Context: an optimization exercise on an open-source flow, tuned for small area. The choices shown serve that exercise and are no tape-out recipe. At most, simulation tests tie the RTL to the original design; equivalence was not proved. Some runs may be left out. An edit can pass the tests and still lose a function that they never use. The RTL of runs 2 and 6 was laid out without a check of its function. Power and IR drop assume default switching activity.

==> design/flow/design.v <==
module pe_first (
    input clk,
    input rst,
    input [7:0] a_in,
    input [7:0] b_in,
    output reg [15:0] accum_out
);
  wire na1;
  wire nb3;
  wire na5;
  wire nb7;
  wire na9;
  wire nb11;
  wire na13;
  wire nb15;
  wire na17;
  wire nb19;
  wire na21;
  wire nb23;
  wire na25;
  wire nb27;
  wire pp0_0_29;
  wire pp0_1_31;
  wire pp0_2_33;
  wire pp0_3_35;
  wire pp0_4_37;
  wire pp0_5_39;
  wire pp0_6_41;
  wire pp0_7_43;
  wire pp1_0_45;
  wire pp1_1_47;
  wire pp1_2_49;
  wire pp1_3_51;
  wire pp1_4_53;
  wire pp1_5_55;
  wire pp1_6_57;
  wire pp1_7_59;
  wire pp2_0_61;
  wire pp2_1_63;
  wire pp2_2_65;
  wire pp2_3_67;
  wire pp2_4_69;
  wire pp2_5_71;
  wire pp2_6_73;
  wire pp2_7_75;
  wire pp3_0_77;
  wire pp3_1_79;
  wire pp3_2_81;
  wire pp3_3_83;
  wire pp3_4_85;
  wire pp3_5_87;
  wire pp3_6_89;
  wire pp3_7_91;
  wire pp4_0_93;
  wire pp4_1_95;
  wire pp4_2_97;
  wire pp4_3_99;
  wire pp4_4_101;
  wire pp4_5_103;
  wire pp4_6_105;
  wire pp4_7_107;
  wire pp5_0_109;
  wire pp5_1_111;
  wire pp5_2_113;
  wire pp5_3_115;
  wire pp5_4_117;
  wire pp5_5_119;
  wire pp5_6_121;
  wire pp5_7_123;
  wire pp6_0_125;
  wire pp6_1_127;
  wire pp6_2_129;
  wire pp6_3_131;
  wire pp6_4_133;
  wire pp6_5_135;
  wire pp6_6_137;
  wire pp6_7_139;
  wire pp7_0_141;
  wire pp7_1_143;
  wire pp7_2_145;
  wire pp7_3_147;
  wire pp7_4_149;
  wire pp7_5_151;
  wire pp7_6_153;
  wire pp7_7_155;
  wire s157;
  wire c158;
  wire s160;
  wire c161;
  wire s163;
  wire c164;
  wire s166;
  wire c167;
  wire s169;
  wire c170;
  wire s172;
  wire c173;
  wire s175;
  wire c176;
  wire s178;
  wire c179;
  wire s181;
  wire c182;
  wire s184;
  wire c185;
  wire s187;
  wire c188;
  wire s190;
  wire c191;
  wire s193;
  wire c194;
  wire s196;
  wire c197;
  wire s199;
  wire c200;
  wire s202;
  wire c203;
  wire s205;
  wire c206;
  wire s208;
  wire c209;
  wire s211;
  wire c212;
  wire s214;
  wire c215;
  wire s217;
  wire c218;
  wire s220;
  wire c221;
  wire s223;
  wire c224;
  wire s226;
  wire c227;
  wire s229;
  wire c230;
  wire s232;
  wire c233;
  wire s235;
  wire c236;
  wire s238;
  wire c239;
  wire s241;
  wire c242;
  wire s244;
  wire c245;
  wire s247;
  wire c248;
  wire s250;
  wire c251;
  wire s253;
  wire c254;
  wire s256;
  wire c257;
  wire s259;
  wire c260;
  wire s263;
  wire c264;
  wire s266;
  wire c267;
  wire s269;
  wire c270;
  wire s272;
  wire c273;
  wire s275;
  wire c276;
  wire s278;
  wire c279;
  wire s281;
  wire c282;
  wire s284;
  wire c285;
  wire s287;
  wire c288;
  wire s290;
  wire c291;
  wire s293;
  wire k294;
  wire p295;
  wire g296;
  wire s300;
  wire c301;
  wire s303;
  wire c304;
  wire s306;
  wire c307;
  wire s309;
  wire k310;
  wire pn311;
  wire gn312;
  wire s317;
  wire c318;
  wire s320;
  wire c321;
  wire s323;
  wire k324;
  wire p325;
  wire g326;
  wire s330;
  wire c331;
  wire s333;
  wire k334;
  wire pn335;
  wire gn336;
  wire s341;
  wire k342;
  wire p343;
  wire g344;
  c_inv g2 (.a(a_in[0]), .y(na1));
  c_inv g4 (.a(b_in[0]), .y(nb3));
  c_inv g6 (.a(a_in[1]), .y(na5));
  c_inv g8 (.a(b_in[1]), .y(nb7));
  c_inv g10 (.a(a_in[2]), .y(na9));
  c_inv g12 (.a(b_in[2]), .y(nb11));
  c_inv g14 (.a(a_in[3]), .y(na13));
  c_inv g16 (.a(b_in[3]), .y(nb15));
  c_inv g18 (.a(a_in[4]), .y(na17));
  c_inv g20 (.a(b_in[4]), .y(nb19));
  c_inv g22 (.a(a_in[5]), .y(na21));
  c_inv g24 (.a(b_in[5]), .y(nb23));
  c_inv g26 (.a(a_in[6]), .y(na25));
  c_inv g28 (.a(b_in[6]), .y(nb27));
  c_nor2 g30 (.a(na1), .b(nb3), .y(pp0_0_29));
  c_nor2 g32 (.a(na1), .b(nb7), .y(pp0_1_31));
  c_nor2 g34 (.a(na1), .b(nb11), .y(pp0_2_33));
  c_nor2 g36 (.a(na1), .b(nb15), .y(pp0_3_35));
  c_nor2 g38 (.a(na1), .b(nb19), .y(pp0_4_37));
  c_nor2 g40 (.a(na1), .b(nb23), .y(pp0_5_39));
  c_nor2 g42 (.a(na1), .b(nb27), .y(pp0_6_41));
  c_nand2 g44 (.a(a_in[0]), .b(b_in[7]), .y(pp0_7_43));
  c_nor2 g46 (.a(na5), .b(nb3), .y(pp1_0_45));
  c_nor2 g48 (.a(na5), .b(nb7), .y(pp1_1_47));
  c_nor2 g50 (.a(na5), .b(nb11), .y(pp1_2_49));
  c_nor2 g52 (.a(na5), .b(nb15), .y(pp1_3_51));
  c_nor2 g54 (.a(na5), .b(nb19), .y(pp1_4_53));
  c_nor2 g56 (.a(na5), .b(nb23), .y(pp1_5_55));
  c_nor2 g58 (.a(na5), .b(nb27), .y(pp1_6_57));
  c_nand2 g60 (.a(a_in[1]), .b(b_in[7]), .y(pp1_7_59));
  c_nor2 g62 (.a(na9), .b(nb3), .y(pp2_0_61));
  c_nor2 g64 (.a(na9), .b(nb7), .y(pp2_1_63));
  c_nor2 g66 (.a(na9), .b(nb11), .y(pp2_2_65));
  c_nor2 g68 (.a(na9), .b(nb15), .y(pp2_3_67));
  c_nor2 g70 (.a(na9), .b(nb19), .y(pp2_4_69));
  c_nor2 g72 (.a(na9), .b(nb23), .y(pp2_5_71));
  c_nor2 g74 (.a(na9), .b(nb27), .y(pp2_6_73));
  c_nand2 g76 (.a(a_in[2]), .b(b_in[7]), .y(pp2_7_75));
  c_nor2 g78 (.a(na13), .b(nb3), .y(pp3_0_77));
  c_nor2 g80 (.a(na13), .b(nb7), .y(pp3_1_79));
  c_nor2 g82 (.a(na13), .b(nb11), .y(pp3_2_81));
  c_nor2 g84 (.a(na13), .b(nb15), .y(pp3_3_83));
  c_nor2 g86 (.a(na13), .b(nb19), .y(pp3_4_85));
  c_nor2 g88 (.a(na13), .b(nb23), .y(pp3_5_87));
  c_nor2 g90 (.a(na13), .b(nb27), .y(pp3_6_89));
  c_nand2 g92 (.a(a_in[3]), .b(b_in[7]), .y(pp3_7_91));
  c_nor2 g94 (.a(na17), .b(nb3), .y(pp4_0_93));
  c_nor2 g96 (.a(na17), .b(nb7), .y(pp4_1_95));
  c_nor2 g98 (.a(na17), .b(nb11), .y(pp4_2_97));
  c_nor2 g100 (.a(na17), .b(nb15), .y(pp4_3_99));
  c_nor2 g102 (.a(na17), .b(nb19), .y(pp4_4_101));
  c_nor2 g104 (.a(na17), .b(nb23), .y(pp4_5_103));
  c_nor2 g106 (.a(na17), .b(nb27), .y(pp4_6_105));
  c_nand2 g108 (.a(a_in[4]), .b(b_in[7]), .y(pp4_7_107));
  c_nor2 g110 (.a(na21), .b(nb3), .y(pp5_0_109));
  c_nor2 g112 (.a(na21), .b(nb7), .y(pp5_1_111));
  c_nor2 g114 (.a(na21), .b(nb11), .y(pp5_2_113));
  c_nor2 g116 (.a(na21), .b(nb15), .y(pp5_3_115));
  c_nor2 g118 (.a(na21), .b(nb19), .y(pp5_4_117));
  c_nor2 g120 (.a(na21), .b(nb23), .y(pp5_5_119));
  c_nor2 g122 (.a(na21), .b(nb27), .y(pp5_6_121));
  c_nand2 g124 (.a(a_in[5]), .b(b_in[7]), .y(pp5_7_123));
  c_nor2 g126 (.a(na25), .b(nb3), .y(pp6_0_125));
  c_nor2 g128 (.a(na25), .b(nb7), .y(pp6_1_127));
  c_nor2 g130 (.a(na25), .b(nb11), .y(pp6_2_129));
  c_nor2 g132 (.a(na25), .b(nb15), .y(pp6_3_131));
  c_nor2 g134 (.a(na25), .b(nb19), .y(pp6_4_133));
  c_nor2 g136 (.a(na25), .b(nb23), .y(pp6_5_135));
  c_nor2 g138 (.a(na25), .b(nb27), .y(pp6_6_137));
  c_nand2 g140 (.a(a_in[6]), .b(b_in[7]), .y(pp6_7_139));
  c_nand2 g142 (.a(a_in[7]), .b(b_in[0]), .y(pp7_0_141));
  c_nand2 g144 (.a(a_in[7]), .b(b_in[1]), .y(pp7_1_143));
  c_nand2 g146 (.a(a_in[7]), .b(b_in[2]), .y(pp7_2_145));
  c_nand2 g148 (.a(a_in[7]), .b(b_in[3]), .y(pp7_3_147));
  c_nand2 g150 (.a(a_in[7]), .b(b_in[4]), .y(pp7_4_149));
  c_nand2 g152 (.a(a_in[7]), .b(b_in[5]), .y(pp7_5_151));
  c_nand2 g154 (.a(a_in[7]), .b(b_in[6]), .y(pp7_6_153));
  c_and2 g156 (.a(a_in[7]), .b(b_in[7]), .y(pp7_7_155));
  c_ha g159 (.a(pp0_1_31), .b(pp1_0_45), .s(s157), .c(c158));
  c_fa g162 (.a(pp0_2_33), .b(pp1_1_47), .ci(pp2_0_61), .s(s160), .c(c161));
  c_ha g165 (.a(c158), .b(s160), .s(s163), .c(c164));
  c_fa g168 (.a(pp0_3_35), .b(pp1_2_49), .ci(pp2_1_63), .s(s166), .c(c167));
  c_fa g171 (.a(pp3_0_77), .b(c161), .ci(s166), .s(s169), .c(c170));
  c_ha g174 (.a(c164), .b(s169), .s(s172), .c(c173));
  c_fa g177 (.a(pp0_4_37), .b(pp1_3_51), .ci(pp2_2_65), .s(s175), .c(c176));
  c_fa g180 (.a(pp3_1_79), .b(pp4_0_93), .ci(c167), .s(s178), .c(c179));
  c_fa g183 (.a(s175), .b(c170), .ci(s178), .s(s181), .c(c182));
  c_ha g186 (.a(c173), .b(s181), .s(s184), .c(c185));
  c_fa g189 (.a(pp0_5_39), .b(pp1_4_53), .ci(pp2_3_67), .s(s187), .c(c188));
  c_fa g192 (.a(pp3_2_81), .b(pp4_1_95), .ci(pp5_0_109), .s(s190), .c(c191));
  c_fa g195 (.a(c176), .b(s187), .ci(s190), .s(s193), .c(c194));
  c_fa g198 (.a(c179), .b(s193), .ci(c182), .s(s196), .c(c197));
  c_ha g201 (.a(c185), .b(s196), .s(s199), .c(c200));
  c_fa g204 (.a(pp0_6_41), .b(pp1_5_55), .ci(pp2_4_69), .s(s202), .c(c203));
  c_fa g207 (.a(pp3_3_83), .b(pp4_2_97), .ci(pp5_1_111), .s(s205), .c(c206));
  c_fa g210 (.a(pp6_0_125), .b(c188), .ci(c191), .s(s208), .c(c209));
  c_fa g213 (.a(s202), .b(s205), .ci(c194), .s(s211), .c(c212));
  c_fa g216 (.a(s208), .b(s211), .ci(c197), .s(s214), .c(c215));
  c_ha g219 (.a(c200), .b(s214), .s(s217), .c(c218));
  c_fa g222 (.a(pp0_7_43), .b(pp7_0_141), .ci(pp1_6_57), .s(s220), .c(c221));
  c_fa g225 (.a(pp2_5_71), .b(pp3_4_85), .ci(pp4_3_99), .s(s223), .c(c224));
  c_fa g228 (.a(pp5_2_113), .b(pp6_1_127), .ci(c203), .s(s226), .c(c227));
  c_fa g231 (.a(c206), .b(s220), .ci(s223), .s(s229), .c(c230));
  c_fa g234 (.a(c209), .b(s226), .ci(s229), .s(s232), .c(c233));
  c_fa g237 (.a(c212), .b(s232), .ci(c215), .s(s235), .c(c236));
  c_ha g240 (.a(c218), .b(s235), .s(s238), .c(c239));
  c_fa g243 (.a(pp1_7_59), .b(pp7_1_143), .ci(pp2_6_73), .s(s241), .c(c242));
  c_fa g246 (.a(pp3_5_87), .b(pp4_4_101), .ci(pp5_3_115), .s(s244), .c(c245));
  c_fa g249 (.a(pp6_2_129), .b(c221), .ci(c224), .s(s247), .c(c248));
  c_fa g252 (.a(s241), .b(s244), .ci(c227), .s(s250), .c(c251));
  c_fa g255 (.a(c230), .b(s247), .ci(s250), .s(s253), .c(c254));
  c_fa g258 (.a(c233), .b(s253), .ci(c236), .s(s256), .c(c257));
  c_xnor2 g261 (.a(c239), .b(s256), .y(s259));
  c_or2 g262 (.a(c239), .b(s256), .y(c260));
  c_fa g265 (.a(pp2_7_75), .b(pp7_2_145), .ci(pp3_6_89), .s(s263), .c(c264));
  c_fa g268 (.a(pp4_5_103), .b(pp5_4_117), .ci(pp6_3_131), .s(s266), .c(c267));
  c_fa g271 (.a(c242), .b(c245), .ci(s263), .s(s269), .c(c270));
  c_fa g274 (.a(s266), .b(c248), .ci(s269), .s(s272), .c(c273));
  c_fa g277 (.a(c251), .b(s272), .ci(c254), .s(s275), .c(c276));
  c_fa g280 (.a(s275), .b(c257), .ci(c260), .s(s278), .c(c279));
  c_fa g283 (.a(pp3_7_91), .b(pp7_3_147), .ci(pp4_6_105), .s(s281), .c(c282));
  c_fa g286 (.a(pp5_5_119), .b(pp6_4_133), .ci(c264), .s(s284), .c(c285));
  c_fa g289 (.a(c267), .b(s281), .ci(c270), .s(s287), .c(c288));
  c_fa g292 (.a(s284), .b(c273), .ci(s287), .s(s290), .c(c291));
  c_ha g297 (.a(s290), .b(c276), .s(p295), .c(g296));
  c_xor2 g298 (.a(p295), .b(c279), .y(s293));
  c_a21oi g299 (.a1(p295), .a2(c279), .b1(g296), .y(k294));
  c_fa g302 (.a(pp4_7_107), .b(pp7_4_149), .ci(pp5_6_121), .s(s300), .c(c301));
  c_fa g305 (.a(pp6_5_135), .b(c282), .ci(s300), .s(s303), .c(c304));
  c_fa g308 (.a(c285), .b(s303), .ci(c288), .s(s306), .c(c307));
  c_xnor2 g313 (.a(c291), .b(s306), .y(pn311));
  c_nand2 g314 (.a(c291), .b(s306), .y(gn312));
  c_xor2 g315 (.a(pn311), .b(k294), .y(s309));
  c_o21ai g316 (.a1(pn311), .a2(k294), .b1(gn312), .y(k310));
  c_fa g319 (.a(pp5_7_123), .b(pp7_5_151), .ci(pp6_6_137), .s(s317), .c(c318));
  c_fa g322 (.a(c301), .b(s317), .ci(c304), .s(s320), .c(c321));
  c_ha g327 (.a(s320), .b(c307), .s(p325), .c(g326));
  c_xor2 g328 (.a(p325), .b(k310), .y(s323));
  c_a21oi g329 (.a1(p325), .a2(k310), .b1(g326), .y(k324));
  c_fa g332 (.a(pp6_7_139), .b(pp7_6_153), .ci(c318), .s(s330), .c(c331));
  c_xnor2 g337 (.a(s330), .b(c321), .y(pn335));
  c_nand2 g338 (.a(s330), .b(c321), .y(gn336));
  c_xor2 g339 (.a(pn335), .b(k324), .y(s333));
  c_o21ai g340 (.a1(pn335), .a2(k324), .b1(gn336), .y(k334));
  c_ha g345 (.a(pp7_7_155), .b(c331), .s(p343), .c(g344));
  c_xor2 g346 (.a(p343), .b(k334), .y(s341));
  c_a21oi g347 (.a1(p343), .a2(k334), .b1(g344), .y(k342));
  wire [15:0] sum = {k342, s341, s333, s323, s309, s293, s278, s259, s238, s217, s199, s184, s172, s163, s157, pp0_0_29};
  always @(posedge clk or posedge rst) begin
    if (rst)
      accum_out <= 16'd0;
    else
      accum_out <= sum;
  end
endmodule
module pe_acc (
    input clk,
    input rst,
    input [7:0] a_in,
    input [7:0] b_in,
    input [15:0] accum_in,
    output reg [15:0] accum_out
);
  wire na1;
  wire nb3;
  wire na5;
  wire nb7;
  wire na9;
  wire nb11;
  wire na13;
  wire nb15;
  wire na17;
  wire nb19;
  wire na21;
  wire nb23;
  wire na25;
  wire nb27;
  wire pp0_0_29;
  wire pp0_1_31;
  wire pp0_2_33;
  wire pp0_3_35;
  wire pp0_4_37;
  wire pp0_5_39;
  wire pp0_6_41;
  wire pp0_7_43;
  wire pp1_0_45;
  wire pp1_1_47;
  wire pp1_2_49;
  wire pp1_3_51;
  wire pp1_4_53;
  wire pp1_5_55;
  wire pp1_6_57;
  wire pp1_7_59;
  wire pp2_0_61;
  wire pp2_1_63;
  wire pp2_2_65;
  wire pp2_3_67;
  wire pp2_4_69;
  wire pp2_5_71;
  wire pp2_6_73;
  wire pp2_7_75;
  wire pp3_0_77;
  wire pp3_1_79;
  wire pp3_2_81;
  wire pp3_3_83;
  wire pp3_4_85;
  wire pp3_5_87;
  wire pp3_6_89;
  wire pp3_7_91;
  wire pp4_0_93;
  wire pp4_1_95;
  wire pp4_2_97;
  wire pp4_3_99;
  wire pp4_4_101;
  wire pp4_5_103;
  wire pp4_6_105;
  wire pp4_7_107;
  wire pp5_0_109;
  wire pp5_1_111;
  wire pp5_2_113;
  wire pp5_3_115;
  wire pp5_4_117;
  wire pp5_5_119;
  wire pp5_6_121;
  wire pp5_7_123;
  wire pp6_0_125;
  wire pp6_1_127;
  wire pp6_2_129;
  wire pp6_3_131;
  wire pp6_4_133;
  wire pp6_5_135;
  wire pp6_6_137;
  wire pp6_7_139;
  wire pp7_0_141;
  wire pp7_1_143;
  wire pp7_2_145;
  wire pp7_3_147;
  wire pp7_4_149;
  wire pp7_5_151;
  wire pp7_6_153;
  wire pp7_7_155;
  wire s157;
  wire c158;
  wire s160;
  wire c161;
  wire s163;
  wire c164;
  wire s166;
  wire c167;
  wire s169;
  wire c170;
  wire s172;
  wire c173;
  wire s175;
  wire c176;
  wire s178;
  wire c179;
  wire s181;
  wire c182;
  wire s184;
  wire c185;
  wire s187;
  wire c188;
  wire s190;
  wire c191;
  wire s193;
  wire c194;
  wire s196;
  wire c197;
  wire s199;
  wire c200;
  wire s202;
  wire c203;
  wire s205;
  wire c206;
  wire s208;
  wire c209;
  wire s211;
  wire c212;
  wire s214;
  wire c215;
  wire s217;
  wire c218;
  wire s220;
  wire c221;
  wire s223;
  wire c224;
  wire s226;
  wire c227;
  wire s229;
  wire c230;
  wire s232;
  wire c233;
  wire s235;
  wire c236;
  wire s238;
  wire c239;
  wire s241;
  wire c242;
  wire s244;
  wire c245;
  wire s247;
  wire c248;
  wire s250;
  wire c251;
  wire s253;
  wire c254;
  wire s256;
  wire c257;
  wire s259;
  wire c260;
  wire s262;
  wire c263;
  wire s265;
  wire c266;
  wire s268;
  wire c269;
  wire s271;
  wire c272;
  wire s274;
  wire c275;
  wire s277;
  wire c278;
  wire s280;
  wire c281;
  wire s283;
  wire c284;
  wire s287;
  wire k288;
  wire p289;
  wire g290;
  wire s294;
  wire c295;
  wire s297;
  wire c298;
  wire s300;
  wire c301;
  wire s303;
  wire c304;
  wire s306;
  wire c307;
  wire s309;
  wire c310;
  wire s312;
  wire k313;
  wire pn314;
  wire gn315;
  wire s320;
  wire c321;
  wire s323;
  wire c324;
  wire s326;
  wire c327;
  wire s329;
  wire c330;
  wire s332;
  wire c333;
  wire s335;
  wire k336;
  wire p337;
  wire g338;
  wire s342;
  wire c343;
  wire s345;
  wire c346;
  wire s348;
  wire c349;
  wire s351;
  wire c352;
  wire s354;
  wire k355;
  wire pn356;
  wire gn357;
  wire s362;
  wire c363;
  wire s365;
  wire c366;
  wire s368;
  wire c369;
  wire s371;
  wire k372;
  wire p373;
  wire g374;
  wire s378;
  wire c379;
  wire s381;
  wire c382;
  wire s384;
  wire k385;
  wire pn386;
  wire gn387;
  wire s392;
  wire c393;
  wire s395;
  wire k396;
  wire p397;
  wire g398;
  wire x402;
  wire x404;
  c_inv g2 (.a(a_in[0]), .y(na1));
  c_inv g4 (.a(b_in[0]), .y(nb3));
  c_inv g6 (.a(a_in[1]), .y(na5));
  c_inv g8 (.a(b_in[1]), .y(nb7));
  c_inv g10 (.a(a_in[2]), .y(na9));
  c_inv g12 (.a(b_in[2]), .y(nb11));
  c_inv g14 (.a(a_in[3]), .y(na13));
  c_inv g16 (.a(b_in[3]), .y(nb15));
  c_inv g18 (.a(a_in[4]), .y(na17));
  c_inv g20 (.a(b_in[4]), .y(nb19));
  c_inv g22 (.a(a_in[5]), .y(na21));
  c_inv g24 (.a(b_in[5]), .y(nb23));
  c_inv g26 (.a(a_in[6]), .y(na25));
  c_inv g28 (.a(b_in[6]), .y(nb27));
  c_nor2 g30 (.a(na1), .b(nb3), .y(pp0_0_29));
  c_nor2 g32 (.a(na1), .b(nb7), .y(pp0_1_31));
  c_nor2 g34 (.a(na1), .b(nb11), .y(pp0_2_33));
  c_nor2 g36 (.a(na1), .b(nb15), .y(pp0_3_35));
  c_nor2 g38 (.a(na1), .b(nb19), .y(pp0_4_37));
  c_nor2 g40 (.a(na1), .b(nb23), .y(pp0_5_39));
  c_nor2 g42 (.a(na1), .b(nb27), .y(pp0_6_41));
  c_nand2 g44 (.a(a_in[0]), .b(b_in[7]), .y(pp0_7_43));
  c_nor2 g46 (.a(na5), .b(nb3), .y(pp1_0_45));
  c_nor2 g48 (.a(na5), .b(nb7), .y(pp1_1_47));
  c_nor2 g50 (.a(na5), .b(nb11), .y(pp1_2_49));
  c_nor2 g52 (.a(na5), .b(nb15), .y(pp1_3_51));
  c_nor2 g54 (.a(na5), .b(nb19), .y(pp1_4_53));
  c_nor2 g56 (.a(na5), .b(nb23), .y(pp1_5_55));
  c_nor2 g58 (.a(na5), .b(nb27), .y(pp1_6_57));
  c_nand2 g60 (.a(a_in[1]), .b(b_in[7]), .y(pp1_7_59));
  c_nor2 g62 (.a(na9), .b(nb3), .y(pp2_0_61));
  c_nor2 g64 (.a(na9), .b(nb7), .y(pp2_1_63));
  c_nor2 g66 (.a(na9), .b(nb11), .y(pp2_2_65));
  c_nor2 g68 (.a(na9), .b(nb15), .y(pp2_3_67));
  c_nor2 g70 (.a(na9), .b(nb19), .y(pp2_4_69));
  c_nor2 g72 (.a(na9), .b(nb23), .y(pp2_5_71));
  c_nor2 g74 (.a(na9), .b(nb27), .y(pp2_6_73));
  c_nand2 g76 (.a(a_in[2]), .b(b_in[7]), .y(pp2_7_75));
  c_nor2 g78 (.a(na13), .b(nb3), .y(pp3_0_77));
  c_nor2 g80 (.a(na13), .b(nb7), .y(pp3_1_79));
  c_nor2 g82 (.a(na13), .b(nb11), .y(pp3_2_81));
  c_nor2 g84 (.a(na13), .b(nb15), .y(pp3_3_83));
  c_nor2 g86 (.a(na13), .b(nb19), .y(pp3_4_85));
  c_nor2 g88 (.a(na13), .b(nb23), .y(pp3_5_87));
  c_nor2 g90 (.a(na13), .b(nb27), .y(pp3_6_89));
  c_nand2 g92 (.a(a_in[3]), .b(b_in[7]), .y(pp3_7_91));
  c_nor2 g94 (.a(na17), .b(nb3), .y(pp4_0_93));
  c_nor2 g96 (.a(na17), .b(nb7), .y(pp4_1_95));
  c_nor2 g98 (.a(na17), .b(nb11), .y(pp4_2_97));
  c_nor2 g100 (.a(na17), .b(nb15), .y(pp4_3_99));
  c_nor2 g102 (.a(na17), .b(nb19), .y(pp4_4_101));
  c_nor2 g104 (.a(na17), .b(nb23), .y(pp4_5_103));
  c_nor2 g106 (.a(na17), .b(nb27), .y(pp4_6_105));
  c_nand2 g108 (.a(a_in[4]), .b(b_in[7]), .y(pp4_7_107));
  c_nor2 g110 (.a(na21), .b(nb3), .y(pp5_0_109));
  c_nor2 g112 (.a(na21), .b(nb7), .y(pp5_1_111));
  c_nor2 g114 (.a(na21), .b(nb11), .y(pp5_2_113));
  c_nor2 g116 (.a(na21), .b(nb15), .y(pp5_3_115));
  c_nor2 g118 (.a(na21), .b(nb19), .y(pp5_4_117));
  c_nor2 g120 (.a(na21), .b(nb23), .y(pp5_5_119));
  c_nor2 g122 (.a(na21), .b(nb27), .y(pp5_6_121));
  c_nand2 g124 (.a(a_in[5]), .b(b_in[7]), .y(pp5_7_123));
  c_nor2 g126 (.a(na25), .b(nb3), .y(pp6_0_125));
  c_nor2 g128 (.a(na25), .b(nb7), .y(pp6_1_127));
  c_nor2 g130 (.a(na25), .b(nb11), .y(pp6_2_129));
  c_nor2 g132 (.a(na25), .b(nb15), .y(pp6_3_131));
  c_nor2 g134 (.a(na25), .b(nb19), .y(pp6_4_133));
  c_nor2 g136 (.a(na25), .b(nb23), .y(pp6_5_135));
  c_nor2 g138 (.a(na25), .b(nb27), .y(pp6_6_137));
  c_nand2 g140 (.a(a_in[6]), .b(b_in[7]), .y(pp6_7_139));
  c_nand2 g142 (.a(a_in[7]), .b(b_in[0]), .y(pp7_0_141));
  c_nand2 g144 (.a(a_in[7]), .b(b_in[1]), .y(pp7_1_143));
  c_nand2 g146 (.a(a_in[7]), .b(b_in[2]), .y(pp7_2_145));
  c_nand2 g148 (.a(a_in[7]), .b(b_in[3]), .y(pp7_3_147));
  c_nand2 g150 (.a(a_in[7]), .b(b_in[4]), .y(pp7_4_149));
  c_nand2 g152 (.a(a_in[7]), .b(b_in[5]), .y(pp7_5_151));
  c_nand2 g154 (.a(a_in[7]), .b(b_in[6]), .y(pp7_6_153));
  c_and2 g156 (.a(a_in[7]), .b(b_in[7]), .y(pp7_7_155));
  c_ha g159 (.a(accum_in[0]), .b(pp0_0_29), .s(s157), .c(c158));
  c_fa g162 (.a(accum_in[1]), .b(pp0_1_31), .ci(pp1_0_45), .s(s160), .c(c161));
  c_ha g165 (.a(c158), .b(s160), .s(s163), .c(c164));
  c_fa g168 (.a(accum_in[2]), .b(pp0_2_33), .ci(pp1_1_47), .s(s166), .c(c167));
  c_fa g171 (.a(pp2_0_61), .b(c161), .ci(s166), .s(s169), .c(c170));
  c_ha g174 (.a(c164), .b(s169), .s(s172), .c(c173));
  c_fa g177 (.a(accum_in[3]), .b(pp0_3_35), .ci(pp1_2_49), .s(s175), .c(c176));
  c_fa g180 (.a(pp2_1_63), .b(pp3_0_77), .ci(c167), .s(s178), .c(c179));
  c_fa g183 (.a(s175), .b(c170), .ci(s178), .s(s181), .c(c182));
  c_ha g186 (.a(c173), .b(s181), .s(s184), .c(c185));
  c_fa g189 (.a(accum_in[4]), .b(pp0_4_37), .ci(pp1_3_51), .s(s187), .c(c188));
  c_fa g192 (.a(pp2_2_65), .b(pp3_1_79), .ci(pp4_0_93), .s(s190), .c(c191));
  c_fa g195 (.a(c176), .b(s187), .ci(s190), .s(s193), .c(c194));
  c_fa g198 (.a(c179), .b(s193), .ci(c182), .s(s196), .c(c197));
  c_ha g201 (.a(c185), .b(s196), .s(s199), .c(c200));
  c_fa g204 (.a(accum_in[5]), .b(pp0_5_39), .ci(pp1_4_53), .s(s202), .c(c203));
  c_fa g207 (.a(pp2_3_67), .b(pp3_2_81), .ci(pp4_1_95), .s(s205), .c(c206));
  c_fa g210 (.a(pp5_0_109), .b(c188), .ci(c191), .s(s208), .c(c209));
  c_fa g213 (.a(s202), .b(s205), .ci(c194), .s(s211), .c(c212));
  c_fa g216 (.a(s208), .b(s211), .ci(c197), .s(s214), .c(c215));
  c_ha g219 (.a(c200), .b(s214), .s(s217), .c(c218));
  c_fa g222 (.a(accum_in[6]), .b(pp0_6_41), .ci(pp1_5_55), .s(s220), .c(c221));
  c_fa g225 (.a(pp2_4_69), .b(pp3_3_83), .ci(pp4_2_97), .s(s223), .c(c224));
  c_fa g228 (.a(pp5_1_111), .b(pp6_0_125), .ci(c203), .s(s226), .c(c227));
  c_fa g231 (.a(c206), .b(s220), .ci(s223), .s(s229), .c(c230));
  c_fa g234 (.a(c209), .b(s226), .ci(s229), .s(s232), .c(c233));
  c_fa g237 (.a(c212), .b(s232), .ci(c215), .s(s235), .c(c236));
  c_ha g240 (.a(c218), .b(s235), .s(s238), .c(c239));
  c_fa g243 (.a(accum_in[7]), .b(pp0_7_43), .ci(pp7_0_141), .s(s241), .c(c242));
  c_fa g246 (.a(pp1_6_57), .b(pp2_5_71), .ci(pp3_4_85), .s(s244), .c(c245));
  c_fa g249 (.a(pp4_3_99), .b(pp5_2_113), .ci(pp6_1_127), .s(s247), .c(c248));
  c_fa g252 (.a(s241), .b(c221), .ci(c224), .s(s250), .c(c251));
  c_fa g255 (.a(s244), .b(s247), .ci(c227), .s(s253), .c(c254));
  c_fa g258 (.a(c230), .b(s250), .ci(s253), .s(s256), .c(c257));
  c_fa g261 (.a(c233), .b(s256), .ci(c236), .s(s259), .c(c260));
  c_ha g264 (.a(c239), .b(s259), .s(s262), .c(c263));
  c_fa g267 (.a(accum_in[8]), .b(pp1_7_59), .ci(pp7_1_143), .s(s265), .c(c266));
  c_fa g270 (.a(pp2_6_73), .b(pp3_5_87), .ci(pp4_4_101), .s(s268), .c(c269));
  c_fa g273 (.a(pp5_3_115), .b(pp6_2_129), .ci(c242), .s(s271), .c(c272));
  c_fa g276 (.a(s265), .b(c245), .ci(c248), .s(s274), .c(c275));
  c_fa g279 (.a(s268), .b(s271), .ci(c251), .s(s277), .c(c278));
  c_fa g282 (.a(s274), .b(c254), .ci(s277), .s(s280), .c(c281));
  c_xnor2 g285 (.a(c257), .b(s280), .y(s283));
  c_or2 g286 (.a(c257), .b(s280), .y(c284));
  c_ha g291 (.a(s283), .b(c260), .s(p289), .c(g290));
  c_xor2 g292 (.a(p289), .b(c263), .y(s287));
  c_a21oi g293 (.a1(p289), .a2(c263), .b1(g290), .y(k288));
  c_fa g296 (.a(accum_in[9]), .b(pp2_7_75), .ci(pp7_2_145), .s(s294), .c(c295));
  c_fa g299 (.a(pp3_6_89), .b(pp4_5_103), .ci(pp5_4_117), .s(s297), .c(c298));
  c_fa g302 (.a(pp6_3_131), .b(c266), .ci(s294), .s(s300), .c(c301));
  c_fa g305 (.a(c269), .b(s297), .ci(c272), .s(s303), .c(c304));
  c_fa g308 (.a(c275), .b(s300), .ci(s303), .s(s306), .c(c307));
  c_fa g311 (.a(c278), .b(s306), .ci(c281), .s(s309), .c(c310));
  c_xnor2 g316 (.a(c284), .b(s309), .y(pn314));
  c_nand2 g317 (.a(c284), .b(s309), .y(gn315));
  c_xor2 g318 (.a(pn314), .b(k288), .y(s312));
  c_o21ai g319 (.a1(pn314), .a2(k288), .b1(gn315), .y(k313));
  c_fa g322 (.a(accum_in[10]), .b(pp3_7_91), .ci(pp7_3_147), .s(s320), .c(c321));
  c_fa g325 (.a(pp4_6_105), .b(pp5_5_119), .ci(pp6_4_133), .s(s323), .c(c324));
  c_fa g328 (.a(c295), .b(s320), .ci(c298), .s(s326), .c(c327));
  c_fa g331 (.a(s323), .b(c301), .ci(s326), .s(s329), .c(c330));
  c_fa g334 (.a(c304), .b(s329), .ci(c307), .s(s332), .c(c333));
  c_ha g339 (.a(s332), .b(c310), .s(p337), .c(g338));
  c_xor2 g340 (.a(p337), .b(k313), .y(s335));
  c_a21oi g341 (.a1(p337), .a2(k313), .b1(g338), .y(k336));
  c_fa g344 (.a(accum_in[11]), .b(pp4_7_107), .ci(pp7_4_149), .s(s342), .c(c343));
  c_fa g347 (.a(pp5_6_121), .b(pp6_5_135), .ci(c321), .s(s345), .c(c346));
  c_fa g350 (.a(s342), .b(c324), .ci(s345), .s(s348), .c(c349));
  c_fa g353 (.a(c327), .b(s348), .ci(c330), .s(s351), .c(c352));
  c_xnor2 g358 (.a(s351), .b(c333), .y(pn356));
  c_nand2 g359 (.a(s351), .b(c333), .y(gn357));
  c_xor2 g360 (.a(pn356), .b(k336), .y(s354));
  c_o21ai g361 (.a1(pn356), .a2(k336), .b1(gn357), .y(k355));
  c_fa g364 (.a(accum_in[12]), .b(pp5_7_123), .ci(pp7_5_151), .s(s362), .c(c363));
  c_fa g367 (.a(pp6_6_137), .b(c343), .ci(s362), .s(s365), .c(c366));
  c_fa g370 (.a(c346), .b(s365), .ci(c349), .s(s368), .c(c369));
  c_ha g375 (.a(s368), .b(c352), .s(p373), .c(g374));
  c_xor2 g376 (.a(p373), .b(k355), .y(s371));
  c_a21oi g377 (.a1(p373), .a2(k355), .b1(g374), .y(k372));
  c_fa g380 (.a(accum_in[13]), .b(pp6_7_139), .ci(pp7_6_153), .s(s378), .c(c379));
  c_fa g383 (.a(c363), .b(s378), .ci(c366), .s(s381), .c(c382));
  c_xnor2 g388 (.a(s381), .b(c369), .y(pn386));
  c_nand2 g389 (.a(s381), .b(c369), .y(gn387));
  c_xor2 g390 (.a(pn386), .b(k372), .y(s384));
  c_o21ai g391 (.a1(pn386), .a2(k372), .b1(gn387), .y(k385));
  c_fa g394 (.a(accum_in[14]), .b(pp7_7_155), .ci(c379), .s(s392), .c(c393));
  c_ha g399 (.a(s392), .b(c382), .s(p397), .c(g398));
  c_xor2 g400 (.a(p397), .b(k385), .y(s395));
  c_a21oi g401 (.a1(p397), .a2(k385), .b1(g398), .y(k396));
  c_xor2 g403 (.a(accum_in[15]), .b(c393), .y(x402));
  c_xor2 g405 (.a(x402), .b(k396), .y(x404));
  wire [15:0] sum = {x404, s395, s384, s371, s354, s335, s312, s287, s262, s238, s217, s199, s184, s172, s163, s157};
  always @(posedge clk or posedge rst) begin
    if (rst)
      accum_out <= 16'd0;
    else
      accum_out <= sum;
  end
endmodule
module c_inv (input a, output y);
  assign y = ~a;
endmodule
module c_and2 (input a, input b, output y);
  assign y = a & b;
endmodule
module c_nand2 (input a, input b, output y);
  assign y = ~(a & b);
endmodule
module c_nor2 (input a, input b, output y);
  assign y = ~(a | b);
endmodule
module c_or2 (input a, input b, output y);
  assign y = a | b;
endmodule
module c_xor2 (input a, input b, output y);
  assign y = a ^ b;
endmodule
module c_xnor2 (input a, input b, output y);
  assign y = ~(a ^ b);
endmodule
module c_a21oi (input a1, input a2, input b1, output y);
  assign y = ~((a1 & a2) | b1);
endmodule
module c_o21ai (input a1, input a2, input b1, output y);
  assign y = ~((a1 | a2) & b1);
endmodule
module c_ha (input a, input b, output s, output c);
  assign s = a ^ b;
  assign c = a & b;
endmodule
module c_fa (input a, input b, input ci, output s, output c);
  assign s = a ^ b ^ ci;
  assign c = (a & b) | (a & ci) | (b & ci);
endmodule
module systolic_array #(parameter DATA_WIDTH = 8, SIZE = 4) (
    input clk,
    input rst,
    input [DATA_WIDTH*SIZE*SIZE-1:0] a_in,
    input [DATA_WIDTH*SIZE*SIZE-1:0] b_in,
    output [2*DATA_WIDTH*SIZE*SIZE-1:0] result
);
wire [2*DATA_WIDTH-1:0] accum [0:SIZE-1][0:SIZE-1];
generate
    genvar i, j;
    for (i = 0; i < SIZE; i = i + 1) begin : row
        for (j = 0; j < SIZE; j = j + 1) begin : col
            if (i == 0) begin : first
                pe_first pe (
                    .clk(clk), .rst(rst),
                    .a_in(a_in[(i * SIZE + j) * DATA_WIDTH +: DATA_WIDTH]),
                    .b_in(b_in[(i * SIZE + j) * DATA_WIDTH +: DATA_WIDTH]),
                    .accum_out(accum[i][j])
                );
            end else begin : rest
                pe_acc pe (
                    .clk(clk), .rst(rst),
                    .a_in(a_in[(i * SIZE + j) * DATA_WIDTH +: DATA_WIDTH]),
                    .b_in(b_in[(i * SIZE + j) * DATA_WIDTH +: DATA_WIDTH]),
                    .accum_in(accum[i-1][j]),
                    .accum_out(accum[i][j])
                );
            end
            assign result[(i * SIZE + j) * 2 * DATA_WIDTH +: 2 * DATA_WIDTH] = accum[i][j];
        end
    end
endgenerate
endmodule
==> design/flow/flow/run.sh <==
#!/bin/bash
# Layout flow: the standard ORFS flow (standard.sh), with
#  - the port buffers made from the smallest buffer cell (buf_1) instead of
#    the default delay buffer, and
#  - clock tree synthesis using small clock buffers and no dummy loads.
# Each tool's full output is in the ORFS logs under orfs/logs/; the make output
# is in standard.log.
set -euo pipefail
export BUFFER_PORTS_ARGS="-buffer_cell sky130_fd_sc_hd__buf_1"
export CTS_ARGS="-sink_clustering_enable -repair_clock_nets -dont_use_dummy_load -buf_list {sky130_fd_sc_hd__clkbuf_4 sky130_fd_sc_hd__clkbuf_8}"
bash standard.sh > standard.log 2>&1
==> design/flow/standard.sh <==
#!/bin/bash
# synth_recipe.tcl (not shown) runs the flow's synth.tcl, then flattens the netlist and writes it again
# the make line also repeats each setting of config.mk as NAME=value (left out here)
make -C /OpenROAD-flow-scripts/flow DESIGN_CONFIG=/design/flow/config.mk WORK_HOME=/design/flow/orfs CLKGATE_MAP_FILE= SYNTH_SCRIPT=/design/flow/synth_recipe.tcl "${@:-finish}"
==> design/flow/config.mk <==
export PLATFORM = sky130hd
export DESIGN_NAME = systolic_array
export DESIGN_NICKNAME = systolic_array
export VERILOG_FILES = /design/flow/design.v
export SDC_FILE = /design/flow/constraint.sdc
export NUM_CORES = 4
export LEC_CHECK = 0
export CAP_MARGIN = 20
export CORE_MARGIN = 2
export CORE_UTILIZATION = 40
export GPL_TIMING_DRIVEN = 0
export SLEW_MARGIN = 20
export SYNTH_HIERARCHICAL = 1
==> design/flow/constraint.sdc <==
create_clock -name core_clock -period 6.5 [get_ports {clk}]
set_input_delay 1.3000 -clock core_clock [delete_from_list [all_inputs] [get_ports {clk}]]
set_output_delay 1.3000 -clock core_clock [all_outputs]
set_load 0.01 [all_outputs]
run_1/clock_map.png
(1 px per um)
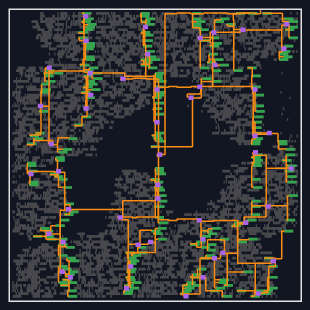
[orange] clock wires | length: 4500 um
[purple] cells driving clock nets | count: 51
[green] flip-flops | count: 256
flops lie: widely spread
routed clock nets: 52

run_1/registers.png
(1.5 px per um) Other cells in grey.
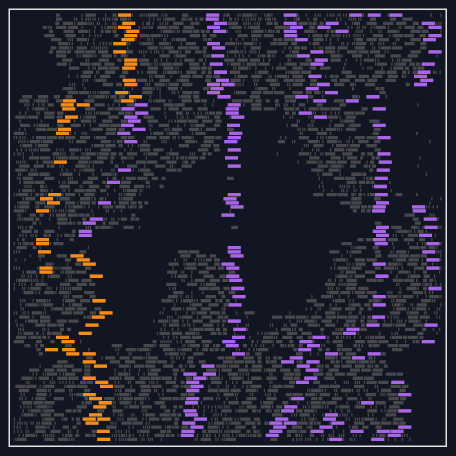
[purple] row.col.rest.pe.accum_out | sequential cells: 192
[orange] row.col.first.pe.accum_out | sequential cells: 64 | where: a column on the left
sequential power: 0.00357 W
Seq area share: 17.4%
FF/Latch Area: 6410 um2
Final Core Density: 45.2%

==> metrics.md, run 1 <==
| Metric | Value |
|---|---|
| WP buf/inv | 2 |
| Crit path largest cell delay | 0.45 ns |
| Gr ovfl total | 0 |
| Main power group | combinational logic |
| Status | no timing/DRC/antenna violations |
| Cell count after synthesis | 2888 |
| Initial antenna violation count | 25 |
| Power share of the clock group | 6.2% |
| Power Dens Cells | 582 nW/um2 |
| Area delta synth->final | 12.3% |
| Flops & latches, synth | 256 |
| IO buf count | 513 |
| Sw Ratio | 49.3% |
| Post-CTS resize count | 0 |
| Setup TNS | 0 ns |
| Endpoint of the worst hold path | row[1].col[2].rest.pe.accum_out[0]$_DFF_PP0_ |
| Initial Utilization | 40.2% |
| Number of cells on the critical path | 19 |
| First-pass GRT wire length | 141000 um |
| Top Family by Delay on Critical Path | adder cells |
| Final RePlAce weighted congestion | 0.931 |
| Crit Path Max Fanout | 7 |
| Die width | 290 um |
| ANT nets after route | 0 |
| CP endpoint | row[2].col[2].rest.pe.accum_out[15]$_DFF_PP0_ |
| Worst reg2reg path startpoint | row[1].col[1].rest.pe.accum_out[2]$_DFF_PP0_ |
| DR pass1 iterations | 6 |
| Yosys warning total | 9 |
| Hold depth | 1 |
| P_comb | 0.0165 W |
| Syn_nets | 4162 |
| Pint | 0.0109 W |
| Min Tclk post-route | 5.91 ns |
| Yosys cell types | 12 |
| Met3 Wirelength | 4890 um |
| Met3 Use GR | 3.97% |
| DRT met1 WL | 37600 um |
| Largest Register | row.col.rest.pe.accum_out |
| GR Util met1 | 29.0% |
| Static leakage | 16.7 nW |
| Sw Pwr | 0.0106 W |
| Fmax | 169 MHz |
| CTS tree | yes |
| Placed cell areas | 36100 um2 |
| Slowest cell on the critical path | fa_1 |
| WP data required | 6.98 ns |
| Power share of the combinational group | 77.1% |
| Dpl ws | -0.0173 ns |
| Top cells by area, synth | fa_1 51%, dfrtp_1 20%, nor2_1 9.0% |
| Share of cells above drive strength 1 | 3.27% |
| Relative slew slack | 52.8% |
| Synth area leader | fa_1 |
| Type of origin of the critical path | input pin |
| Crit end category | register |
| Slew @ Worst Pin | 0.707 ns |
| Hold Violations, Final | 0 |
| RSZ-0062 raised after global routing | false |
| Dpl hpwl | 76100 um |
| Final slew viol count | 0 |
| Max clock buf depth | 3 |
| WS Path Type | in -> reg |
| Commonest non-fill, non-tap cells in the layout | 832 x fa_1, 784 x nor2_1, 512 x buf_1 |
| Clock Pin Slew Worst Setup and Hold Paths | 0.05 ns |
| Synthesized area | 32800 um2 |
| Vias | 22.3k |
| Final cell count without fillers | 4538 |
| Avg Synthesized Cell Area | 11.4 um2 |
| Critical Path AT | 6.39 ns |
| Setup Buffers After CTS | 0 |
| Max cap viols | 0 |
| DR iter-0 viols | 1003 |
| Die Ht | 290 um |
| DRT Wirelength | 86600 um |
| Cell area after layout | 36800 um2 |
| Num ports | 514 |
| FF-to-FF setup slack | 1.26 ns |
| Max FFs per register | 192 |
| # DRC | 0 |
| Vias per cell | 4.92 |
| Dpl cells | 4472 |
| WHS | 0.554 ns |
| Largest net degree at the start of global routing | 17 |
| DR WL/cell | 19.1 um |
| Die area | 84300 um2 |
| Critical path startpoint | b_in[81] |
| Final Power | 0.0214 W |
| Final nets | 4729 |
| Worst hold path class | reg -> reg |
| Post-synth top area share | 50.8% |
| Reg2Reg Depth | 16 |
| Reg2reg end | row[2].col[1].rest.pe.accum_out[15]$_DFF_PP0_ |
| Commonest non-fill, non-tap cell in the layout | fa_1 |
| Top Registers | row.col.rest.pe.accum_out (192), row.col.first.pe.accum_out (64) |
| CP Cell Sequence | buf_1 > inv_1 > nor2_1 > fa_1 > fa_1 > fa_1 > fa_1 > fa_1 > fa_1 > fa_1 > ha_1 > a21oi_2 > o21ai_1 > a21oi_2 > o21ai_1 > a21oi_2 > o21ai_1 > a21oi_2 > xor2_1 |
| Max IR drop VDD | 0.000317 V |
| Met2 WL post-DR | 40600 um |
| H-tree depth | 2 |
| Global route hottest layer | met2 |
| Power share of the sequential group | 16.6% |
| Final setup vio count | 0 |
| CTS Sinks | 256 |
| Vias in the first global route | 25.4k |
| Root Driver | clkbuf_8 |
| Hold_buf cts | 0 |
| Hold Startpoint | row[0].col[2].first.pe.accum_out[0]$_DFF_PP0_ |
| # rows | 105 |
| Final period utilization | 91.0% |
| GRT Total Usage | 21.2% |
| Final WS setup | 0.587 ns |
| CP most frequent cell | fa_1 |
| Core ar. | 81600 um2 |
| Highest metal used | met5 |
| Sequential-to-total area share from yosys stat | 19.5% |
| Met2 GRT Util | 33.8% |
run_1/final_clocks.png
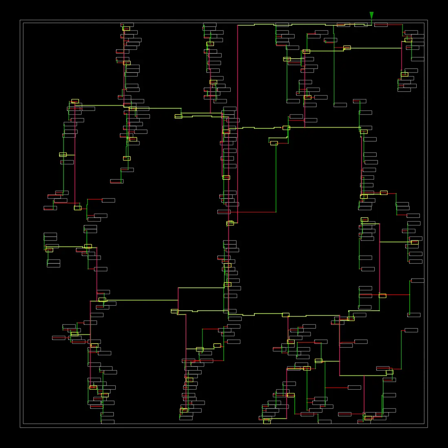
CTS Buf Count: 51
clk latency of the worst-skew pair: 0.62 ns
clock skew: 0.0434 ns
power in the clock group: 0.00133 W

[run 1: final cells by class]
cell class,count,area (um2)
Antenna cell,15,37.5
Fill cell,7721,44700
Clock buffer,51,702
Sequential cell,256,6410
Tap cell,1070,1340
Inverter,240,901
Multi-Input combinational cell,2392,25500
Timing Repair Buffer,514,1950
[run 1: cell families after synthesis]
logic type | count (synthesis) | synth area share [%]
XOR/XNOR | 188 | 5.02
adder cells (fa/ha/maj) | 1016 | 57.8
AND/OR/NAND/NOR | 1084 | 12.6
AO/OA/AOI/OAI | 104 | 2.27
buffers and inverters | 240 | 2.75
flip-flops | 256 | 19.5
[run 1: cell usage after synthesis]
library cell / n
dfrtp_1: 256
a21oi_2: 60
or2_1: 16
nor2_1: 784
xor2_1: 128
ha_1: 184
fa_1: 832
and2_1: 16
o21ai_1: 44
xnor2_1: 60
nand2_1: 268
inv_1: 240
[run 1: per-module statistics from Yosys (local to each module, per instance), a selection]
module	times used	flops+latches
c_o21ai	44	0
c_inv	224	0
c_and2	16	0
c_nor2	784	0
pe_acc	12	16
c_ha	184	0
c_a21oi	60	0
c_nand2	268	0
c_xnor2	60	0
c_or2	16	0
pe_first	4	16
c_xor2	128	0
c_fa	832	0
run_1/gate_families.png
(2 px per um)
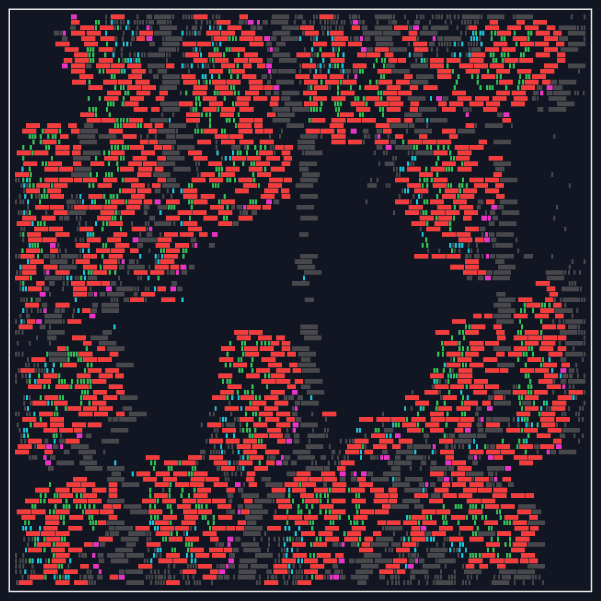

==> run 2, diff against run 1 <==
--- a/design/flow/design.v
+++ b/design/flow/design.v
@@ -517,93 +517,93 @@
   wire s259;
   wire c260;
   wire s262;
-  wire c263;
-  wire s265;
-  wire c266;
-  wire s268;
-  wire c269;
-  wire s271;
-  wire c272;
-  wire s274;
-  wire c275;
-  wire s277;
-  wire c278;
-  wire s280;
-  wire c281;
-  wire s283;
-  wire c284;
-  wire s287;
-  wire k288;
-  wire p289;
-  wire g290;
-  wire s294;
-  wire c295;
-  wire s297;
-  wire c298;
-  wire s300;
-  wire c301;
-  wire s303;
-  wire c304;
-  wire s306;
-  wire c307;
-  wire s309;
-  wire c310;
-  wire s312;
-  wire k313;
-  wire pn314;
-  wire gn315;
-  wire s320;
-  wire c321;
-  wire s323;
-  wire c324;
-  wire s326;
-  wire c327;
-  wire s329;
-  wire c330;
-  wire s332;
-  wire c333;
-  wire s335;
-  wire k336;
-  wire p337;
-  wire g338;
-  wire s342;
-  wire c343;
-  wire s345;
-  wire c346;
-  wire s348;
-  wire c349;
-  wire s351;
-  wire c352;
-  wire s354;
-  wire k355;
-  wire pn356;
-  wire gn357;
-  wire s362;
-  wire c363;
-  wire s365;
-  wire c366;
-  wire s368;
-  wire c369;
-  wire s371;
-  wire k372;
-  wire p373;
-  wire g374;
-  wire s378;
-  wire c379;
-  wire s381;
-  wire c382;
-  wire s384;
-  wire k385;
-  wire pn386;
-  wire gn387;
-  wire s392;
-  wire c393;
-  wire s395;
-  wire k396;
-  wire p397;
-  wire g398;
-  wire x402;
+  wire k263;
+  wire s266;
+  wire c267;
+  wire s269;
+  wire c270;
+  wire s272;
+  wire c273;
+  wire s275;
+  wire c276;
+  wire s278;
+  wire c279;
+  wire s281;
+  wire c282;
+  wire s284;
+  wire c285;
+  wire s288;
+  wire k289;
+  wire pn290;
+  wire gn291;
+  wire s296;
+  wire c297;
+  wire s299;
+  wire c300;
+  wire s302;
+  wire c303;
+  wire s305;
+  wire c306;
+  wire s308;
+  wire c309;
+  wire s311;
+  wire c312;
+  wire s314;
+  wire k315;
+  wire p316;
+  wire g317;
+  wire s321;
+  wire c322;
+  wire s324;
+  wire c325;
+  wire s327;
+  wire c328;
+  wire s330;
+  wire c331;
+  wire s333;
+  wire c334;
+  wire s336;
+  wire k337;
+  wire pn338;
+  wire gn339;
+  wire s344;
+  wire c345;
+  wire s347;
+  wire c348;
+  wire s350;
+  wire c351;
+  wire s353;
+  wire c354;
+  wire s356;
+  wire k357;
+  wire p358;
+  wire g359;
+  wire s363;
+  wire c364;
+  wire s366;
+  wire c367;
+  wire s369;
+  wire c370;
+  wire s372;
+  wire k373;
+  wire pn374;
+  wire gn375;
+  wire s380;
+  wire c381;
+  wire s383;
+  wire c384;
+  wire s386;
+  wire k387;
+  wire p388;
+  wire g389;
+  wire s393;
+  wire c394;
+  wire s396;
+  wire k397;
+  wire pn398;
+  wire gn399;
   wire x404;
+  wire x406;
   c_inv g2 (.a(a_in[0]), .y(na1));
   c_inv g4 (.a(b_in[0]), .y(nb3));
   c_inv g6 (.a(a_in[1]), .y(na5));
@@ -717,63 +717,65 @@
   c_fa g255 (.a(s244), .b(s247), .ci(c227), .s(s253), .c(c254));
   c_fa g258 (.a(c230), .b(s250), .ci(s253), .s(s256), .c(c257));
   c_fa g261 (.a(c233), .b(s256), .ci(c236), .s(s259), .c(c260));
-  c_ha g264 (.a(c239), .b(s259), .s(s262), .c(c263));
-  c_fa g267 (.a(accum_in[8]), .b(pp1_7_59), .ci(pp7_1_143), .s(s265), .c(c266));
-  c_fa g270 (.a(pp2_6_73), .b(pp3_5_87), .ci(pp4_4_101), .s(s268), .c(c269));
-  c_fa g273 (.a(pp5_3_115), .b(pp6_2_129), .ci(c242), .s(s271), .c(c272));
-  c_fa g276 (.a(s265), .b(c245), .ci(c248), .s(s274), .c(c275));
-  c_fa g279 (.a(s268), .b(s271), .ci(c251), .s(s277), .c(c278));
-  c_fa g282 (.a(s274), .b(c254), .ci(s277), .s(s280), .c(c281));
-  c_xnor2 g285 (.a(c257), .b(s280), .y(s283));
-  c_or2 g286 (.a(c257), .b(s280), .y(c284));
-  c_ha g291 (.a(s283), .b(c260), .s(p289), .c(g290));
-  c_xor2 g292 (.a(p289), .b(c263), .y(s287));
-  c_a21oi g293 (.a1(p289), .a2(c263), .b1(g290), .y(k288));
-  c_fa g296 (.a(accum_in[9]), .b(pp2_7_75), .ci(pp7_2_145), .s(s294), .c(c295));
-  c_fa g299 (.a(pp3_6_89), .b(pp4_5_103), .ci(pp5_4_117), .s(s297), .c(c298));
-  c_fa g302 (.a(pp6_3_131), .b(c266), .ci(s294), .s(s300), .c(c301));
-  c_fa g305 (.a(c269), .b(s297), .ci(c272), .s(s303), .c(c304));
-  c_fa g308 (.a(c275), .b(s300), .ci(s303), .s(s306), .c(c307));
-  c_fa g311 (.a(c278), .b(s306), .ci(c281), .s(s309), .c(c310));
-  c_xnor2 g316 (.a(c284), .b(s309), .y(pn314));
-  c_nand2 g317 (.a(c284), .b(s309), .y(gn315));
-  c_xor2 g318 (.a(pn314), .b(k288), .y(s312));
-  c_o21ai g319 (.a1(pn314), .a2(k288), .b1(gn315), .y(k313));
-  c_fa g322 (.a(accum_in[10]), .b(pp3_7_91), .ci(pp7_3_147), .s(s320), .c(c321));
-  c_fa g325 (.a(pp4_6_105), .b(pp5_5_119), .ci(pp6_4_133), .s(s323), .c(c324));
-  c_fa g328 (.a(c295), .b(s320), .ci(c298), .s(s326), .c(c327));
-  c_fa g331 (.a(s323), .b(c301), .ci(s326), .s(s329), .c(c330));
-  c_fa g334 (.a(c304), .b(s329), .ci(c307), .s(s332), .c(c333));
-  c_ha g339 (.a(s332), .b(c310), .s(p337), .c(g338));
-  c_xor2 g340 (.a(p337), .b(k313), .y(s335));
-  c_a21oi g341 (.a1(p337), .a2(k313), .b1(g338), .y(k336));
-  c_fa g344 (.a(accum_in[11]), .b(pp4_7_107), .ci(pp7_4_149), .s(s342), .c(c343));
-  c_fa g347 (.a(pp5_6_121), .b(pp6_5_135), .ci(c321), .s(s345), .c(c346));
-  c_fa g350 (.a(s342), .b(c324), .ci(s345), .s(s348), .c(c349));
-  c_fa g353 (.a(c327), .b(s348), .ci(c330), .s(s351), .c(c352));
-  c_xnor2 g358 (.a(s351), .b(c333), .y(pn356));
-  c_nand2 g359 (.a(s351), .b(c333), .y(gn357));
-  c_xor2 g360 (.a(pn356), .b(k336), .y(s354));
-  c_o21ai g361 (.a1(pn356), .a2(k336), .b1(gn357), .y(k355));
-  c_fa g364 (.a(accum_in[12]), .b(pp5_7_123), .ci(pp7_5_151), .s(s362), .c(c363));
-  c_fa g367 (.a(pp6_6_137), .b(c343), .ci(s362), .s(s365), .c(c366));
-  c_fa g370 (.a(c346), .b(s365), .ci(c349), .s(s368), .c(c369));
-  c_ha g375 (.a(s368), .b(c352), .s(p373), .c(g374));
-  c_xor2 g376 (.a(p373), .b(k355), .y(s371));
-  c_a21oi g377 (.a1(p373), .a2(k355), .b1(g374), .y(k372));
-  c_fa g380 (.a(accum_in[13]), .b(pp6_7_139), .ci(pp7_6_153), .s(s378), .c(c379));
-  c_fa g383 (.a(c363), .b(s378), .ci(c366), .s(s381), .c(c382));
-  c_xnor2 g388 (.a(s381), .b(c369), .y(pn386));
-  c_nand2 g389 (.a(s381), .b(c369), .y(gn387));
-  c_xor2 g390 (.a(pn386), .b(k372), .y(s384));
-  c_o21ai g391 (.a1(pn386), .a2(k372), .b1(gn387), .y(k385));
-  c_fa g394 (.a(accum_in[14]), .b(pp7_7_155), .ci(c379), .s(s392), .c(c393));
-  c_ha g399 (.a(s392), .b(c382), .s(p397), .c(g398));
-  c_xor2 g400 (.a(p397), .b(k385), .y(s395));
-  c_a21oi g401 (.a1(p397), .a2(k385), .b1(g398), .y(k396));
-  c_xor2 g403 (.a(accum_in[15]), .b(c393), .y(x402));
-  c_xor2 g405 (.a(x402), .b(k396), .y(x404));
-  wire [15:0] sum = {x404, s395, s384, s371, s354, s335, s312, s287, s262, s238, s217, s199, s184, s172, s163, s157};
+  c_xor2 g264 (.a(s259), .b(c239), .y(s262));
+  c_nand2 g265 (.a(s259), .b(c239), .y(k263));
+  c_fa g268 (.a(accum_in[8]), .b(pp1_7_59), .ci(pp7_1_143), .s(s266), .c(c267));
+  c_fa g271 (.a(pp2_6_73), .b(pp3_5_87), .ci(pp4_4_101), .s(s269), .c(c270));
+  c_fa g274 (.a(pp5_3_115), .b(pp6_2_129), .ci(c242), .s(s272), .c(c273));
+  c_fa g277 (.a(s266), .b(c245), .ci(c248), .s(s275), .c(c276));
+  c_fa g280 (.a(s269), .b(s272), .ci(c251), .s(s278), .c(c279));
+  c_fa g283 (.a(s275), .b(c254), .ci(s278), .s(s281), .c(c282));
+  c_xnor2 g286 (.a(c257), .b(s281), .y(s284));
+  c_or2 g287 (.a(c257), .b(s281), .y(c285));
+  c_xnor2 g292 (.a(s284), .b(c260), .y(pn290));
+  c_nand2 g293 (.a(s284), .b(c260), .y(gn291));
+  c_xor2 g294 (.a(pn290), .b(k263), .y(s288));
+  c_o21ai g295 (.a1(pn290), .a2(k263), .b1(gn291), .y(k289));
+  c_fa g298 (.a(accum_in[9]), .b(pp2_7_75), .ci(pp7_2_145), .s(s296), .c(c297));
+  c_fa g301 (.a(pp3_6_89), .b(pp4_5_103), .ci(pp5_4_117), .s(s299), .c(c300));
+  c_fa g304 (.a(pp6_3_131), .b(c267), .ci(s296), .s(s302), .c(c303));
+  c_fa g307 (.a(c270), .b(s299), .ci(c273), .s(s305), .c(c306));
+  c_fa g310 (.a(c276), .b(s302), .ci(s305), .s(s308), .c(c309));
+  c_fa g313 (.a(c279), .b(s308), .ci(c282), .s(s311), .c(c312));
+  c_ha g318 (.a(c285), .b(s311), .s(p316), .c(g317));
+  c_xor2 g319 (.a(p316), .b(k289), .y(s314));
+  c_a21oi g320 (.a1(p316), .a2(k289), .b1(g317), .y(k315));
+  c_fa g323 (.a(accum_in[10]), .b(pp3_7_91), .ci(pp7_3_147), .s(s321), .c(c322));
+  c_fa g326 (.a(pp4_6_105), .b(pp5_5_119), .ci(pp6_4_133), .s(s324), .c(c325));
+  c_fa g329 (.a(c297), .b(s321), .ci(c300), .s(s327), .c(c328));
+  c_fa g332 (.a(s324), .b(c303), .ci(s327), .s(s330), .c(c331));
+  c_fa g335 (.a(c306), .b(s330), .ci(c309), .s(s333), .c(c334));
+  c_xnor2 g340 (.a(s333), .b(c312), .y(pn338));
+  c_nand2 g341 (.a(s333), .b(c312), .y(gn339));
+  c_xor2 g342 (.a(pn338), .b(k315), .y(s336));
+  c_o21ai g343 (.a1(pn338), .a2(k315), .b1(gn339), .y(k337));
+  c_fa g346 (.a(accum_in[11]), .b(pp4_7_107), .ci(pp7_4_149), .s(s344), .c(c345));
+  c_fa g349 (.a(pp5_6_121), .b(pp6_5_135), .ci(c322), .s(s347), .c(c348));
+  c_fa g352 (.a(s344), .b(c325), .ci(s347), .s(s350), .c(c351));
+  c_fa g355 (.a(c328), .b(s350), .ci(c331), .s(s353), .c(c354));
+  c_ha g360 (.a(s353), .b(c334), .s(p358), .c(g359));
+  c_xor2 g361 (.a(p358), .b(k337), .y(s356));
+  c_a21oi g362 (.a1(p358), .a2(k337), .b1(g359), .y(k357));
+  c_fa g365 (.a(accum_in[12]), .b(pp5_7_123), .ci(pp7_5_151), .s(s363), .c(c364));
+  c_fa g368 (.a(pp6_6_137), .b(c345), .ci(s363), .s(s366), .c(c367));
+  c_fa g371 (.a(c348), .b(s366), .ci(c351), .s(s369), .c(c370));
+  c_xnor2 g376 (.a(s369), .b(c354), .y(pn374));
+  c_nand2 g377 (.a(s369), .b(c354), .y(gn375));
+  c_xor2 g378 (.a(pn374), .b(k357), .y(s372));
+  c_o21ai g379 (.a1(pn374), .a2(k357), .b1(gn375), .y(k373));
+  c_fa g382 (.a(accum_in[13]), .b(pp6_7_139), .ci(pp7_6_153), .s(s380), .c(c381));
+  c_fa g385 (.a(c364), .b(s380), .ci(c367), .s(s383), .c(c384));
+  c_ha g390 (.a(s383), .b(c370), .s(p388), .c(g389));
+  c_xor2 g391 (.a(p388), .b(k373), .y(s386));
+  c_a21oi g392 (.a1(p388), .a2(k373), .b1(g389), .y(k387));
+  c_fa g395 (.a(accum_in[14]), .b(pp7_7_155), .ci(c381), .s(s393), .c(c394));
+  c_xnor2 g400 (.a(s393), .b(c384), .y(pn398));
+  c_nand2 g401 (.a(s393), .b(c384), .y(gn399));
+  c_xor2 g402 (.a(pn398), .b(k387), .y(s396));
+  c_o21ai g403 (.a1(pn398), .a2(k387), .b1(gn399), .y(k397));
+  c_xnor2 g405 (.a(accum_in[15]), .b(c394), .y(x404));
+  c_xor2 g407 (.a(x404), .b(k397), .y(x406));
+  wire [15:0] sum = {x406, s396, s386, s372, s356, s336, s314, s288, s262, s238, s217, s199, s184, s172, s163, s157};
   always @(posedge clk or posedge rst) begin
     if (rst)
       accum_out <= 16'd0;
==> design/flow/flow/run.sh (replaced) <==
#!/bin/bash
# Layout flow: the standard ORFS flow (standard.sh), with
#  - the AOI21 gates that synthesis sized to drive strength 2 set back to
#    drive strength 1 (same function; timing repair may upsize them again),
#  - the port buffers made from the smallest buffer cell (buf_1) instead of
#    the default delay buffer, and
#  - clock tree synthesis with smaller clusters of clkbuf_8 and no dummy loads.
# Each tool's full output is in the ORFS logs under orfs/logs/; the make
# output is in synth.log and standard.log.
set -euo pipefail
export BUFFER_PORTS_ARGS="-buffer_cell sky130_fd_sc_hd__buf_1"
export CTS_ARGS="-sink_clustering_enable -repair_clock_nets -dont_use_dummy_load -sink_clustering_size 14 -sink_clustering_max_diameter 80 -buf_list {sky130_fd_sc_hd__clkbuf_4 sky130_fd_sc_hd__clkbuf_8}"
RES=orfs/results/sky130hd/systolic_array/base
bash standard.sh synth > synth.log 2>&1
sed -i 's/sky130_fd_sc_hd__a21oi_2 /sky130_fd_sc_hd__a21oi_1 /' $RES/1_2_yosys.v
rm -f $RES/1_synth.odb $RES/1_synth.sdc
bash standard.sh > standard.log 2>&1
run_2/gate_families.png
(2 px per um)
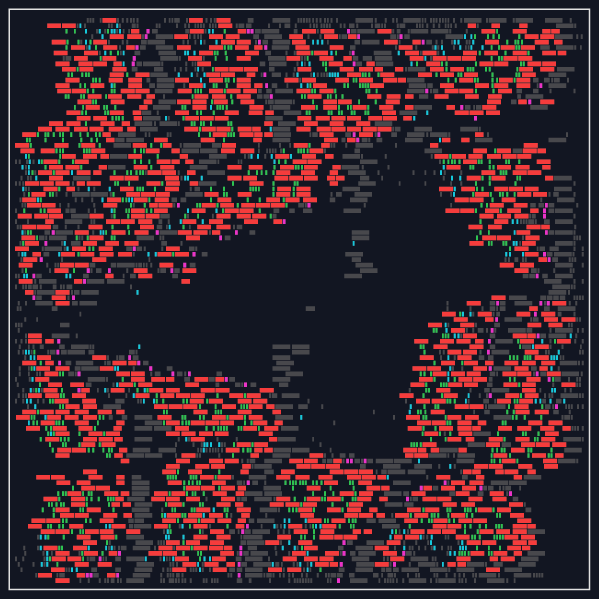
[magenta] inverting AOI/OAI gates | cells: 104 | most used: o21ai_1 | where: widely spread
[red] adder and majority cells | cells: 992 | most used: fa_1 | where: widely spread
[cyan] inverters | cells: 240 | most used: inv_1 | where: widely spread
[green] NOR gates | cells: 784 | most used: nor2_1 | where: widely spread
commonest non-fill, non-tap cell in the layout: fa_1
multi-input combinational area share: 69.7%

==> run 2 against run 1 <==
  * Still clean
  * Sequential share of layout area up 0.27 points
  * Clock power down 28%
  * Design area down 1.5%
  * Combinational power about the same
  * Sequential power about the same
  * Power down 3.0%
  * Register-to-register slack worse by 0.07 ns
  * First-iteration DRC count up 22%
  * Clock-buffer cell count down 22
  * Sequential cell count unchanged
  * Utilization down 0.12 points
  * Critical endpoint is now row[2].col[1].rest.pe.accum_out[15]$_DFF_PP0_
  * Highest routed layer unchanged
==> metrics.md, run 2 <==
| Metric | Value |
|---|---|
| Critical path startpoint | b_in[73] |
| Power share of the sequential group | 17.1% (+0.5 points) |
| Sequential power | 0.00356 W (about the same) |
| Final period utilization | 91.2% (+0.27 points) |
| Die area | 83800 um2 (-0.68%) |
| Vias in the first global route | 24.4k (-3.8%) |
| Share of cells above drive strength 1 | 0.897% (-2.4 points) |
| Met3 Use GR | 3.76% (-0.21 points) |
| Clock skew | 0.0750 ns (+0.0317 ns) |
| CP Cell Sequence | buf_1 > inv_1 > nor2_1 > fa_1 > fa_1 > fa_1 > fa_1 > fa_1 > fa_1 > fa_1 > xnor2_1 > o21ai_1 > a21oi_1 > o21ai_1 > a21oi_1 > o21ai_1 > a21oi_1 > o21ai_1 > xor2_1 |
| Final Core Density | 45.0% (-0.12 points) |
| Relative slew slack | 50.5% (-2.3 points) |
| Sequential-to-total area share from yosys stat | 19.6% (+0.027 points) |
| P_comb | 0.0163 W (about the same) |
| Final RePlAce weighted congestion | 0.907 (-2.6%) |
| Final slew viol count | 0 (unchanged) |
| Initial Utilization | 40.4% (+0.24 points) |
| IO buf count | 513 (unchanged) |
| FF-to-FF setup slack | 1.19 ns (-0.07 ns) |
| Placed cell areas | 35900 um2 (-0.66%) |
| Largest family of logic cells by synthesized area | adder cells |
| Crit path largest cell delay | 0.44 ns (about the same) |
| Post-CTS resize count | 0 (unchanged) |
| Power share of the clock group | 4.6% (-1.6 points) |
| First-pass GRT wire length | 135000 um (-3.9%) |
| # rows | 104 (-0.95%) |
| CP endpoint | row[2].col[1].rest.pe.accum_out[15]$_DFF_PP0_ |
| Top Registers | row.col.rest.pe.accum_out (192), row.col.first.pe.accum_out (64) |
| Endpoint of the worst hold path | row[1].col[1].rest.pe.accum_out[0]$_DFF_PP0_ |
| Met2 GRT Util | 32.9% (-0.95 points) |
| Type of origin of the critical path | input pin |
| Prevailing post-synth register cell | dfrtp_1 |
| Area delta synth->final | 11.3% |
| Met2 WL post-DR | 40300 um (-0.75%) |
| Simple-gate share of the synthesized area | 12.9% (+0.29 points) |
| Number of cells on the critical path | 19 (unchanged) |
| DR WL/cell | 19.0 um (-0.25%) |
| Max cap viols | 0 (unchanged) |
| Final cell count without fillers | 4521 (-0.37%) |
| Crit Path Max Fanout | 7 (unchanged) |
| WP data required | 7.01 ns (+0.03 ns) |
| Clk latency of the worst-skew pair | 0.67 ns (+0.05 ns) |
| Top Family by Delay on Critical Path | adder cells |
| Root Driver | clkbuf_8 |
| Die width | 289 um (-0.34%) |
| Synth Area in Compound Gates | 2.14% (-0.13 points) |
| Post-synthesis xor/xnor area fraction | 5.67% (+0.65 points) |
| Largest net degree at the start of global routing | 17 (unchanged) |
| Met3 Wirelength | 5280 um (+7.9%) |
| CTS Buf Count | 29 (-43%) |
| Count leader, synth | fa_1 |
| Gr ovfl total | 0 (unchanged) |
| Num ports | 514 (unchanged) |
| WP buf/inv | 2 (unchanged) |
| Status | no timing/DRC/antenna violations |
| DRT Wirelength | 86000 um (-0.62%) |
| Setup Buffers After CTS | 0 (unchanged) |
| DR iter-0 viols | 1222 (+22%) |
| Largest Register | row.col.rest.pe.accum_out |
| Initial antenna violation count | 18 (-28%) |
| Pint | 0.0104 W (-4.2%) |
| Highest metal used | met5 |
| Worst hold path class | reg -> reg |
| Yosys cell types | 12 (unchanged) |
| DR pass1 iterations | 5 (-1) |
| Vias per cell | 4.93 (+0.23%) |
| Cell area after layout | 36300 um2 (-1.5%) |
| Critical Path AT | 6.44 ns (+0.05 ns) |
| RSZ-0062 raised after global routing | false |
| Max clock buf depth | 3 (unchanged) |
| Final nets | 4707 (-0.47%) |
| Fraction of registers with async set/reset | 100% (unchanged) |
| Hold Violations, Final | 0 (unchanged) |
| Reg2Reg Depth | 16 (unchanged) |
| Main power group | combinational logic |
| CTS Sinks | 256 (unchanged) |
| Vias | 22.3k (-0.15%) |
| Number of synthesized flops with an enable pin | 0 (unchanged) |
| Power in the clock group | 0.000958 W (-28%) |
| Min Tclk post-route | 5.93 ns (+0.0177 ns) |
| Static leakage | 16.4 nW (-1.9%) |
| Top cells by area, synth | fa_1 51%, dfrtp_1 20%, nor2_1 9.0% |
| Post-synthesis mux area share | 0% (unchanged) |
| Flops & latches, synth | 256 (unchanged) |
| Hold Startpoint | row[0].col[1].first.pe.accum_out[0]$_DFF_PP0_ |
| Final Power | 0.0208 W (-3.0%) |
| WS Path Type | in -> reg |
| Slew @ Worst Pin | 0.741 ns (+0.0346 ns) |
| Yosys warning total | 9 (unchanged) |
| Reg2reg end | row[3].col[2].rest.pe.accum_out[15]$_DFF_PP0_ |
| Synthesized area | 32600 um2 (-0.69%) |
| # DRC | 0 (unchanged) |
| Synth top cells by count | 832 x fa_1, 784 x nor2_1, 292 x nand2_1, 256 x dfrtp_1, 240 x inv_1 |
| Global route hottest layer | met2 |
| Core ar. | 80500 um2 (-1.3%) |
| DRT met1 WL | 37800 um (+0.51%) |
| Clock Pin Slew Worst Setup and Hold Paths | 0.07 ns (+0.02 ns) |
| CTS tree | yes |
| Hold_buf cts | 0 (unchanged) |
| Dpl hpwl | 76100 um (about the same) |
| ANT nets after route | 0 (unchanged) |
| Syn_nets | 4162 (unchanged) |
| Cell count after synthesis | 2912 (+0.83%) |
| Sw Ratio | 49.9% (+0.61 points) |
| Dpl cells | 4486 (+0.31%) |
| Worst reg2reg path startpoint | row[2].col[2].rest.pe.accum_out[2]$_DFF_PP0_ |
| Synthesis area per yosys | 32800 um2 |
| Post-synth top area share | 50.8% (+0.070 points) |
| Crit end category | register |
| Slowest cell on the critical path | fa_1 |
| Die Ht | 289 um (-0.34%) |
| Sw Pwr | 0.0104 W (-1.9%) |
| Avg Synthesized Cell Area | 11.2 um2 (-1.5%) |
| Max IR drop VDD | 0.000296 V (-6.6%) |
| Commonest non-fill, non-tap cells in the layout | 832 x fa_1, 784 x nor2_1, 512 x buf_1 |
| Synth area leader | fa_1 |
| Fmax | 169 MHz (-0.30%) |
| Synth Area in Adders | 57.0% (-0.84 points) |
| CP most frequent cell | fa_1 |
| Power Dens Cells | 573 nW/um2 (-1.5%) |
| Max FFs per register | 192 (unchanged) |
| Final setup vio count | 0 (unchanged) |
| Power share of the combinational group | 78.3% (+1.2 points) |
| GR Util met1 | 28.9% (-0.088 points) |
| GRT Total Usage | 20.7% (-0.53 points) |
| Filler cells | 7650 (-0.92%) |
| H-tree depth | 1 (-1) |
| Hold depth | 1 (unchanged) |
run_2/met1.png
(2 px per um)
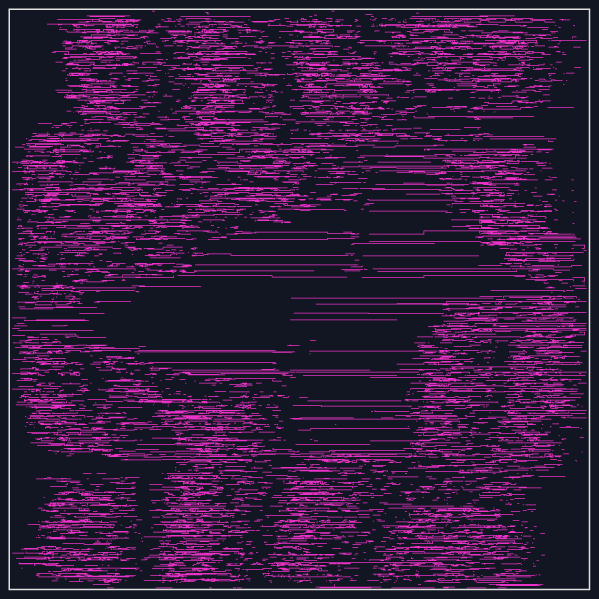
wire length on this layer: 37.8 mm
nets with wire on the layer: 4133

[run 2: layout make-up]
| class | count | area (um2) | share of cell area, % |
|---|---|---|---|
| multi-input combinational | 2416 | 25300 | 69.7 |
| sequential | 256 | 6410 | 17.7 |
| timing repair buffer | 514 | 1950 | 5.39 |
| tap | 1060 | 1330 | 3.66 |
| inverter | 240 | 901 | 2.48 |
| clock buffer | 29 | 399 | 1.10 |
| antenna | 6 | 15.0 | 0.0414 |
[run 2: stage by stage]
step | worst slack, ns | hold WS [ns] | setup TNS, ns
final | 0.569 | 0.516 | 0
after floorplan | 0.562 | 0.545 | 0
after CTS | 0.502 | 0.511 | 0
after global routing | 0.174 | 0.523 | 0
after detailed placement | -0.168 | 0.523 | -0.379
after global placement | -0.147 | 0.510 | -0.266
[run 2: worst register-to-register path, stage by stage (launching register included)]
cell	delay (ns)
dfrtp_1	0.45
fa_1	0.53
fa_1	0.41
fa_1	0.43
fa_1	0.40
fa_1	0.40
fa_1	0.40
fa_1	0.42
xnor2_1	0.25
o21ai_1	0.13
a21oi_1	0.26
o21ai_1	0.15
a21oi_1	0.26
o21ai_1	0.17
a21oi_1	0.24
o21ai_1	0.13
xor2_1	0.17
run_2/registers.png
(1.5 px per um) Other cells in grey.
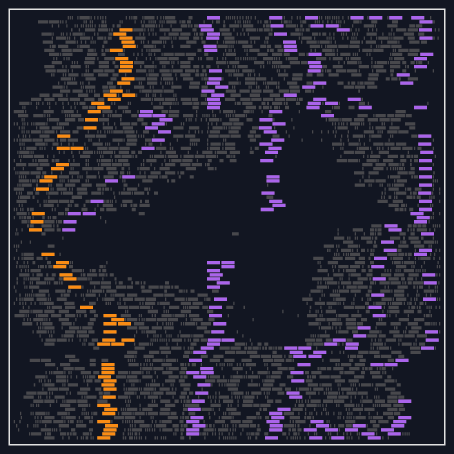

## Run 3: large edit since run 2, in outline
design/flow/design.v: 853 -> 764 lines; modules unchanged: 12
  pe_first: edited, 362 -> 334 lines
  pe_acc: edited, 423 -> 359 lines
  c_a22oi: new, 3 lines
==> module c_a22oi as of run 3 <==
module c_a22oi (input a1, input a2, input b1, input b2, output y);
  assign y = ~((a1 & a2) | (b1 & b2));
endmodule
--- a/design/flow/flow/run.sh
+++ b/design/flow/flow/run.sh
@@ -1,5 +1,5 @@
 #!/bin/bash
 # Layout flow: the standard ORFS flow (standard.sh), with
-#  - the AOI21 gates that synthesis sized to drive strength 2 set back to
+#  - the AOI21 and AOI22 gates that synthesis sized to drive strength 2 set back to
 #    drive strength 1 (same function; timing repair may upsize them again),
 #  - the port buffers made from the smallest buffer cell (buf_1) instead of
@@ -13,5 +13,5 @@
 RES=orfs/results/sky130hd/systolic_array/base
 bash standard.sh synth > synth.log 2>&1
-sed -i 's/sky130_fd_sc_hd__a21oi_2 /sky130_fd_sc_hd__a21oi_1 /' $RES/1_2_yosys.v
+sed -i -e "s/sky130_fd_sc_hd__a21oi_2 /sky130_fd_sc_hd__a21oi_1 /" -e "s/sky130_fd_sc_hd__a22oi_2 /sky130_fd_sc_hd__a22oi_1 /" $RES/1_2_yosys.v
 rm -f $RES/1_synth.odb $RES/1_synth.sdc
 bash standard.sh > standard.log 2>&1
run_3/registers.png
(1.5 px per um) Other cells in grey.
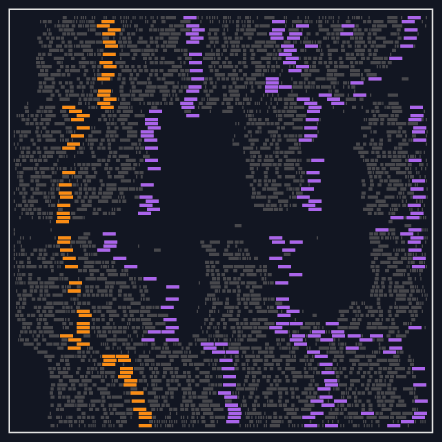
Final Core Density: 45.5%
sequential power: 0.00389 W
Seq area share: 18.6%

run_3/gate_families.png
(2 px per um)
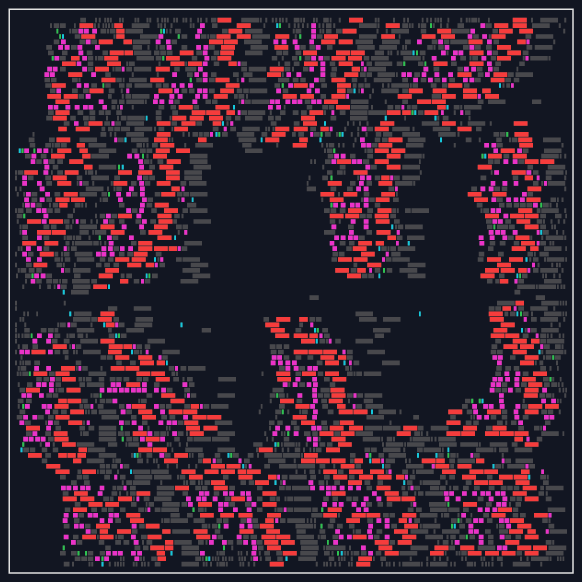
[red] adder and majority cells | cells: 544 | most used: fa_1 | where: widely spread
[green] NOR gates | cells: 76 | most used: nor2_1 | where: widely spread
[cyan] inverters | cells: 72 | most used: inv_1 | where: widely spread
[magenta] inverting AOI/OAI gates | cells: 616 | most used: a22oi_1 | where: widely spread

==> run 3 against run 2 <==
  * Clock power shrank 2.4%
  * Sequential cell count is the same
  * Highest routed layer is now met4
  * Sequential power grew 9.3%
  * Combinational power rose by 14%
  * Non-clock buffer count did not move
  * Via count down 1.7%
  * Die area is 5.6% lower
  * Sequential share of layout area grew 0.90 points
  * Critical path type unchanged
  * Critical path depth did not move
  * Utilization rose by 0.41 points
==> metrics.md, run 3 <==
| Metric | Value |
|---|---|
| DR WL/cell | 18.8 um (-1.1%) |
| Critical Path AT | 6.84 ns (+0.40 ns) |
| CP most frequent cell | fa_1 |
| Pint | 0.0118 W (+13%) |
| Endpoint of the worst hold path | row[3].col[2].rest.pe.accum_out[0]$_DFF_PP0_ |
| DRT met1 WL | 36300 um (-4.0%) |
| Final nets | 4042 (-14%) |
| DR pass1 iterations | 6 (+1) |
| Vias in the first global route | 21.6k (-12%) |
| # DRC | 0 (unchanged) |
| FFs & Latches | 256 (unchanged) |
| WP data required | 7.05 ns (+0.04 ns) |
| Share of cells above drive strength 1 | 1.30% (+0.40 points) |
| FF-to-FF setup slack | 1.80 ns (+0.61 ns) |
| Met3 Use GR | 2.39% (-1.4 points) |
| Avg Synthesized Cell Area | 11.4 um2 (+1.9%) |
| Static leakage | 12.6 nW (-23%) |
| Main power group | combinational logic |
| Hold Violations, Final | 0 (unchanged) |
| Largest Register | row.col.rest.pe.accum_out |
| Clock Pin Slew Worst Setup and Hold Paths | 0.09 ns (+0.02 ns) |
| DRT Wirelength | 80600 um (-6.4%) |
| Multi-input gate count | 2368 (-2.0%) |
| Setup Buffers After CTS | 0 (unchanged) |
| Slowest cell on the critical path | xor2_1 |
| ANT nets after route | 0 (unchanged) |
| Crit Path Max Fanout | 12 (+5) |
| Num ports | 514 (unchanged) |
| Hold_buf cts | 0 (unchanged) |
| Area occupied by multi-input gates | 24100 um2 (-4.5%) |
| Post-CTS resize count | 0 (unchanged) |
| WS Path Type | in -> reg |
| # rows | 101 (-2.9%) |
| Worst hold path class | reg -> reg |
| H-tree depth | 1 (unchanged) |
| GRT Total Usage | 19.9% (-0.74 points) |
| Filler cells | 7398 (-3.3%) |
| Met3 Wirelength | 4200 um (-21%) |
| Power Dens Cells | 678 nW/um2 (+18%) |
| FF/Latch Area | 6410 um2 (unchanged) |
| Hold Startpoint | row[2].col[2].rest.pe.accum_out[0]$_DFF_PP0_ |
| Top Family by Delay on Critical Path | adder cells |
| Global route hottest layer | met2 |
| Power share of the clock group | 4.0% (-0.6 points) |
| Final slew viol count | 0 (unchanged) |
| Power share of the sequential group | 16.6% (-0.5 points) |
| Met2 WL post-DR | 37500 um (-6.8%) |
| Final period utilization | 96.7% (+5.4 points) |
| Clock skew | 0.0428 ns (-0.0322 ns) |
| Max FFs per register | 192 (unchanged) |
| Hold depth | 1 (unchanged) |
| Type of origin of the critical path | input pin |
| Relative slew slack | 37.4% (-13 points) |
| Synthesized area | 30700 um2 (-5.7%) |
| Reg2Reg Depth | 16 (unchanged) |
| Final WS setup | 0.215 ns (-0.354 ns) |
| Root Driver | clkbuf_8 |
| WP buf/inv | 1 (-1) |
| CTS Sinks | 256 (unchanged) |
| Syn_nets | 3498 (-16%) |
| Dpl hpwl | 67100 um (-12%) |
| Initial Utilization | 40.5% (about the same) |
| Clk cell area share | 1.12% (+0.016 points) |
| Tap Cells | 1030 (-2.8%) |
| Layout non-clock buf frac | 5.79% (+0.40 points) |
| IO buf count | 513 (unchanged) |
| Final Power | 0.0234 W (+13%) |
| Gr ovfl total | 0 (unchanged) |
| Power share of the combinational group | 79.4% (+1.1 points) |
| Dpl ws | -0.455 ns (-0.287 ns) |
| Crit end category | register |
| Power in the clock group | 0.000935 W (-2.4%) |
| Vias per cell | 5.12 (+3.8%) |
| Max IR drop VDD | 0.000294 V (-0.51%) |
| Core ar. | 75900 um2 (-5.7%) |
| Cell type taking the most area | multi-input gates |
| Max cap viols | 0 (unchanged) |
| Max clock buf depth | 3 (unchanged) |
| Commonest non-fill, non-tap cell in the layout | xnor2_1 |
| Area delta synth->final | 12.3% |
| Final setup vio count | 0 (unchanged) |
| Reg2reg end | row[1].col[3].rest.pe.accum_out[15]$_DFF_PP0_ |
| Yosys warning total | 9 (unchanged) |
| Fmax | 159 MHz (-5.6%) |
| Die width | 281 um (-2.8%) |
| Met2 GRT Util | 31.4% (-1.4 points) |
| # clk buffers | 28 (-3.4%) |
| Slew @ Worst Pin | 0.940 ns (+0.198 ns) |
| Sw Pwr | 0.0116 W (+12%) |
| GR Util met1 | 28.5% (-0.41 points) |
| Top Registers | row.col.rest.pe.accum_out (192), row.col.first.pe.accum_out (64) |
| Largest net degree at the start of global routing | 17 (unchanged) |
| Vias | 21.9k (-1.7%) |
| Status | no timing/DRC/antenna violations |
| Die Ht | 281 um (-2.8%) |
| RSZ-0062 raised after global routing | false |
| Die area | 79100 um2 (-5.6%) |
| DR iter-0 viols | 1316 (+7.7%) |
| Non-clk invs | 72 (-70%) |
| CP Cell Sequence | buf_1 > xor2_1 > nand2_1 > xnor2_1 > fa_1 > fa_1 > fa_1 > fa_1 > fa_1 > a21oi_1 > o21ai_1 > nand2_1 > o21ai_1 > a21oi_1 > o21ai_1 > a21oi_1 > nor2_1 > a21oi_1 > xor2_1 |
| First-pass GRT wire length | 124000 um (-8.2%) |
| Commonest non-fill, non-tap cells in the layout | 668 x xnor2_1, 512 x a22oi_1, 505 x buf_1 |
| Min Tclk post-route | 6.28 ns (+0.354 ns) |
| Crit path largest cell delay | 0.72 ns (+0.28 ns) |
| P_comb | 0.0186 W (+14%) |
| Worst reg2reg path startpoint | row[0].col[3].first.pe.accum_out[0]$_DFF_PP0_ |
| Cell count after synthesis | 2696 (-7.4%) |
| CTS Buf Count | 28 (-3.4%) |
| Sw Ratio | 49.6% (-0.38 points) |
| Final RePlAce weighted congestion | 0.889 (-1.9%) |
| WHS | 0.580 ns (+0.0637 ns) |
| Clk latency of the worst-skew pair | 0.62 ns (-0.05 ns) |
| Highest metal used | met4 |
| Multi-input combinational area share | 69.9% (+0.27 points) |
| Number of cells on the critical path | 19 (unchanged) |
-- run 3: worst max path at each step --
stage / start / to / slack [ns]
after floorplan: b_in[37] / row[1].col[0].rest.pe.accum_out[15]$_DFF_PP0_ / 0.82
after global placement: b_in[85] / row[2].col[2].rest.pe.accum_out[15]$_DFF_PP0_ / -0.45
after detailed placement: b_in[61] / row[1].col[3].rest.pe.accum_out[15]$_DFF_PP0_ / -0.46
after CTS: b_in[61] / row[1].col[3].rest.pe.accum_out[15]$_DFF_PP0_ / 0.27
after global routing: b_in[113] / row[3].col[2].rest.pe.accum_out[15]$_DFF_PP0_ / 0.002
final: b_in[113] / row[3].col[2].rest.pe.accum_out[15]$_DFF_PP0_ / 0.22
-- run 3: per-stage QoR --
step | setup TNS [ns] | instances | instance area, um2 | util, %
2_1_floorplan | 0 | 2696 | 30700 | -
3_3_place_gp | -7.36 | 4239 | 33900 | 44.7
3_5_place_dp | -8.76 | 4240 | 34000 | 44.7
4_1_cts | 0 | 4268 | 34400 | 45.2
5_1_grt | 0 | 4278 | 34500 | 45.4
6_report | 0 | 4279 | 34500 | 45.5
run_3/final_clocks.png
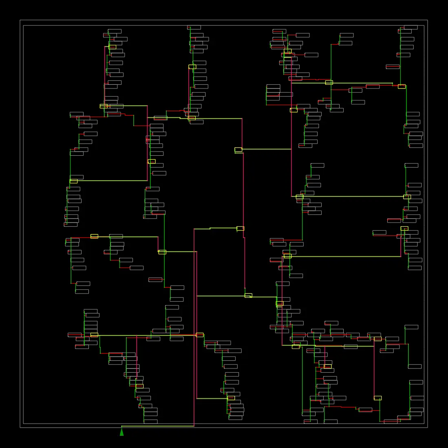

==> run 4, diff against run 3 <==
--- a/design/flow/design.v
+++ b/design/flow/design.v
@@ -262,25 +262,25 @@
   c_xor2 g166 (.a(m3_8_163), .b(b_in[7]), .y(p3_8_165));
   c_ha g169 (.a(b_in[1]), .b(p0_0_7), .s(s167), .c(c168));
   c_ha g172 (.a(c168), .b(p0_1_11), .s(s170), .c(c171));
-  c_fa g175 (.a(b_in[3]), .b(p1_0_49), .ci(p0_2_15), .s(s173), .c(c174));
+  c_fa g175 (.a(b_in[3]), .b(p0_2_15), .ci(p1_0_49), .s(s173), .c(c174));
   c_ha g178 (.a(c171), .b(s173), .s(s176), .c(c177));
-  c_fa g181 (.a(p0_3_19), .b(p1_1_53), .ci(c174), .s(s179), .c(c180));
+  c_fa g181 (.a(p0_3_19), .b(c174), .ci(p1_1_53), .s(s179), .c(c180));
   c_ha g184 (.a(c177), .b(s179), .s(s182), .c(c183));
-  c_fa g187 (.a(b_in[5]), .b(p2_0_91), .ci(p0_4_23), .s(s185), .c(c186));
-  c_fa g190 (.a(p1_2_57), .b(s185), .ci(c180), .s(s188), .c(c189));
+  c_fa g187 (.a(b_in[5]), .b(p0_4_23), .ci(p2_0_91), .s(s185), .c(c186));
+  c_fa g190 (.a(s185), .b(p1_2_57), .ci(c180), .s(s188), .c(c189));
   c_ha g193 (.a(c183), .b(s188), .s(s191), .c(c192));
-  c_fa g196 (.a(p0_5_27), .b(p1_3_61), .ci(p2_1_95), .s(s194), .c(c195));
-  c_fa g199 (.a(c186), .b(s194), .ci(c189), .s(s197), .c(c198));
+  c_fa g196 (.a(p0_5_27), .b(c186), .ci(p1_3_61), .s(s194), .c(c195));
+  c_fa g199 (.a(p2_1_95), .b(s194), .ci(c189), .s(s197), .c(c198));
   c_xor2 g202 (.a(s197), .b(c192), .y(s200));
   c_nand2 g203 (.a(s197), .b(c192), .y(k201));
-  c_ha g206 (.a(b_in[7]), .b(p3_0_133), .s(s204), .c(c205));
-  c_fa g209 (.a(p0_6_31), .b(s204), .ci(p1_4_65), .s(s207), .c(c208));
+  c_ha g206 (.a(b_in[7]), .b(p0_6_31), .s(s204), .c(c205));
+  c_fa g209 (.a(p3_0_133), .b(s204), .ci(p1_4_65), .s(s207), .c(c208));
   c_fa g212 (.a(p2_2_99), .b(c195), .ci(s207), .s(s210), .c(c211));
   c_xnor2 g217 (.a(s210), .b(c198), .y(pn215));
   c_nand2 g218 (.a(s210), .b(c198), .y(gn216));
   c_xor2 g219 (.a(pn215), .b(k201), .y(s213));
   c_o21ai g220 (.a1(pn215), .a2(k201), .b1(gn216), .y(k214));
-  c_fa g223 (.a(c205), .b(p0_7_35), .ci(p1_5_69), .s(s221), .c(c222));
+  c_fa g223 (.a(p0_7_35), .b(c205), .ci(p1_5_69), .s(s221), .c(c222));
   c_fa g226 (.a(p2_3_103), .b(p3_1_137), .ci(c208), .s(s224), .c(c225));
   c_fa g229 (.a(s221), .b(c211), .ci(s224), .s(s227), .c(c228));
   c_xor2 g232 (.a(s227), .b(k214), .y(s230));
@@ -446,90 +446,90 @@
   wire s197;
   wire c198;
   wire s200;
-  wire c201;
-  wire s203;
-  wire c204;
-  wire s206;
-  wire c207;
-  wire s209;
-  wire c210;
-  wire s212;
-  wire k213;
-  wire p214;
-  wire g215;
-  wire s219;
-  wire c220;
-  wire s222;
-  wire c223;
-  wire s225;
-  wire c226;
-  wire s228;
-  wire k229;
-  wire pn230;
-  wire gn231;
-  wire s236;
-  wire c237;
-  wire s239;
-  wire c240;
-  wire s242;
-  wire c243;
-  wire s245;
-  wire c246;
+  wire k201;
+  wire p202;
+  wire g203;
+  wire s207;
+  wire c208;
+  wire s210;
+  wire c211;
+  wire s213;
+  wire c214;
+  wire s216;
+  wire k217;
+  wire pn218;
+  wire gn219;
+  wire s224;
+  wire c225;
+  wire s227;
+  wire c228;
+  wire s230;
+  wire c231;
+  wire s233;
+  wire k234;
+  wire p235;
+  wire g236;
+  wire s240;
+  wire c241;
+  wire s243;
+  wire c244;
+  wire s246;
+  wire c247;
   wire s249;
-  wire k250;
-  wire s253;
-  wire c254;
-  wire s256;
-  wire c257;
+  wire s251;
+  wire k252;
+  wire pn253;
+  wire gn254;
   wire s259;
   wire c260;
   wire s262;
-  wire s264;
-  wire k265;
-  wire pn266;
-  wire gn267;
+  wire c263;
+  wire s265;
+  wire c266;
+  wire s268;
+  wire c269;
   wire s272;
-  wire c273;
-  wire s275;
-  wire c276;
-  wire s278;
-  wire c279;
-  wire s281;
-  wire k282;
-  wire p283;
-  wire g284;
-  wire s288;
-  wire c289;
-  wire s291;
-  wire c292;
-  wire s294;
+  wire k273;
+  wire s276;
+  wire c277;
+  wire s279;
+  wire c280;
+  wire s282;
+  wire c283;
+  wire s285;
+  wire k286;
+  wire pn287;
+  wire gn288;
+  wire s293;
+  wire c294;
   wire s296;
-  wire k297;
-  wire pn298;
-  wire gn299;
-  wire s304;
-  wire c305;
+  wire c297;
+  wire s299;
+  wire c300;
+  wire s303;
+  wire k304;
   wire s307;
   wire c308;
   wire s310;
-  wire k311;
-  wire p312;
-  wire g313;
-  wire s317;
-  wire c318;
-  wire s320;
-  wire c321;
+  wire c311;
+  wire s313;
+  wire k314;
+  wire pn315;
+  wire gn316;
+  wire s321;
+  wire c322;
   wire s324;
-  wire k325;
-  wire nx327;
-  wire s330;
-  wire c331;
-  wire s333;
-  wire k334;
-  wire p335;
-  wire g336;
-  wire x340;
-  wire x342;
+  wire c325;
+  wire s328;
+  wire k329;
+  wire s332;
+  wire c333;
+  wire s335;
+  wire k336;
+  wire pn337;
+  wire gn338;
+  wire x343;
+  wire x345;
   c_inv g3 (.a(b_in[1]), .y(n2));
   c_nor2 g4 (.a(b_in[0]), .b(n2), .y(two1));
   c_nand2 g6 (.a(b_in[0]), .b(a_in[0]), .y(m0_0_5));
@@ -615,75 +615,78 @@
   c_xor2 g166 (.a(m3_8_163), .b(b_in[7]), .y(p3_8_165));
   c_fa g169 (.a(accum_in[0]), .b(b_in[1]), .ci(p0_0_7), .s(s167), .c(c168));
   c_fa g172 (.a(accum_in[1]), .b(c168), .ci(p0_1_11), .s(s170), .c(c171));
-  c_fa g175 (.a(accum_in[2]), .b(b_in[3]), .ci(p1_0_49), .s(s173), .c(c174));
-  c_fa g178 (.a(p0_2_15), .b(s173), .ci(c171), .s(s176), .c(c177));
+  c_fa g175 (.a(accum_in[2]), .b(b_in[3]), .ci(p0_2_15), .s(s173), .c(c174));
+  c_fa g178 (.a(p1_0_49), .b(c171), .ci(s173), .s(s176), .c(c177));
   c_fa g181 (.a(accum_in[3]), .b(p0_3_19), .ci(c174), .s(s179), .c(c180));
-  c_fa g184 (.a(p1_1_53), .b(s179), .ci(c177), .s(s182), .c(c183));
-  c_fa g187 (.a(accum_in[4]), .b(b_in[5]), .ci(p2_0_91), .s(s185), .c(c186));
-  c_fa g190 (.a(p0_4_23), .b(s185), .ci(p1_2_57), .s(s188), .c(c189));
+  c_fa g184 (.a(p1_1_53), .b(c177), .ci(s179), .s(s182), .c(c183));
+  c_fa g187 (.a(accum_in[4]), .b(b_in[5]), .ci(p0_4_23), .s(s185), .c(c186));
+  c_fa g190 (.a(p2_0_91), .b(s185), .ci(p1_2_57), .s(s188), .c(c189));
   c_fa g193 (.a(c180), .b(s188), .ci(c183), .s(s191), .c(c192));
   c_fa g196 (.a(accum_in[5]), .b(p0_5_27), .ci(c186), .s(s194), .c(c195));
   c_fa g199 (.a(p1_3_61), .b(p2_1_95), .ci(s194), .s(s197), .c(c198));
-  c_fa g202 (.a(c189), .b(s197), .ci(c192), .s(s200), .c(c201));
-  c_fa g205 (.a(accum_in[6]), .b(b_in[7]), .ci(p3_0_133), .s(s203), .c(c204));
-  c_fa g208 (.a(p0_6_31), .b(s203), .ci(p1_4_65), .s(s206), .c(c207));
-  c_fa g211 (.a(p2_2_99), .b(c195), .ci(s206), .s(s209), .c(c210));
-  c_ha g216 (.a(c198), .b(s209), .s(p214), .c(g215));
-  c_xor2 g217 (.a(p214), .b(c201), .y(s212));
-  c_a21oi g218 (.a1(p214), .a2(c201), .b1(g215), .y(k213));
-  c_fa g221 (.a(accum_in[7]), .b(p0_7_35), .ci(c204), .s(s219), .c(c220));
-  c_fa g224 (.a(p1_5_69), .b(p2_3_103), .ci(p3_1_137), .s(s222), .c(c223));
-  c_fa g227 (.a(s219), .b(c207), .ci(s222), .s(s225), .c(c226));
-  c_xnor2 g232 (.a(c210), .b(s225), .y(pn230));
-  c_nand2 g233 (.a(c210), .b(s225), .y(gn231));
-  c_xor2 g234 (.a(pn230), .b(k213), .y(s228));
-  c_o21ai g235 (.a1(pn230), .a2(k213), .b1(gn231), .y(k229));
-  c_fa g238 (.a(accum_in[8]), .b(p0_8_39), .ci(p1_6_73), .s(s236), .c(c237));
-  c_fa g241 (.a(p2_4_107), .b(p3_2_141), .ci(c220), .s(s239), .c(c240));
-  c_fa g244 (.a(c223), .b(s236), .ci(s239), .s(s242), .c(c243));
-  c_xnor2 g247 (.a(c226), .b(s242), .y(s245));
-  c_or2 g248 (.a(c226), .b(s242), .y(c246));
-  c_xor2 g251 (.a(s245), .b(k229), .y(s249));
-  c_nand2 g252 (.a(s245), .b(k229), .y(k250));
-  c_fa g255 (.a(accum_in[9]), .b(p1_7_77), .ci(p2_5_111), .s(s253), .c(c254));
-  c_fa g258 (.a(p3_3_145), .b(c237), .ci(s253), .s(s256), .c(c257));
-  c_fa g261 (.a(c240), .b(s256), .ci(c243), .s(s259), .c(c260));
-  c_inv g263 (.a(s259), .y(s262));
-  c_xnor2 g268 (.a(c246), .b(s262), .y(pn266));
-  c_nand2 g269 (.a(c246), .b(s262), .y(gn267));
-  c_xor2 g270 (.a(pn266), .b(k250), .y(s264));
-  c_o21ai g271 (.a1(pn266), .a2(k250), .b1(gn267), .y(k265));
-  c_fa g274 (.a(accum_in[10]), .b(p1_8_81), .ci(p2_6_115), .s(s272), .c(c273));
-  c_fa g277 (.a(p3_4_149), .b(c254), .ci(s272), .s(s275), .c(c276));
-  c_fa g280 (.a(c257), .b(s275), .ci(c260), .s(s278), .c(c279));
-  c_ha g285 (.a(s259), .b(s278), .s(p283), .c(g284));
-  c_xor2 g286 (.a(p283), .b(k265), .y(s281));
-  c_a21oi g287 (.a1(p283), .a2(k265), .b1(g284), .y(k282));
-  c_fa g290 (.a(accum_in[11]), .b(p2_7_119), .ci(p3_5_153), .s(s288), .c(c289));
-  c_fa g293 (.a(c273), .b(s288), .ci(c276), .s(s291), .c(c292));
-  c_inv g295 (.a(s291), .y(s294));
-  c_xnor2 g300 (.a(s294), .b(c279), .y(pn298));
-  c_nand2 g301 (.a(s294), .b(c279), .y(gn299));
-  c_xor2 g302 (.a(pn298), .b(k282), .y(s296));
-  c_o21ai g303 (.a1(pn298), .a2(k282), .b1(gn299), .y(k297));
-  c_fa g306 (.a(accum_in[12]), .b(p2_8_123), .ci(p3_6_157), .s(s304), .c(c305));
-  c_fa g309 (.a(c289), .b(s304), .ci(c292), .s(s307), .c(c308));
-  c_ha g314 (.a(s291), .b(s307), .s(p312), .c(g313));
-  c_xor2 g315 (.a(p312), .b(k297), .y(s310));
-  c_a21oi g316 (.a1(p312), .a2(k297), .b1(g313), .y(k311));
-  c_fa g319 (.a(accum_in[13]), .b(p3_7_161), .ci(c305), .s(s317), .c(c318));
-  c_xnor2 g322 (.a(s317), .b(c308), .y(s320));
-  c_or2 g323 (.a(s317), .b(c308), .y(c321));
-  c_xnor2 g326 (.a(s320), .b(k311), .y(s324));
-  c_inv g328 (.a(s320), .y(nx327));
-  c_nor2 g329 (.a(nx327), .b(k311), .y(k325));
-  c_fa g332 (.a(accum_in[14]), .b(p3_8_165), .ci(c318), .s(s330), .c(c331));
-  c_ha g337 (.a(s330), .b(c321), .s(p335), .c(g336));
-  c_xor2 g338 (.a(p335), .b(k325), .y(s333));
-  c_a21oi g339 (.a1(p335), .a2(k325), .b1(g336), .y(k334));
-  c_xor2 g341 (.a(accum_in[15]), .b(c331), .y(x340));
-  c_xor2 g343 (.a(x340), .b(k334), .y(x342));
-  wire [15:0] sum = {x342, s333, s324, s310, s296, s281, s264, s249, s228, s212, s200, s191, s182, s176, s170, s167};
+  c_ha g204 (.a(c189), .b(s197), .s(p202), .c(g203));
+  c_xor2 g205 (.a(p202), .b(c192), .y(s200));
+  c_a21oi g206 (.a1(p202), .a2(c192), .b1(g203), .y(k201));
+  c_fa g209 (.a(accum_in[6]), .b(b_in[7]), .ci(p0_6_31), .s(s207), .c(c208));
+  c_fa g212 (.a(p3_0_133), .b(s207), .ci(p1_4_65), .s(s210), .c(c211));
+  c_fa g215 (.a(p2_2_99), .b(c195), .ci(s210), .s(s213), .c(c214));
+  c_xnor2 g220 (.a(c198), .b(s213), .y(pn218));
+  c_nand2 g221 (.a(c198), .b(s213), .y(gn219));
+  c_xor2 g222 (.a(pn218), .b(k201), .y(s216));
+  c_o21ai g223 (.a1(pn218), .a2(k201), .b1(gn219), .y(k217));
+  c_fa g226 (.a(accum_in[7]), .b(p0_7_35), .ci(c208), .s(s224), .c(c225));
+  c_fa g229 (.a(p1_5_69), .b(p2_3_103), .ci(p3_1_137), .s(s227), .c(c228));
+  c_fa g232 (.a(s224), .b(c211), .ci(s227), .s(s230), .c(c231));
+  c_ha g237 (.a(c214), .b(s230), .s(p235), .c(g236));
+  c_xor2 g238 (.a(p235), .b(k217), .y(s233));
+  c_a21oi g239 (.a1(p235), .a2(k217), .b1(g236), .y(k234));
+  c_fa g242 (.a(accum_in[8]), .b(p0_8_39), .ci(p1_6_73), .s(s240), .c(c241));
+  c_fa g245 (.a(p2_4_107), .b(p3_2_141), .ci(c225), .s(s243), .c(c244));
+  c_fa g248 (.a(c228), .b(s240), .ci(s243), .s(s246), .c(c247));
+  c_inv g250 (.a(s246), .y(s249));
+  c_xnor2 g255 (.a(c231), .b(s249), .y(pn253));
+  c_nand2 g256 (.a(c231), .b(s249), .y(gn254));
+  c_xor2 g257 (.a(pn253), .b(k234), .y(s251));
+  c_o21ai g258 (.a1(pn253), .a2(k234), .b1(gn254), .y(k252));
+  c_fa g261 (.a(accum_in[9]), .b(p1_7_77), .ci(p2_5_111), .s(s259), .c(c260));
+  c_fa g264 (.a(p3_3_145), .b(c241), .ci(s259), .s(s262), .c(c263));
+  c_fa g267 (.a(c244), .b(s262), .ci(c247), .s(s265), .c(c266));
+  c_xnor2 g270 (.a(s246), .b(s265), .y(s268));
+  c_or2 g271 (.a(s246), .b(s265), .y(c269));
+  c_xor2 g274 (.a(s268), .b(k252), .y(s272));
+  c_nand2 g275 (.a(s268), .b(k252), .y(k273));
+  c_fa g278 (.a(accum_in[10]), .b(p1_8_81), .ci(p2_6_115), .s(s276), .c(c277));
+  c_fa g281 (.a(p3_4_149), .b(c260), .ci(s276), .s(s279), .c(c280));
+  c_fa g284 (.a(c263), .b(s279), .ci(c266), .s(s282), .c(c283));
+  c_xnor2 g289 (.a(c269), .b(s282), .y(pn287));
+  c_nand2 g290 (.a(c269), .b(s282), .y(gn288));
+  c_xor2 g291 (.a(pn287), .b(k273), .y(s285));
+  c_o21ai g292 (.a1(pn287), .a2(k273), .b1(gn288), .y(k286));
+  c_fa g295 (.a(accum_in[11]), .b(p2_7_119), .ci(p3_5_153), .s(s293), .c(c294));
+  c_fa g298 (.a(c277), .b(s293), .ci(c280), .s(s296), .c(c297));
+  c_xnor2 g301 (.a(s296), .b(c283), .y(s299));
+  c_or2 g302 (.a(s296), .b(c283), .y(c300));
+  c_xor2 g305 (.a(s299), .b(k286), .y(s303));
+  c_nand2 g306 (.a(s299), .b(k286), .y(k304));
+  c_fa g309 (.a(accum_in[12]), .b(p2_8_123), .ci(p3_6_157), .s(s307), .c(c308));
+  c_fa g312 (.a(c294), .b(s307), .ci(c297), .s(s310), .c(c311));
+  c_xnor2 g317 (.a(s310), .b(c300), .y(pn315));
+  c_nand2 g318 (.a(s310), .b(c300), .y(gn316));
+  c_xor2 g319 (.a(pn315), .b(k304), .y(s313));
+  c_o21ai g320 (.a1(pn315), .a2(k304), .b1(gn316), .y(k314));
+  c_fa g323 (.a(accum_in[13]), .b(p3_7_161), .ci(c308), .s(s321), .c(c322));
+  c_xnor2 g326 (.a(s321), .b(c311), .y(s324));
+  c_or2 g327 (.a(s321), .b(c311), .y(c325));
+  c_xor2 g330 (.a(s324), .b(k314), .y(s328));
+  c_nand2 g331 (.a(s324), .b(k314), .y(k329));
+  c_fa g334 (.a(accum_in[14]), .b(p3_8_165), .ci(c322), .s(s332), .c(c333));
+  c_xnor2 g339 (.a(s332), .b(c325), .y(pn337));
+  c_nand2 g340 (.a(s332), .b(c325), .y(gn338));
+  c_xor2 g341 (.a(pn337), .b(k329), .y(s335));
+  c_o21ai g342 (.a1(pn337), .a2(k329), .b1(gn338), .y(k336));
+  c_xnor2 g344 (.a(accum_in[15]), .b(c333), .y(x343));
+  c_xor2 g346 (.a(x343), .b(k336), .y(x345));
+  wire [15:0] sum = {x345, s335, s328, s313, s303, s285, s272, s251, s233, s216, s200, s191, s182, s176, s170, s167};
   always @(posedge clk or posedge rst) begin
     if (rst)
       accum_out <= 16'd0;
run_4/final_clocks.png
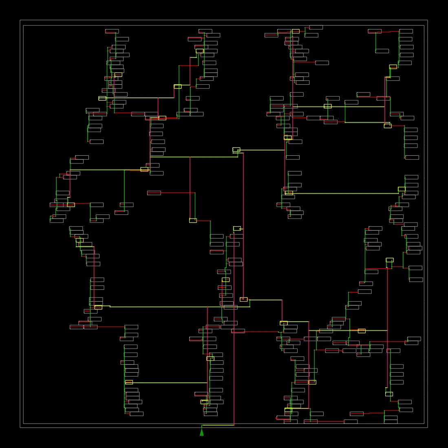
FFs & Latches: 256
# clk buffers: 30
CTS Sinks: 256

run_4/registers.png
(1.5 px per um) Other cells in grey.
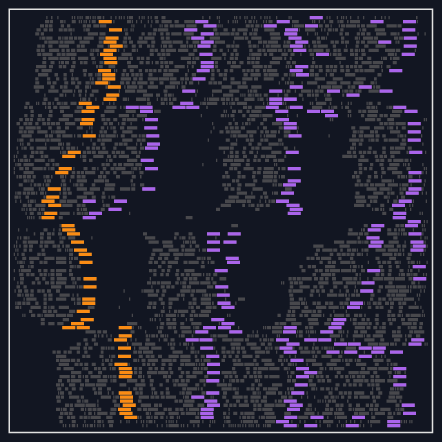
Final Core Density: 45.3%
Seq area share: 18.6%

==> run 4 against run 3 <==
  * Routed wire length rose by 0.30%
  * Non-clock buffer count did not move
  * Design area fell by 0.29%
  * Sequential cell count did not move
  * First-iteration DRC count rose by 17%
  * Hold slack got worse by 0.062 ns
  * Power rose by 0.13%
  * Utilization fell by 0.13 points
  * Clock-buffer cell count rose by 2
  * Via count rose by 1.4%
==> metrics.md, run 4 <==
| Metric | Value |
|---|---|
| Status | no timing/DRC/antenna violations |
| DR iter-0 viols | 1534 (+17%) |
| Final period utilization | 94.7% (-1.9 points) |
| Share of cells above drive strength 1 | 0.977% (-0.32 points) |
| Clock Pin Slew Worst Setup and Hold Paths | 0.10 ns (about the same) |
| Cell count after synthesis | 2732 (+1.3%) |
| Final slew viol count | 0 (unchanged) |
| Area delta synth->final | 12.0% |
| Clk latency of the worst-skew pair | 0.65 ns (+0.03 ns) |
| Critical Path AT | 6.74 ns (-0.10 ns) |
| First-pass GRT wire length | 125000 um (+0.76%) |
| Hold Startpoint | row[2].col[0].rest.pe.accum_out[1]$_DFF_PP0_ |
| CP most frequent cell | fa_1 |
| Final WS setup | 0.341 ns (+0.126 ns) |
| Final setup vio count | 0 (unchanged) |
| Top Registers | row.col.rest.pe.accum_out (192), row.col.first.pe.accum_out (64) |
| IO buf count | 513 (unchanged) |
| Largest net degree at the start of global routing | 17 (unchanged) |
| Die Ht | 281 um (unchanged) |
| Commonest non-fill, non-tap cells in the layout | 704 x xnor2_1, 512 x a22oi_1, 512 x buf_1 |
| Vias | 22.2k (+1.4%) |
| Root Driver | clkbuf_8 |
| Crit end category | register |
| FF-to-FF setup slack | 2.12 ns (+0.32 ns) |
| WP data required | 7.09 ns (+0.04 ns) |
| CP Cell Sequence | buf_1 > inv_1 > nor2_1 > a22oi_1 > xnor2_1 > fa_1 > fa_1 > fa_1 > fa_1 > fa_1 > fa_1 > xnor2_1 > o21ai_1 > nand2_1 > o21ai_1 > nand2_1 > o21ai_1 > xor2_1 |
| Final Power | 0.0234 W (+0.13%) |
| Sw Pwr | 0.0116 W (about the same) |
| Largest Register | row.col.rest.pe.accum_out |
| Max FFs per register | 192 (unchanged) |
| Relative slew slack | 37.6% (+0.27 points) |
| RSZ-0062 raised after global routing | false |
| Sw Ratio | 49.5% (-0.080 points) |
| Gr ovfl total | 0 (unchanged) |
| Worst reg2reg path startpoint | row[2].col[0].rest.pe.accum_out[6]$_DFF_PP0_ |
| Crit Path Max Fanout | 12 (unchanged) |
| CP endpoint | row[2].col[2].rest.pe.accum_out[15]$_DFF_PP0_ |
| Commonest non-fill, non-tap cell in the layout | xnor2_1 |
| Crit path largest cell delay | 0.62 ns (-0.10 ns) |
| # DRC | 0 (unchanged) |
| Power Dens Cells | 681 nW/um2 (+0.42%) |
| Dpl hpwl | 67300 um (+0.29%) |
| Core ar. | 75900 um2 (unchanged) |
| Type of origin of the critical path | input pin |
| Max cap viols | 0 (unchanged) |
| GRT Total Usage | 20.0% (+0.040 points) |
| Cell area after layout | 34400 um2 (-0.29%) |
| Vias per cell | 5.14 (+0.38%) |
| Clock skew | 0.0587 ns (+0.0158 ns) |
| Setup TNS | 0 ns (unchanged) |
| Initial Utilization | 40.5% (unchanged) |
| # rows | 101 (unchanged) |
| Avg Synthesized Cell Area | 11.2 um2 (-1.3%) |
| Hold Violations, Final | 0 (unchanged) |
| DRT Wirelength | 80800 um (+0.30%) |
| Dpl ws | -0.258 ns (+0.197 ns) |
| Max IR drop VDD | 0.000338 V (+15%) |
| Fmax | 162 MHz (+2.0%) |
| Worst hold path class | reg -> reg |
| CTS Buf Count | 30 (+7.1%) |
| Reg2reg end | row[3].col[0].rest.pe.accum_out[15]$_DFF_PP0_ |
| Pint | 0.0118 W (+0.29%) |
| Die width | 281 um (unchanged) |
| H-tree depth | 1 (unchanged) |
| DR WL/cell | 18.7 um (-0.72%) |
| Reg2Reg Depth | 13 (-3) |
| Endpoint of the worst hold path | row[3].col[0].rest.pe.accum_out[1]$_DFF_PP0_ |
| ANT nets after route | 0 (unchanged) |
| Filler cells | 7322 (-1.0%) |
| Hold_buf cts | 0 (unchanged) |
| Power share of the clock group | 4.2% (+0.2 points) |
| Power share of the sequential group | 16.4% (-0.2 points) |
| Slew @ Worst Pin | 0.932 ns (-0.00718 ns) |
| WHS | 0.518 ns (-0.0622 ns) |
| Syn_nets | 3498 (unchanged) |
| Num ports | 514 (unchanged) |
| Placed cell areas | 34000 um2 (about the same) |
| Setup Buffers After CTS | 0 (unchanged) |
| Die area | 79100 um2 (unchanged) |
| Final nets | 4044 (+0.049%) |
| Vias in the first global route | 22.2k (+2.9%) |
| Yosys warning total | 9 (unchanged) |
| Initial antenna violation count | 18 |
| Static leakage | 12.4 nW (-1.7%) |
| Critical path startpoint | b_in[81] |
| Hold depth | 1 (unchanged) |
| Power share of the combinational group | 79.5% (about the same) |
| Final cell count without fillers | 4323 (+1.0%) |
| Post-CTS resize count | 0 (unchanged) |
| WS Path Type | in -> reg |
| Max clock buf depth | 3 (unchanged) |
| Synthesized area | 30700 um2 (unchanged) |
| Min Tclk post-route | 6.16 ns (-0.126 ns) |
| CTS tree | yes |
| Final RePlAce weighted congestion | 0.925 (+4.0%) |
| Dpl cells | 4276 (+0.85%) |
| Slowest cell on the critical path | buf_1 |
| DR pass1 iterations | 6 (unchanged) |
-- run 4: layout make-up --
cell class	count	area [um2]	share of cell area [%]
Antenna cell	17	42.5	0.124
Inverter	48	180	0.523
Multi-Input combinational cell	2428	24100	70.1
Timing Repair Buffer	514	1950	5.66
Clock buffer	30	413	1.20
Tap cell	1030	1290	3.74
Sequential cell	256	6410	18.6
-- run 4: critical path: cells and delay by family --
kind | cells | cell delay (ns)
fa+ha+maj | 6 | 2.62
compound gates | 4 | 0.80
simple gates | 3 | 0.75
buf+inv | 2 | 0.71
xor+xnor | 3 | 0.56
-- run 4: power groups by stage --
stage / combinational [W] / sequential [W] / clock (W)
detailed placement: 0.0189 / 0.00390 / 0
CTS: 0.0189 / 0.00387 / 0.00105
floorplan: 0.0147 / 0.00398 / 0
global placement: 0.0184 / 0.00389 / 0
finish: 0.0186 / 0.00384 / 0.000976
global route: 0.0213 / 0.00396 / 0.00110
-- run 4: routing by layer --
layer	GRT usage (%)	share of wire, %
met5	0	0.046
met1	28.3	46
met2	31.8	46
met4	7.10	3.5
met3	1.99	4.2
run_4/gate_families.png
(2 px per um)
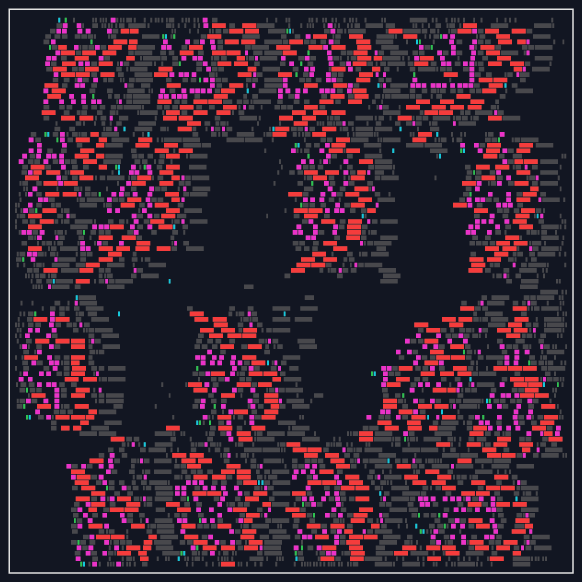

==> run 5, diff against run 4 <==
==> design/flow/flow/run.sh (replaced) <==
#!/bin/bash
# Layout flow: the standard ORFS flow (standard.sh), with
#  - the AOI21 and AOI22 gates that synthesis sized to drive strength 2 set back to
#    drive strength 1 (same function; timing repair may upsize them again),
#  - the port buffers made from the smallest buffer cell (buf_1) instead of
#    the default delay buffer, and
#  - clock tree synthesis with small clusters of clkbuf_4 and no dummy loads.
# Each tool's full output is in the ORFS logs under orfs/logs/; the make
# output is in synth.log and standard.log.
set -euo pipefail
export BUFFER_PORTS_ARGS="-buffer_cell sky130_fd_sc_hd__buf_1"
export CTS_ARGS="-sink_clustering_enable -repair_clock_nets -dont_use_dummy_load -sink_clustering_size 10 -sink_clustering_max_diameter 60 -buf_list {sky130_fd_sc_hd__clkbuf_4}"
RES=orfs/results/sky130hd/systolic_array/base
bash standard.sh synth > synth.log 2>&1
sed -i -e "s/sky130_fd_sc_hd__a21oi_2 /sky130_fd_sc_hd__a21oi_1 /" -e "s/sky130_fd_sc_hd__a22oi_2 /sky130_fd_sc_hd__a22oi_1 /" $RES/1_2_yosys.v
rm -f $RES/1_synth.odb $RES/1_synth.sdc
bash standard.sh > standard.log 2>&1
run_5/gate_families.png
(2 px per um)
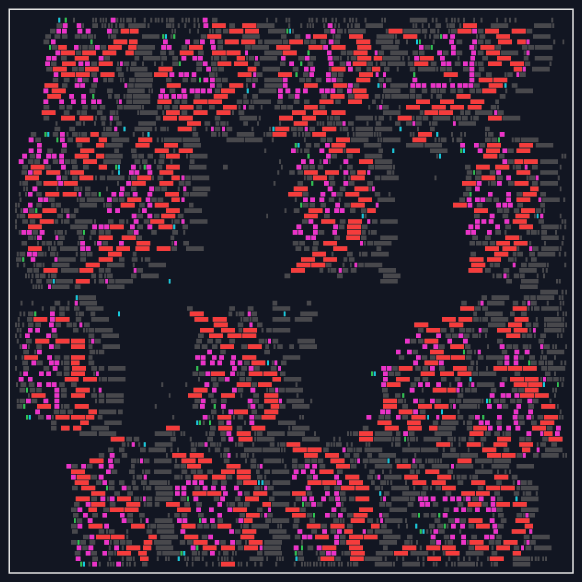
multi-input combinational area share: 70.4%
commonest non-fill, non-tap cell in the layout: xnor2_1
final cell count without fillers: 4334

run_5/met1.png
(2 px per um)
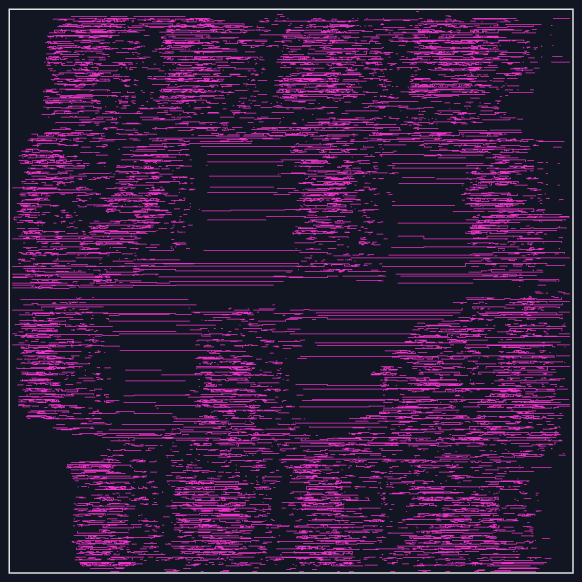
DRT Wirelength: 80700 um
Vias: 22.2k
GR Util met1: 28.3%

==> run 5 against run 4 <==
  * Maximum frequency grew 1.7%
  * Synthesized cell count unchanged
  * Critical path depth unchanged
  * Highest routed layer unchanged
  * Non-clock buffer count is the same
  * Critical endpoint unchanged
  * Sequential cell count unchanged
  * Clock power decreased by 15%
  * Sequential share of layout area grew 0.060 points
  * First-iteration DRC count decreased by 8.5%
==> metrics.md, run 5 <==
| Metric | Value |
|---|---|
| WP data required | 7.19 ns (+0.10 ns) |
| Relative slew slack | 37.3% (-0.31 points) |
| CP most frequent cell | fa_1 |
| WHS | 0.580 ns (+0.0627 ns) |
| Critical Path AT | 6.74 ns (about the same) |
| Top Registers | row.col.rest.pe.accum_out (192), row.col.first.pe.accum_out (64) |
| Initial antenna violation count | 20 (+2) |
| Final slew viol count | 0 (unchanged) |
| Num ports | 514 (unchanged) |
| Min Tclk post-route | 6.06 ns (-0.102 ns) |
| Commonest non-fill, non-tap cells in the layout | 704 x xnor2_1, 512 x a22oi_1, 512 x buf_1 |
| CTS Sinks | 256 (unchanged) |
| DR pass1 iterations | 6 (unchanged) |
| Vias in the first global route | 22.2k (+0.054%) |
| Placed cell areas | 34000 um2 (unchanged) |
| FF-to-FF setup slack | 2.15 ns (+0.03 ns) |
| Reg2reg end | row[3].col[0].rest.pe.accum_out[15]$_DFF_PP0_ |
| Synthesized area | 30700 um2 (unchanged) |
| Type of origin of the critical path | input pin |
| Static leakage | 12.3 nW (-0.26%) |
| Syn_nets | 3498 (unchanged) |
| Power share of the combinational group | 80.0% (+0.5 points) |
| Slowest cell on the critical path | buf_1 |
| Setup Buffers After CTS | 0 (unchanged) |
| Power share of the sequential group | 16.5% (about the same) |
| Dpl cells | 4276 (unchanged) |
| IO buf count | 513 (unchanged) |
| Final Core Density | 45.2% (-0.15 points) |
| Die width | 281 um (unchanged) |
| Final Power | 0.0233 W (-0.70%) |
| ANT nets after route | 0 (unchanged) |
| Clk latency of the worst-skew pair | 0.75 ns (+0.10 ns) |
| Hold_buf cts | 0 (unchanged) |
| Max IR drop VDD | 0.000339 V (+0.17%) |
| Final period utilization | 93.2% (-1.6 points) |
| Final WS setup | 0.443 ns (+0.102 ns) |
| Hold Startpoint | row[0].col[0].first.pe.accum_out[0]$_DFF_PP0_ |
| Critical path startpoint | b_in[81] |
| Share of cells above drive strength 1 | 1.28% (+0.30 points) |
| CTS tree | yes |
| Worst reg2reg path startpoint | row[2].col[0].rest.pe.accum_out[6]$_DFF_PP0_ |
| Hold Violations, Final | 0 (unchanged) |
| Avg Synthesized Cell Area | 11.2 um2 (unchanged) |
| Status | no timing/DRC/antenna violations |
| H-tree depth | 2 (+1) |
| Yosys warning total | 9 (unchanged) |
| Slew @ Worst Pin | 0.937 ns (+0.00466 ns) |
| Final nets | 4054 (+0.25%) |
| Gr ovfl total | 0 (unchanged) |
| Vias per cell | 5.12 (-0.33%) |
| Power Dens Cells | 678 nW/um2 (-0.38%) |
| Power share of the clock group | 3.6% (-0.6 points) |
| CTS Buf Count | 40 (+33%) |
| Crit path largest cell delay | 0.61 ns (about the same) |
| Filler cells | 7348 (+0.36%) |
| Crit Path Max Fanout | 12 (unchanged) |
| Endpoint of the worst hold path | row[1].col[0].rest.pe.accum_out[0]$_DFF_PP0_ |
| # DRC | 0 (unchanged) |
| Final setup vio count | 0 (unchanged) |
| Largest net degree at the start of global routing | 17 (unchanged) |
| Crit end category | register |
| Die area | 79100 um2 (unchanged) |
| Core ar. | 75900 um2 (unchanged) |
| Max clock buf depth | 3 (unchanged) |
| RSZ-0062 raised after global routing | false |
| Cell count after synthesis | 2732 (unchanged) |
| Initial Utilization | 40.5% (unchanged) |
| Fmax | 165 MHz (+1.7%) |
| Hold depth | 1 (unchanged) |
| CP endpoint | row[2].col[2].rest.pe.accum_out[15]$_DFF_PP0_ |
| First-pass GRT wire length | 125000 um (-0.16%) |
| Clock skew | 0.0738 ns (+0.0152 ns) |
| WS Path Type | in -> reg |
| Sw Pwr | 0.0116 W (-0.33%) |
| Max cap viols | 0 (unchanged) |
| Clock Pin Slew Worst Setup and Hold Paths | 0.11 ns (about the same) |
| Largest Register | row.col.rest.pe.accum_out |
| CP Cell Sequence | buf_1 > inv_1 > nor2_1 > a22oi_1 > xnor2_1 > fa_1 > fa_1 > fa_1 > fa_1 > fa_1 > fa_1 > xnor2_1 > o21ai_1 > nand2_1 > o21ai_1 > nand2_1 > o21ai_1 > xor2_1 |
| GRT Total Usage | 20.0% (+0.069 points) |
| Final RePlAce weighted congestion | 0.925 (unchanged) |
| DR WL/cell | 18.6 um (-0.46%) |
| Area delta synth->final | 11.7% |
| Die Ht | 281 um (unchanged) |
| Reg2Reg Depth | 13 (unchanged) |
| Post-CTS resize count | 0 (unchanged) |
| Worst hold path class | reg -> reg |
| Dpl hpwl | 67300 um (unchanged) |
| Root Driver | clkbuf_4 |
| # rows | 101 (unchanged) |
| Max FFs per register | 192 (unchanged) |
| Pint | 0.0117 W (-1.1%) |
| Sw Ratio | 49.7% (+0.18 points) |
| DR iter-0 viols | 1404 (-8.5%) |
| Cell area after layout | 34300 um2 (-0.32%) |
==> run 5: power by group through the flow <==
stage	Combinational [W]	Sequential [W]	Clock (W)
after floorplan	0.0147	0.00398	0
after global placement	0.0184	0.00389	0
after detailed placement	0.0189	0.00390	0
after CTS	0.0189	0.00386	0.000901
after global routing	0.0213	0.00396	0.000953
final	0.0186	0.00383	0.000829
==> run 5: cell type report <==
type                            instances  area, um2  share of cell area [%]
Clock buffer                           40        300                   0.875
Tap cell                             1030       1290                    3.76
Inverter                               48        180                   0.525
Antenna cell                           18       45.0                   0.131
Multi-Input combinational cell       2428      24100                    70.4
Timing Repair Buffer                  514       1950                    5.67
Sequential cell                       256       6410                    18.7
==> run 5: worst max-delay path: cells and delay by family <==
family / cells / cell delay, ns
and+or+nand+nor: 3 / 0.75
buffers and inverters: 2 / 0.71
adders and majority gates: 6 / 2.62
AOI/OAI and AO/OA: 4 / 0.81
xor gates and xnor gates: 3 / 0.55
==> run 5: metal layers <==
metal | global-route usage [%] | part of all wire [%] | up-vias
met2 | 31.7 | 46 | 542
met1 | 28.3 | 46 | 11000
li1 | - | - | 10500
met4 | 7.50 | 3.7 | 8
met5 | 0 | 0.056 | -
met3 | 2.34 | 4.2 | 121
run_5/final_clocks.png
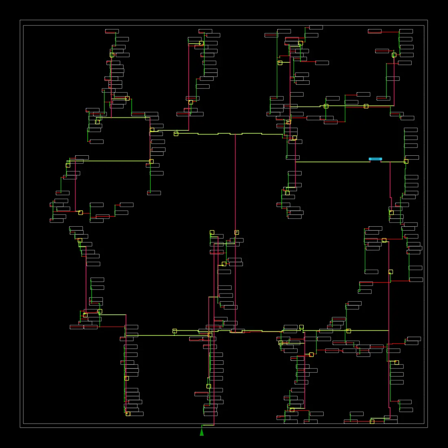

## Run 6: large edit since run 5, in outline
design/flow/design.v: 767 -> 758 lines; modules unchanged: 14
  pe_acc: edited, 362 -> 353 lines
run_6/final_clocks.png
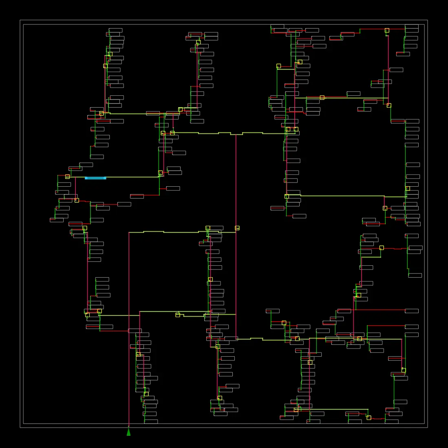
clock skew: 0.0545 ns
# clk buffers: 40
clk latency of the worst-skew pair: 0.75 ns
CTS Buf Count: 40

run_6/met1.png
(2 px per um)
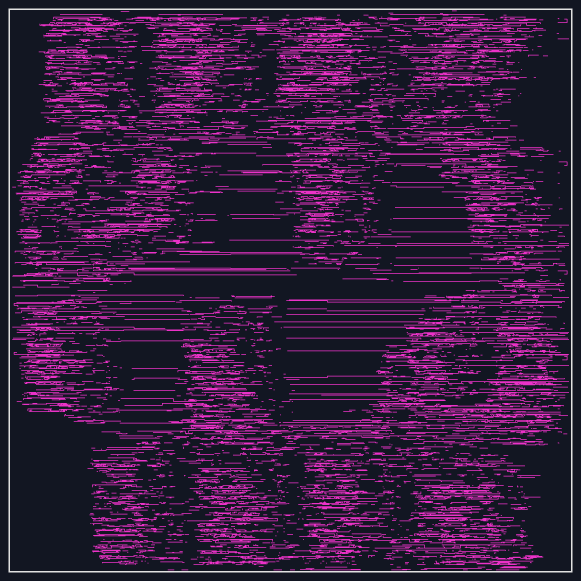
Vias: 21.9k
GR Util met1: 28.6%

==> run 6 against run 5 <==
  * Combinational power down 2%
  * Sequential power barely moved
  * Design area decreased by 0.68%
  * First-iteration DRC count decreased by 4.9%
  * Synthesized area down 0.49%
  * Hold slack about the same
  * Clock skew decreased by 0.019 ns
  * Clock-buffer cell count unchanged
  * Routed wire length down 0.53%
==> metrics.md, run 6 <==
| Metric | Value |
|---|---|
| Power share of the clock group | 3.7% (about the same) |
| Slew @ Worst Pin | 0.923 ns (-0.0138 ns) |
| DR iter-0 viols | 1335 (-4.9%) |
| Max cap viols | 0 (unchanged) |
| Power in the clock group | 0.000844 W (+2%) |
| IO buf count | 513 (unchanged) |
| Worst hold path class | reg -> reg |
| Initial antenna violation count | 17 (-15%) |
| DR pass1 iterations | 7 (+1) |
| Critical path startpoint | b_in[121] |
| Power share of the combinational group | 79.6% (-0.4 points) |
| Power Dens Cells | 670 nW/um2 (-1.3%) |
| Area delta synth->final | 11.4% |
| Power share of the sequential group | 16.7% (+0.2 points) |
| Hold_buf cts | 0 (unchanged) |
| Core ar. | 75800 um2 (-0.17%) |
| Reg2Reg Depth | 16 (+3) |
| Crit Path Max Fanout | 12 (unchanged) |
| Critical Path AT | 6.65 ns (-0.09 ns) |
| Relative slew slack | 38.4% (+1.1 points) |
| Root Driver | clkbuf_4 |
| Dpl ws | -0.211 ns |
| Final slew viol count | 0 (unchanged) |
| Cell count after synthesis | 2672 (-2.2%) |
| Main power group | combinational logic |
| Dpl hpwl | 67000 um (-0.53%) |
| Initial Utilization | 40.3% (-0.13 points) |
| Clock Pin Slew Worst Setup and Hold Paths | 0.11 ns (about the same) |
| Syn_nets | 3450 (-1.4%) |
| GRT Total Usage | 20.2% (+0.15 points) |
| Die area | 78700 um2 (-0.48%) |
| Die width | 280 um (-0.24%) |
| Slowest cell on the critical path | buf_1 |
| H-tree depth | 2 (unchanged) |
| Final cell count without fillers | 4215 (-2.7%) |
| CTS Sinks | 256 (unchanged) |
| ANT nets after route | 0 (unchanged) |
| Status | no timing/DRC/antenna violations |
| Final Power | 0.0228 W (-1.9%) |
| DRT Wirelength | 80200 um (-0.53%) |
| Crit end category | register |
| Sw Pwr | 0.0113 W (-2.0%) |
| Largest Register | row.col.rest.pe.accum_out |
| Gr ovfl total | 0 (unchanged) |
| CP Cell Sequence | buf_1 > inv_1 > nor2_1 > a22oi_1 > xnor2_1 > fa_1 > fa_1 > fa_1 > fa_1 > fa_1 > fa_1 > a21oi_1 > o21ai_1 > nand2_1 > o21ai_1 > nand2_1 > o21ai_1 > nand2_1 > o21ai_1 > xor2_1 |
| Synthesized area | 30600 um2 (-0.49%) |
| Setup TNS | 0 ns |
| # DRC | 0 (unchanged) |
| Max clock buf depth | 3 (unchanged) |
| RSZ-0062 raised after global routing | false |
| Hold depth | 1 (unchanged) |
| Vias in the first global route | 21.7k (-2.4%) |
| FF-to-FF setup slack | 1.71 ns (-0.44 ns) |
| WS Path Type | in -> reg |
| WP buf/inv | 2 (unchanged) |
| Final nets | 4006 (-1.2%) |
| Avg Synthesized Cell Area | 11.4 um2 (+1.7%) |
| P_comb | 0.0182 W (-2%) |
| Post-CTS resize count | 0 (unchanged) |
| Dpl cells | 4164 (-2.6%) |
| CP most frequent cell | fa_1 |
| First-pass GRT wire length | 124000 um (-0.19%) |
| Share of cells above drive strength 1 | 1.30% (+0.024 points) |
| Sw Ratio | 49.6% (about the same) |
| Endpoint of the worst hold path | row[3].col[0].rest.pe.accum_out[1]$_DFF_PP0_ |
| DR WL/cell | 19.0 um (+2.3%) |
| Commonest non-fill, non-tap cell in the layout | xnor2_1 |
| Number of cells on the critical path | 20 (+2) |
| Final RePlAce weighted congestion | 0.908 (-1.8%) |
| Min Tclk post-route | 6.03 ns (-0.0266 ns) |
| Top Family by Delay on Critical Path | adder cells |
| Max FFs per register | 192 (unchanged) |
| Worst reg2reg path startpoint | row[1].col[0].rest.pe.accum_out[0]$_DFF_PP0_ |
| Pint | 0.0115 W (-1.8%) |
| Crit path largest cell delay | 0.60 ns (about the same) |
| Top Registers | row.col.rest.pe.accum_out (192), row.col.first.pe.accum_out (64) |
| Max IR drop VDD | 0.000352 V (+4.0%) |
| Hold Violations, Final | 0 (unchanged) |
| Yosys warning total | 9 (unchanged) |
| Static leakage | 12.2 nW (-0.84%) |
| Num ports | 514 (unchanged) |
| Commonest non-fill, non-tap cells in the layout | 692 x xnor2_1, 512 x a22oi_1, 512 x buf_1 |
| Final setup vio count | 0 (unchanged) |
| Reg2reg end | row[2].col[0].rest.pe.accum_out[15]$_DFF_PP0_ |
| Vias per cell | 5.19 (+1.4%) |
| Sequential power | 0.00382 W (about the same) |
| Hold Startpoint | row[2].col[0].rest.pe.accum_out[1]$_DFF_PP0_ |
| Final period utilization | 92.8% (-0.41 points) |
| Fmax | 166 MHz (+0.44%) |
| Final WS setup | 0.470 ns (+0.0266 ns) |
| Setup Buffers After CTS | 0 (unchanged) |
| # rows | 101 (unchanged) |
| CP endpoint | row[3].col[3].rest.pe.accum_out[15]$_DFF_PP0_ |
| Largest net degree at the start of global routing | 17 (unchanged) |
| Type of origin of the critical path | input pin |
| Die Ht | 280 um (-0.24%) |
| CTS tree | yes |
| WP data required | 7.12 ns (-0.07 ns) |
==> run 6: cell types whose count changed in the layout (fill, tap and decap cells not counted) <==
cell | previous run | this run
a21oi_1 | 24 | 12
diode_2 | 18 | 11
fa_1 | 460 | 484
ha_1 | 48 | 36
nand2_1 | 200 | 188
o21ai_1 | 80 | 68
xnor2_1 | 704 | 692
xor2_1 | 284 | 260
==> run 6: stage by stage <==
step	hold WS, ns	util, %	cell area (um2)
2_1_floorplan	0.604	-	30600
3_3_place_gp	0.555	44.5	33700
3_5_place_dp	0.570	44.5	33700
4_1_cts	0.586	44.9	34100
5_1_grt	0.610	44.9	34100
6_report	0.580	44.9	34100
==> run 6: final cells by class <==
type	instances	area, um2
fill	7368	41700
multi-input combinational	2368	24000
sequential	256	6410
timing repair buffer	514	1950
tap	978	1220
clock buffer	40	300
inverter	48	180
antenna	11	27.5
==> run 6: layer usage <==
| layer | part of all wire [%] | track usage (%) | wire [um] |
|---|---|---|---|
| met1 | 45 | 28.6 | 36200 |
| met2 | 47 | 31.9 | 37700 |
| met3 | 4.9 | 2.89 | 3950 |
| met4 | 2.9 | 6.66 | 2320 |
| met5 | 0.086 | 0 | 69 |

==> what the ideal ports hide <==
Ports are ideal in the flow. The routed layouts listed here were re-timed in OpenROAD.
Step 1: set_driving_cell puts a clkbuf_16 on clk and a buf_2 on each other input, an assumption about the parent block.
Step 2 moves the port delays by t, midway between the first and last clock arrival at a register: inputs arrive t later, outputs are due t later. That takes back most of the time a late clock gives input paths.
Slacks: ideal / step 1 / step 2; pairs: ideal / step 1.
run | t (ns) | setup slack, ns | worst register clock-pin slew, ns
run 1 | 0.667 | 0.587 / 0.569 / -0.098 | 0.06 / 0.06
run 2 | 0.677 | 0.569 / 0.539 / -0.138 | 0.10 / 0.10
run 3 | 0.673 | 0.215 / 0.241 / -0.432 | 0.10 / 0.10
run 4 | 0.678 | 0.341 / 0.360 / -0.318 | 0.10 / 0.10
run 5 | 0.764 | 0.443 / 0.459 / -0.305 | 0.11 / 0.11
run 6 | 0.773 | 0.470 / 0.492 / -0.281 | 0.11 / 0.11
Met with ideal ports but missed after step 2: setup timing in every run listed. For run 6, which loses most, drivers alone change the setup slack by +0.022 ns; drivers and shift together by -0.751 ns.
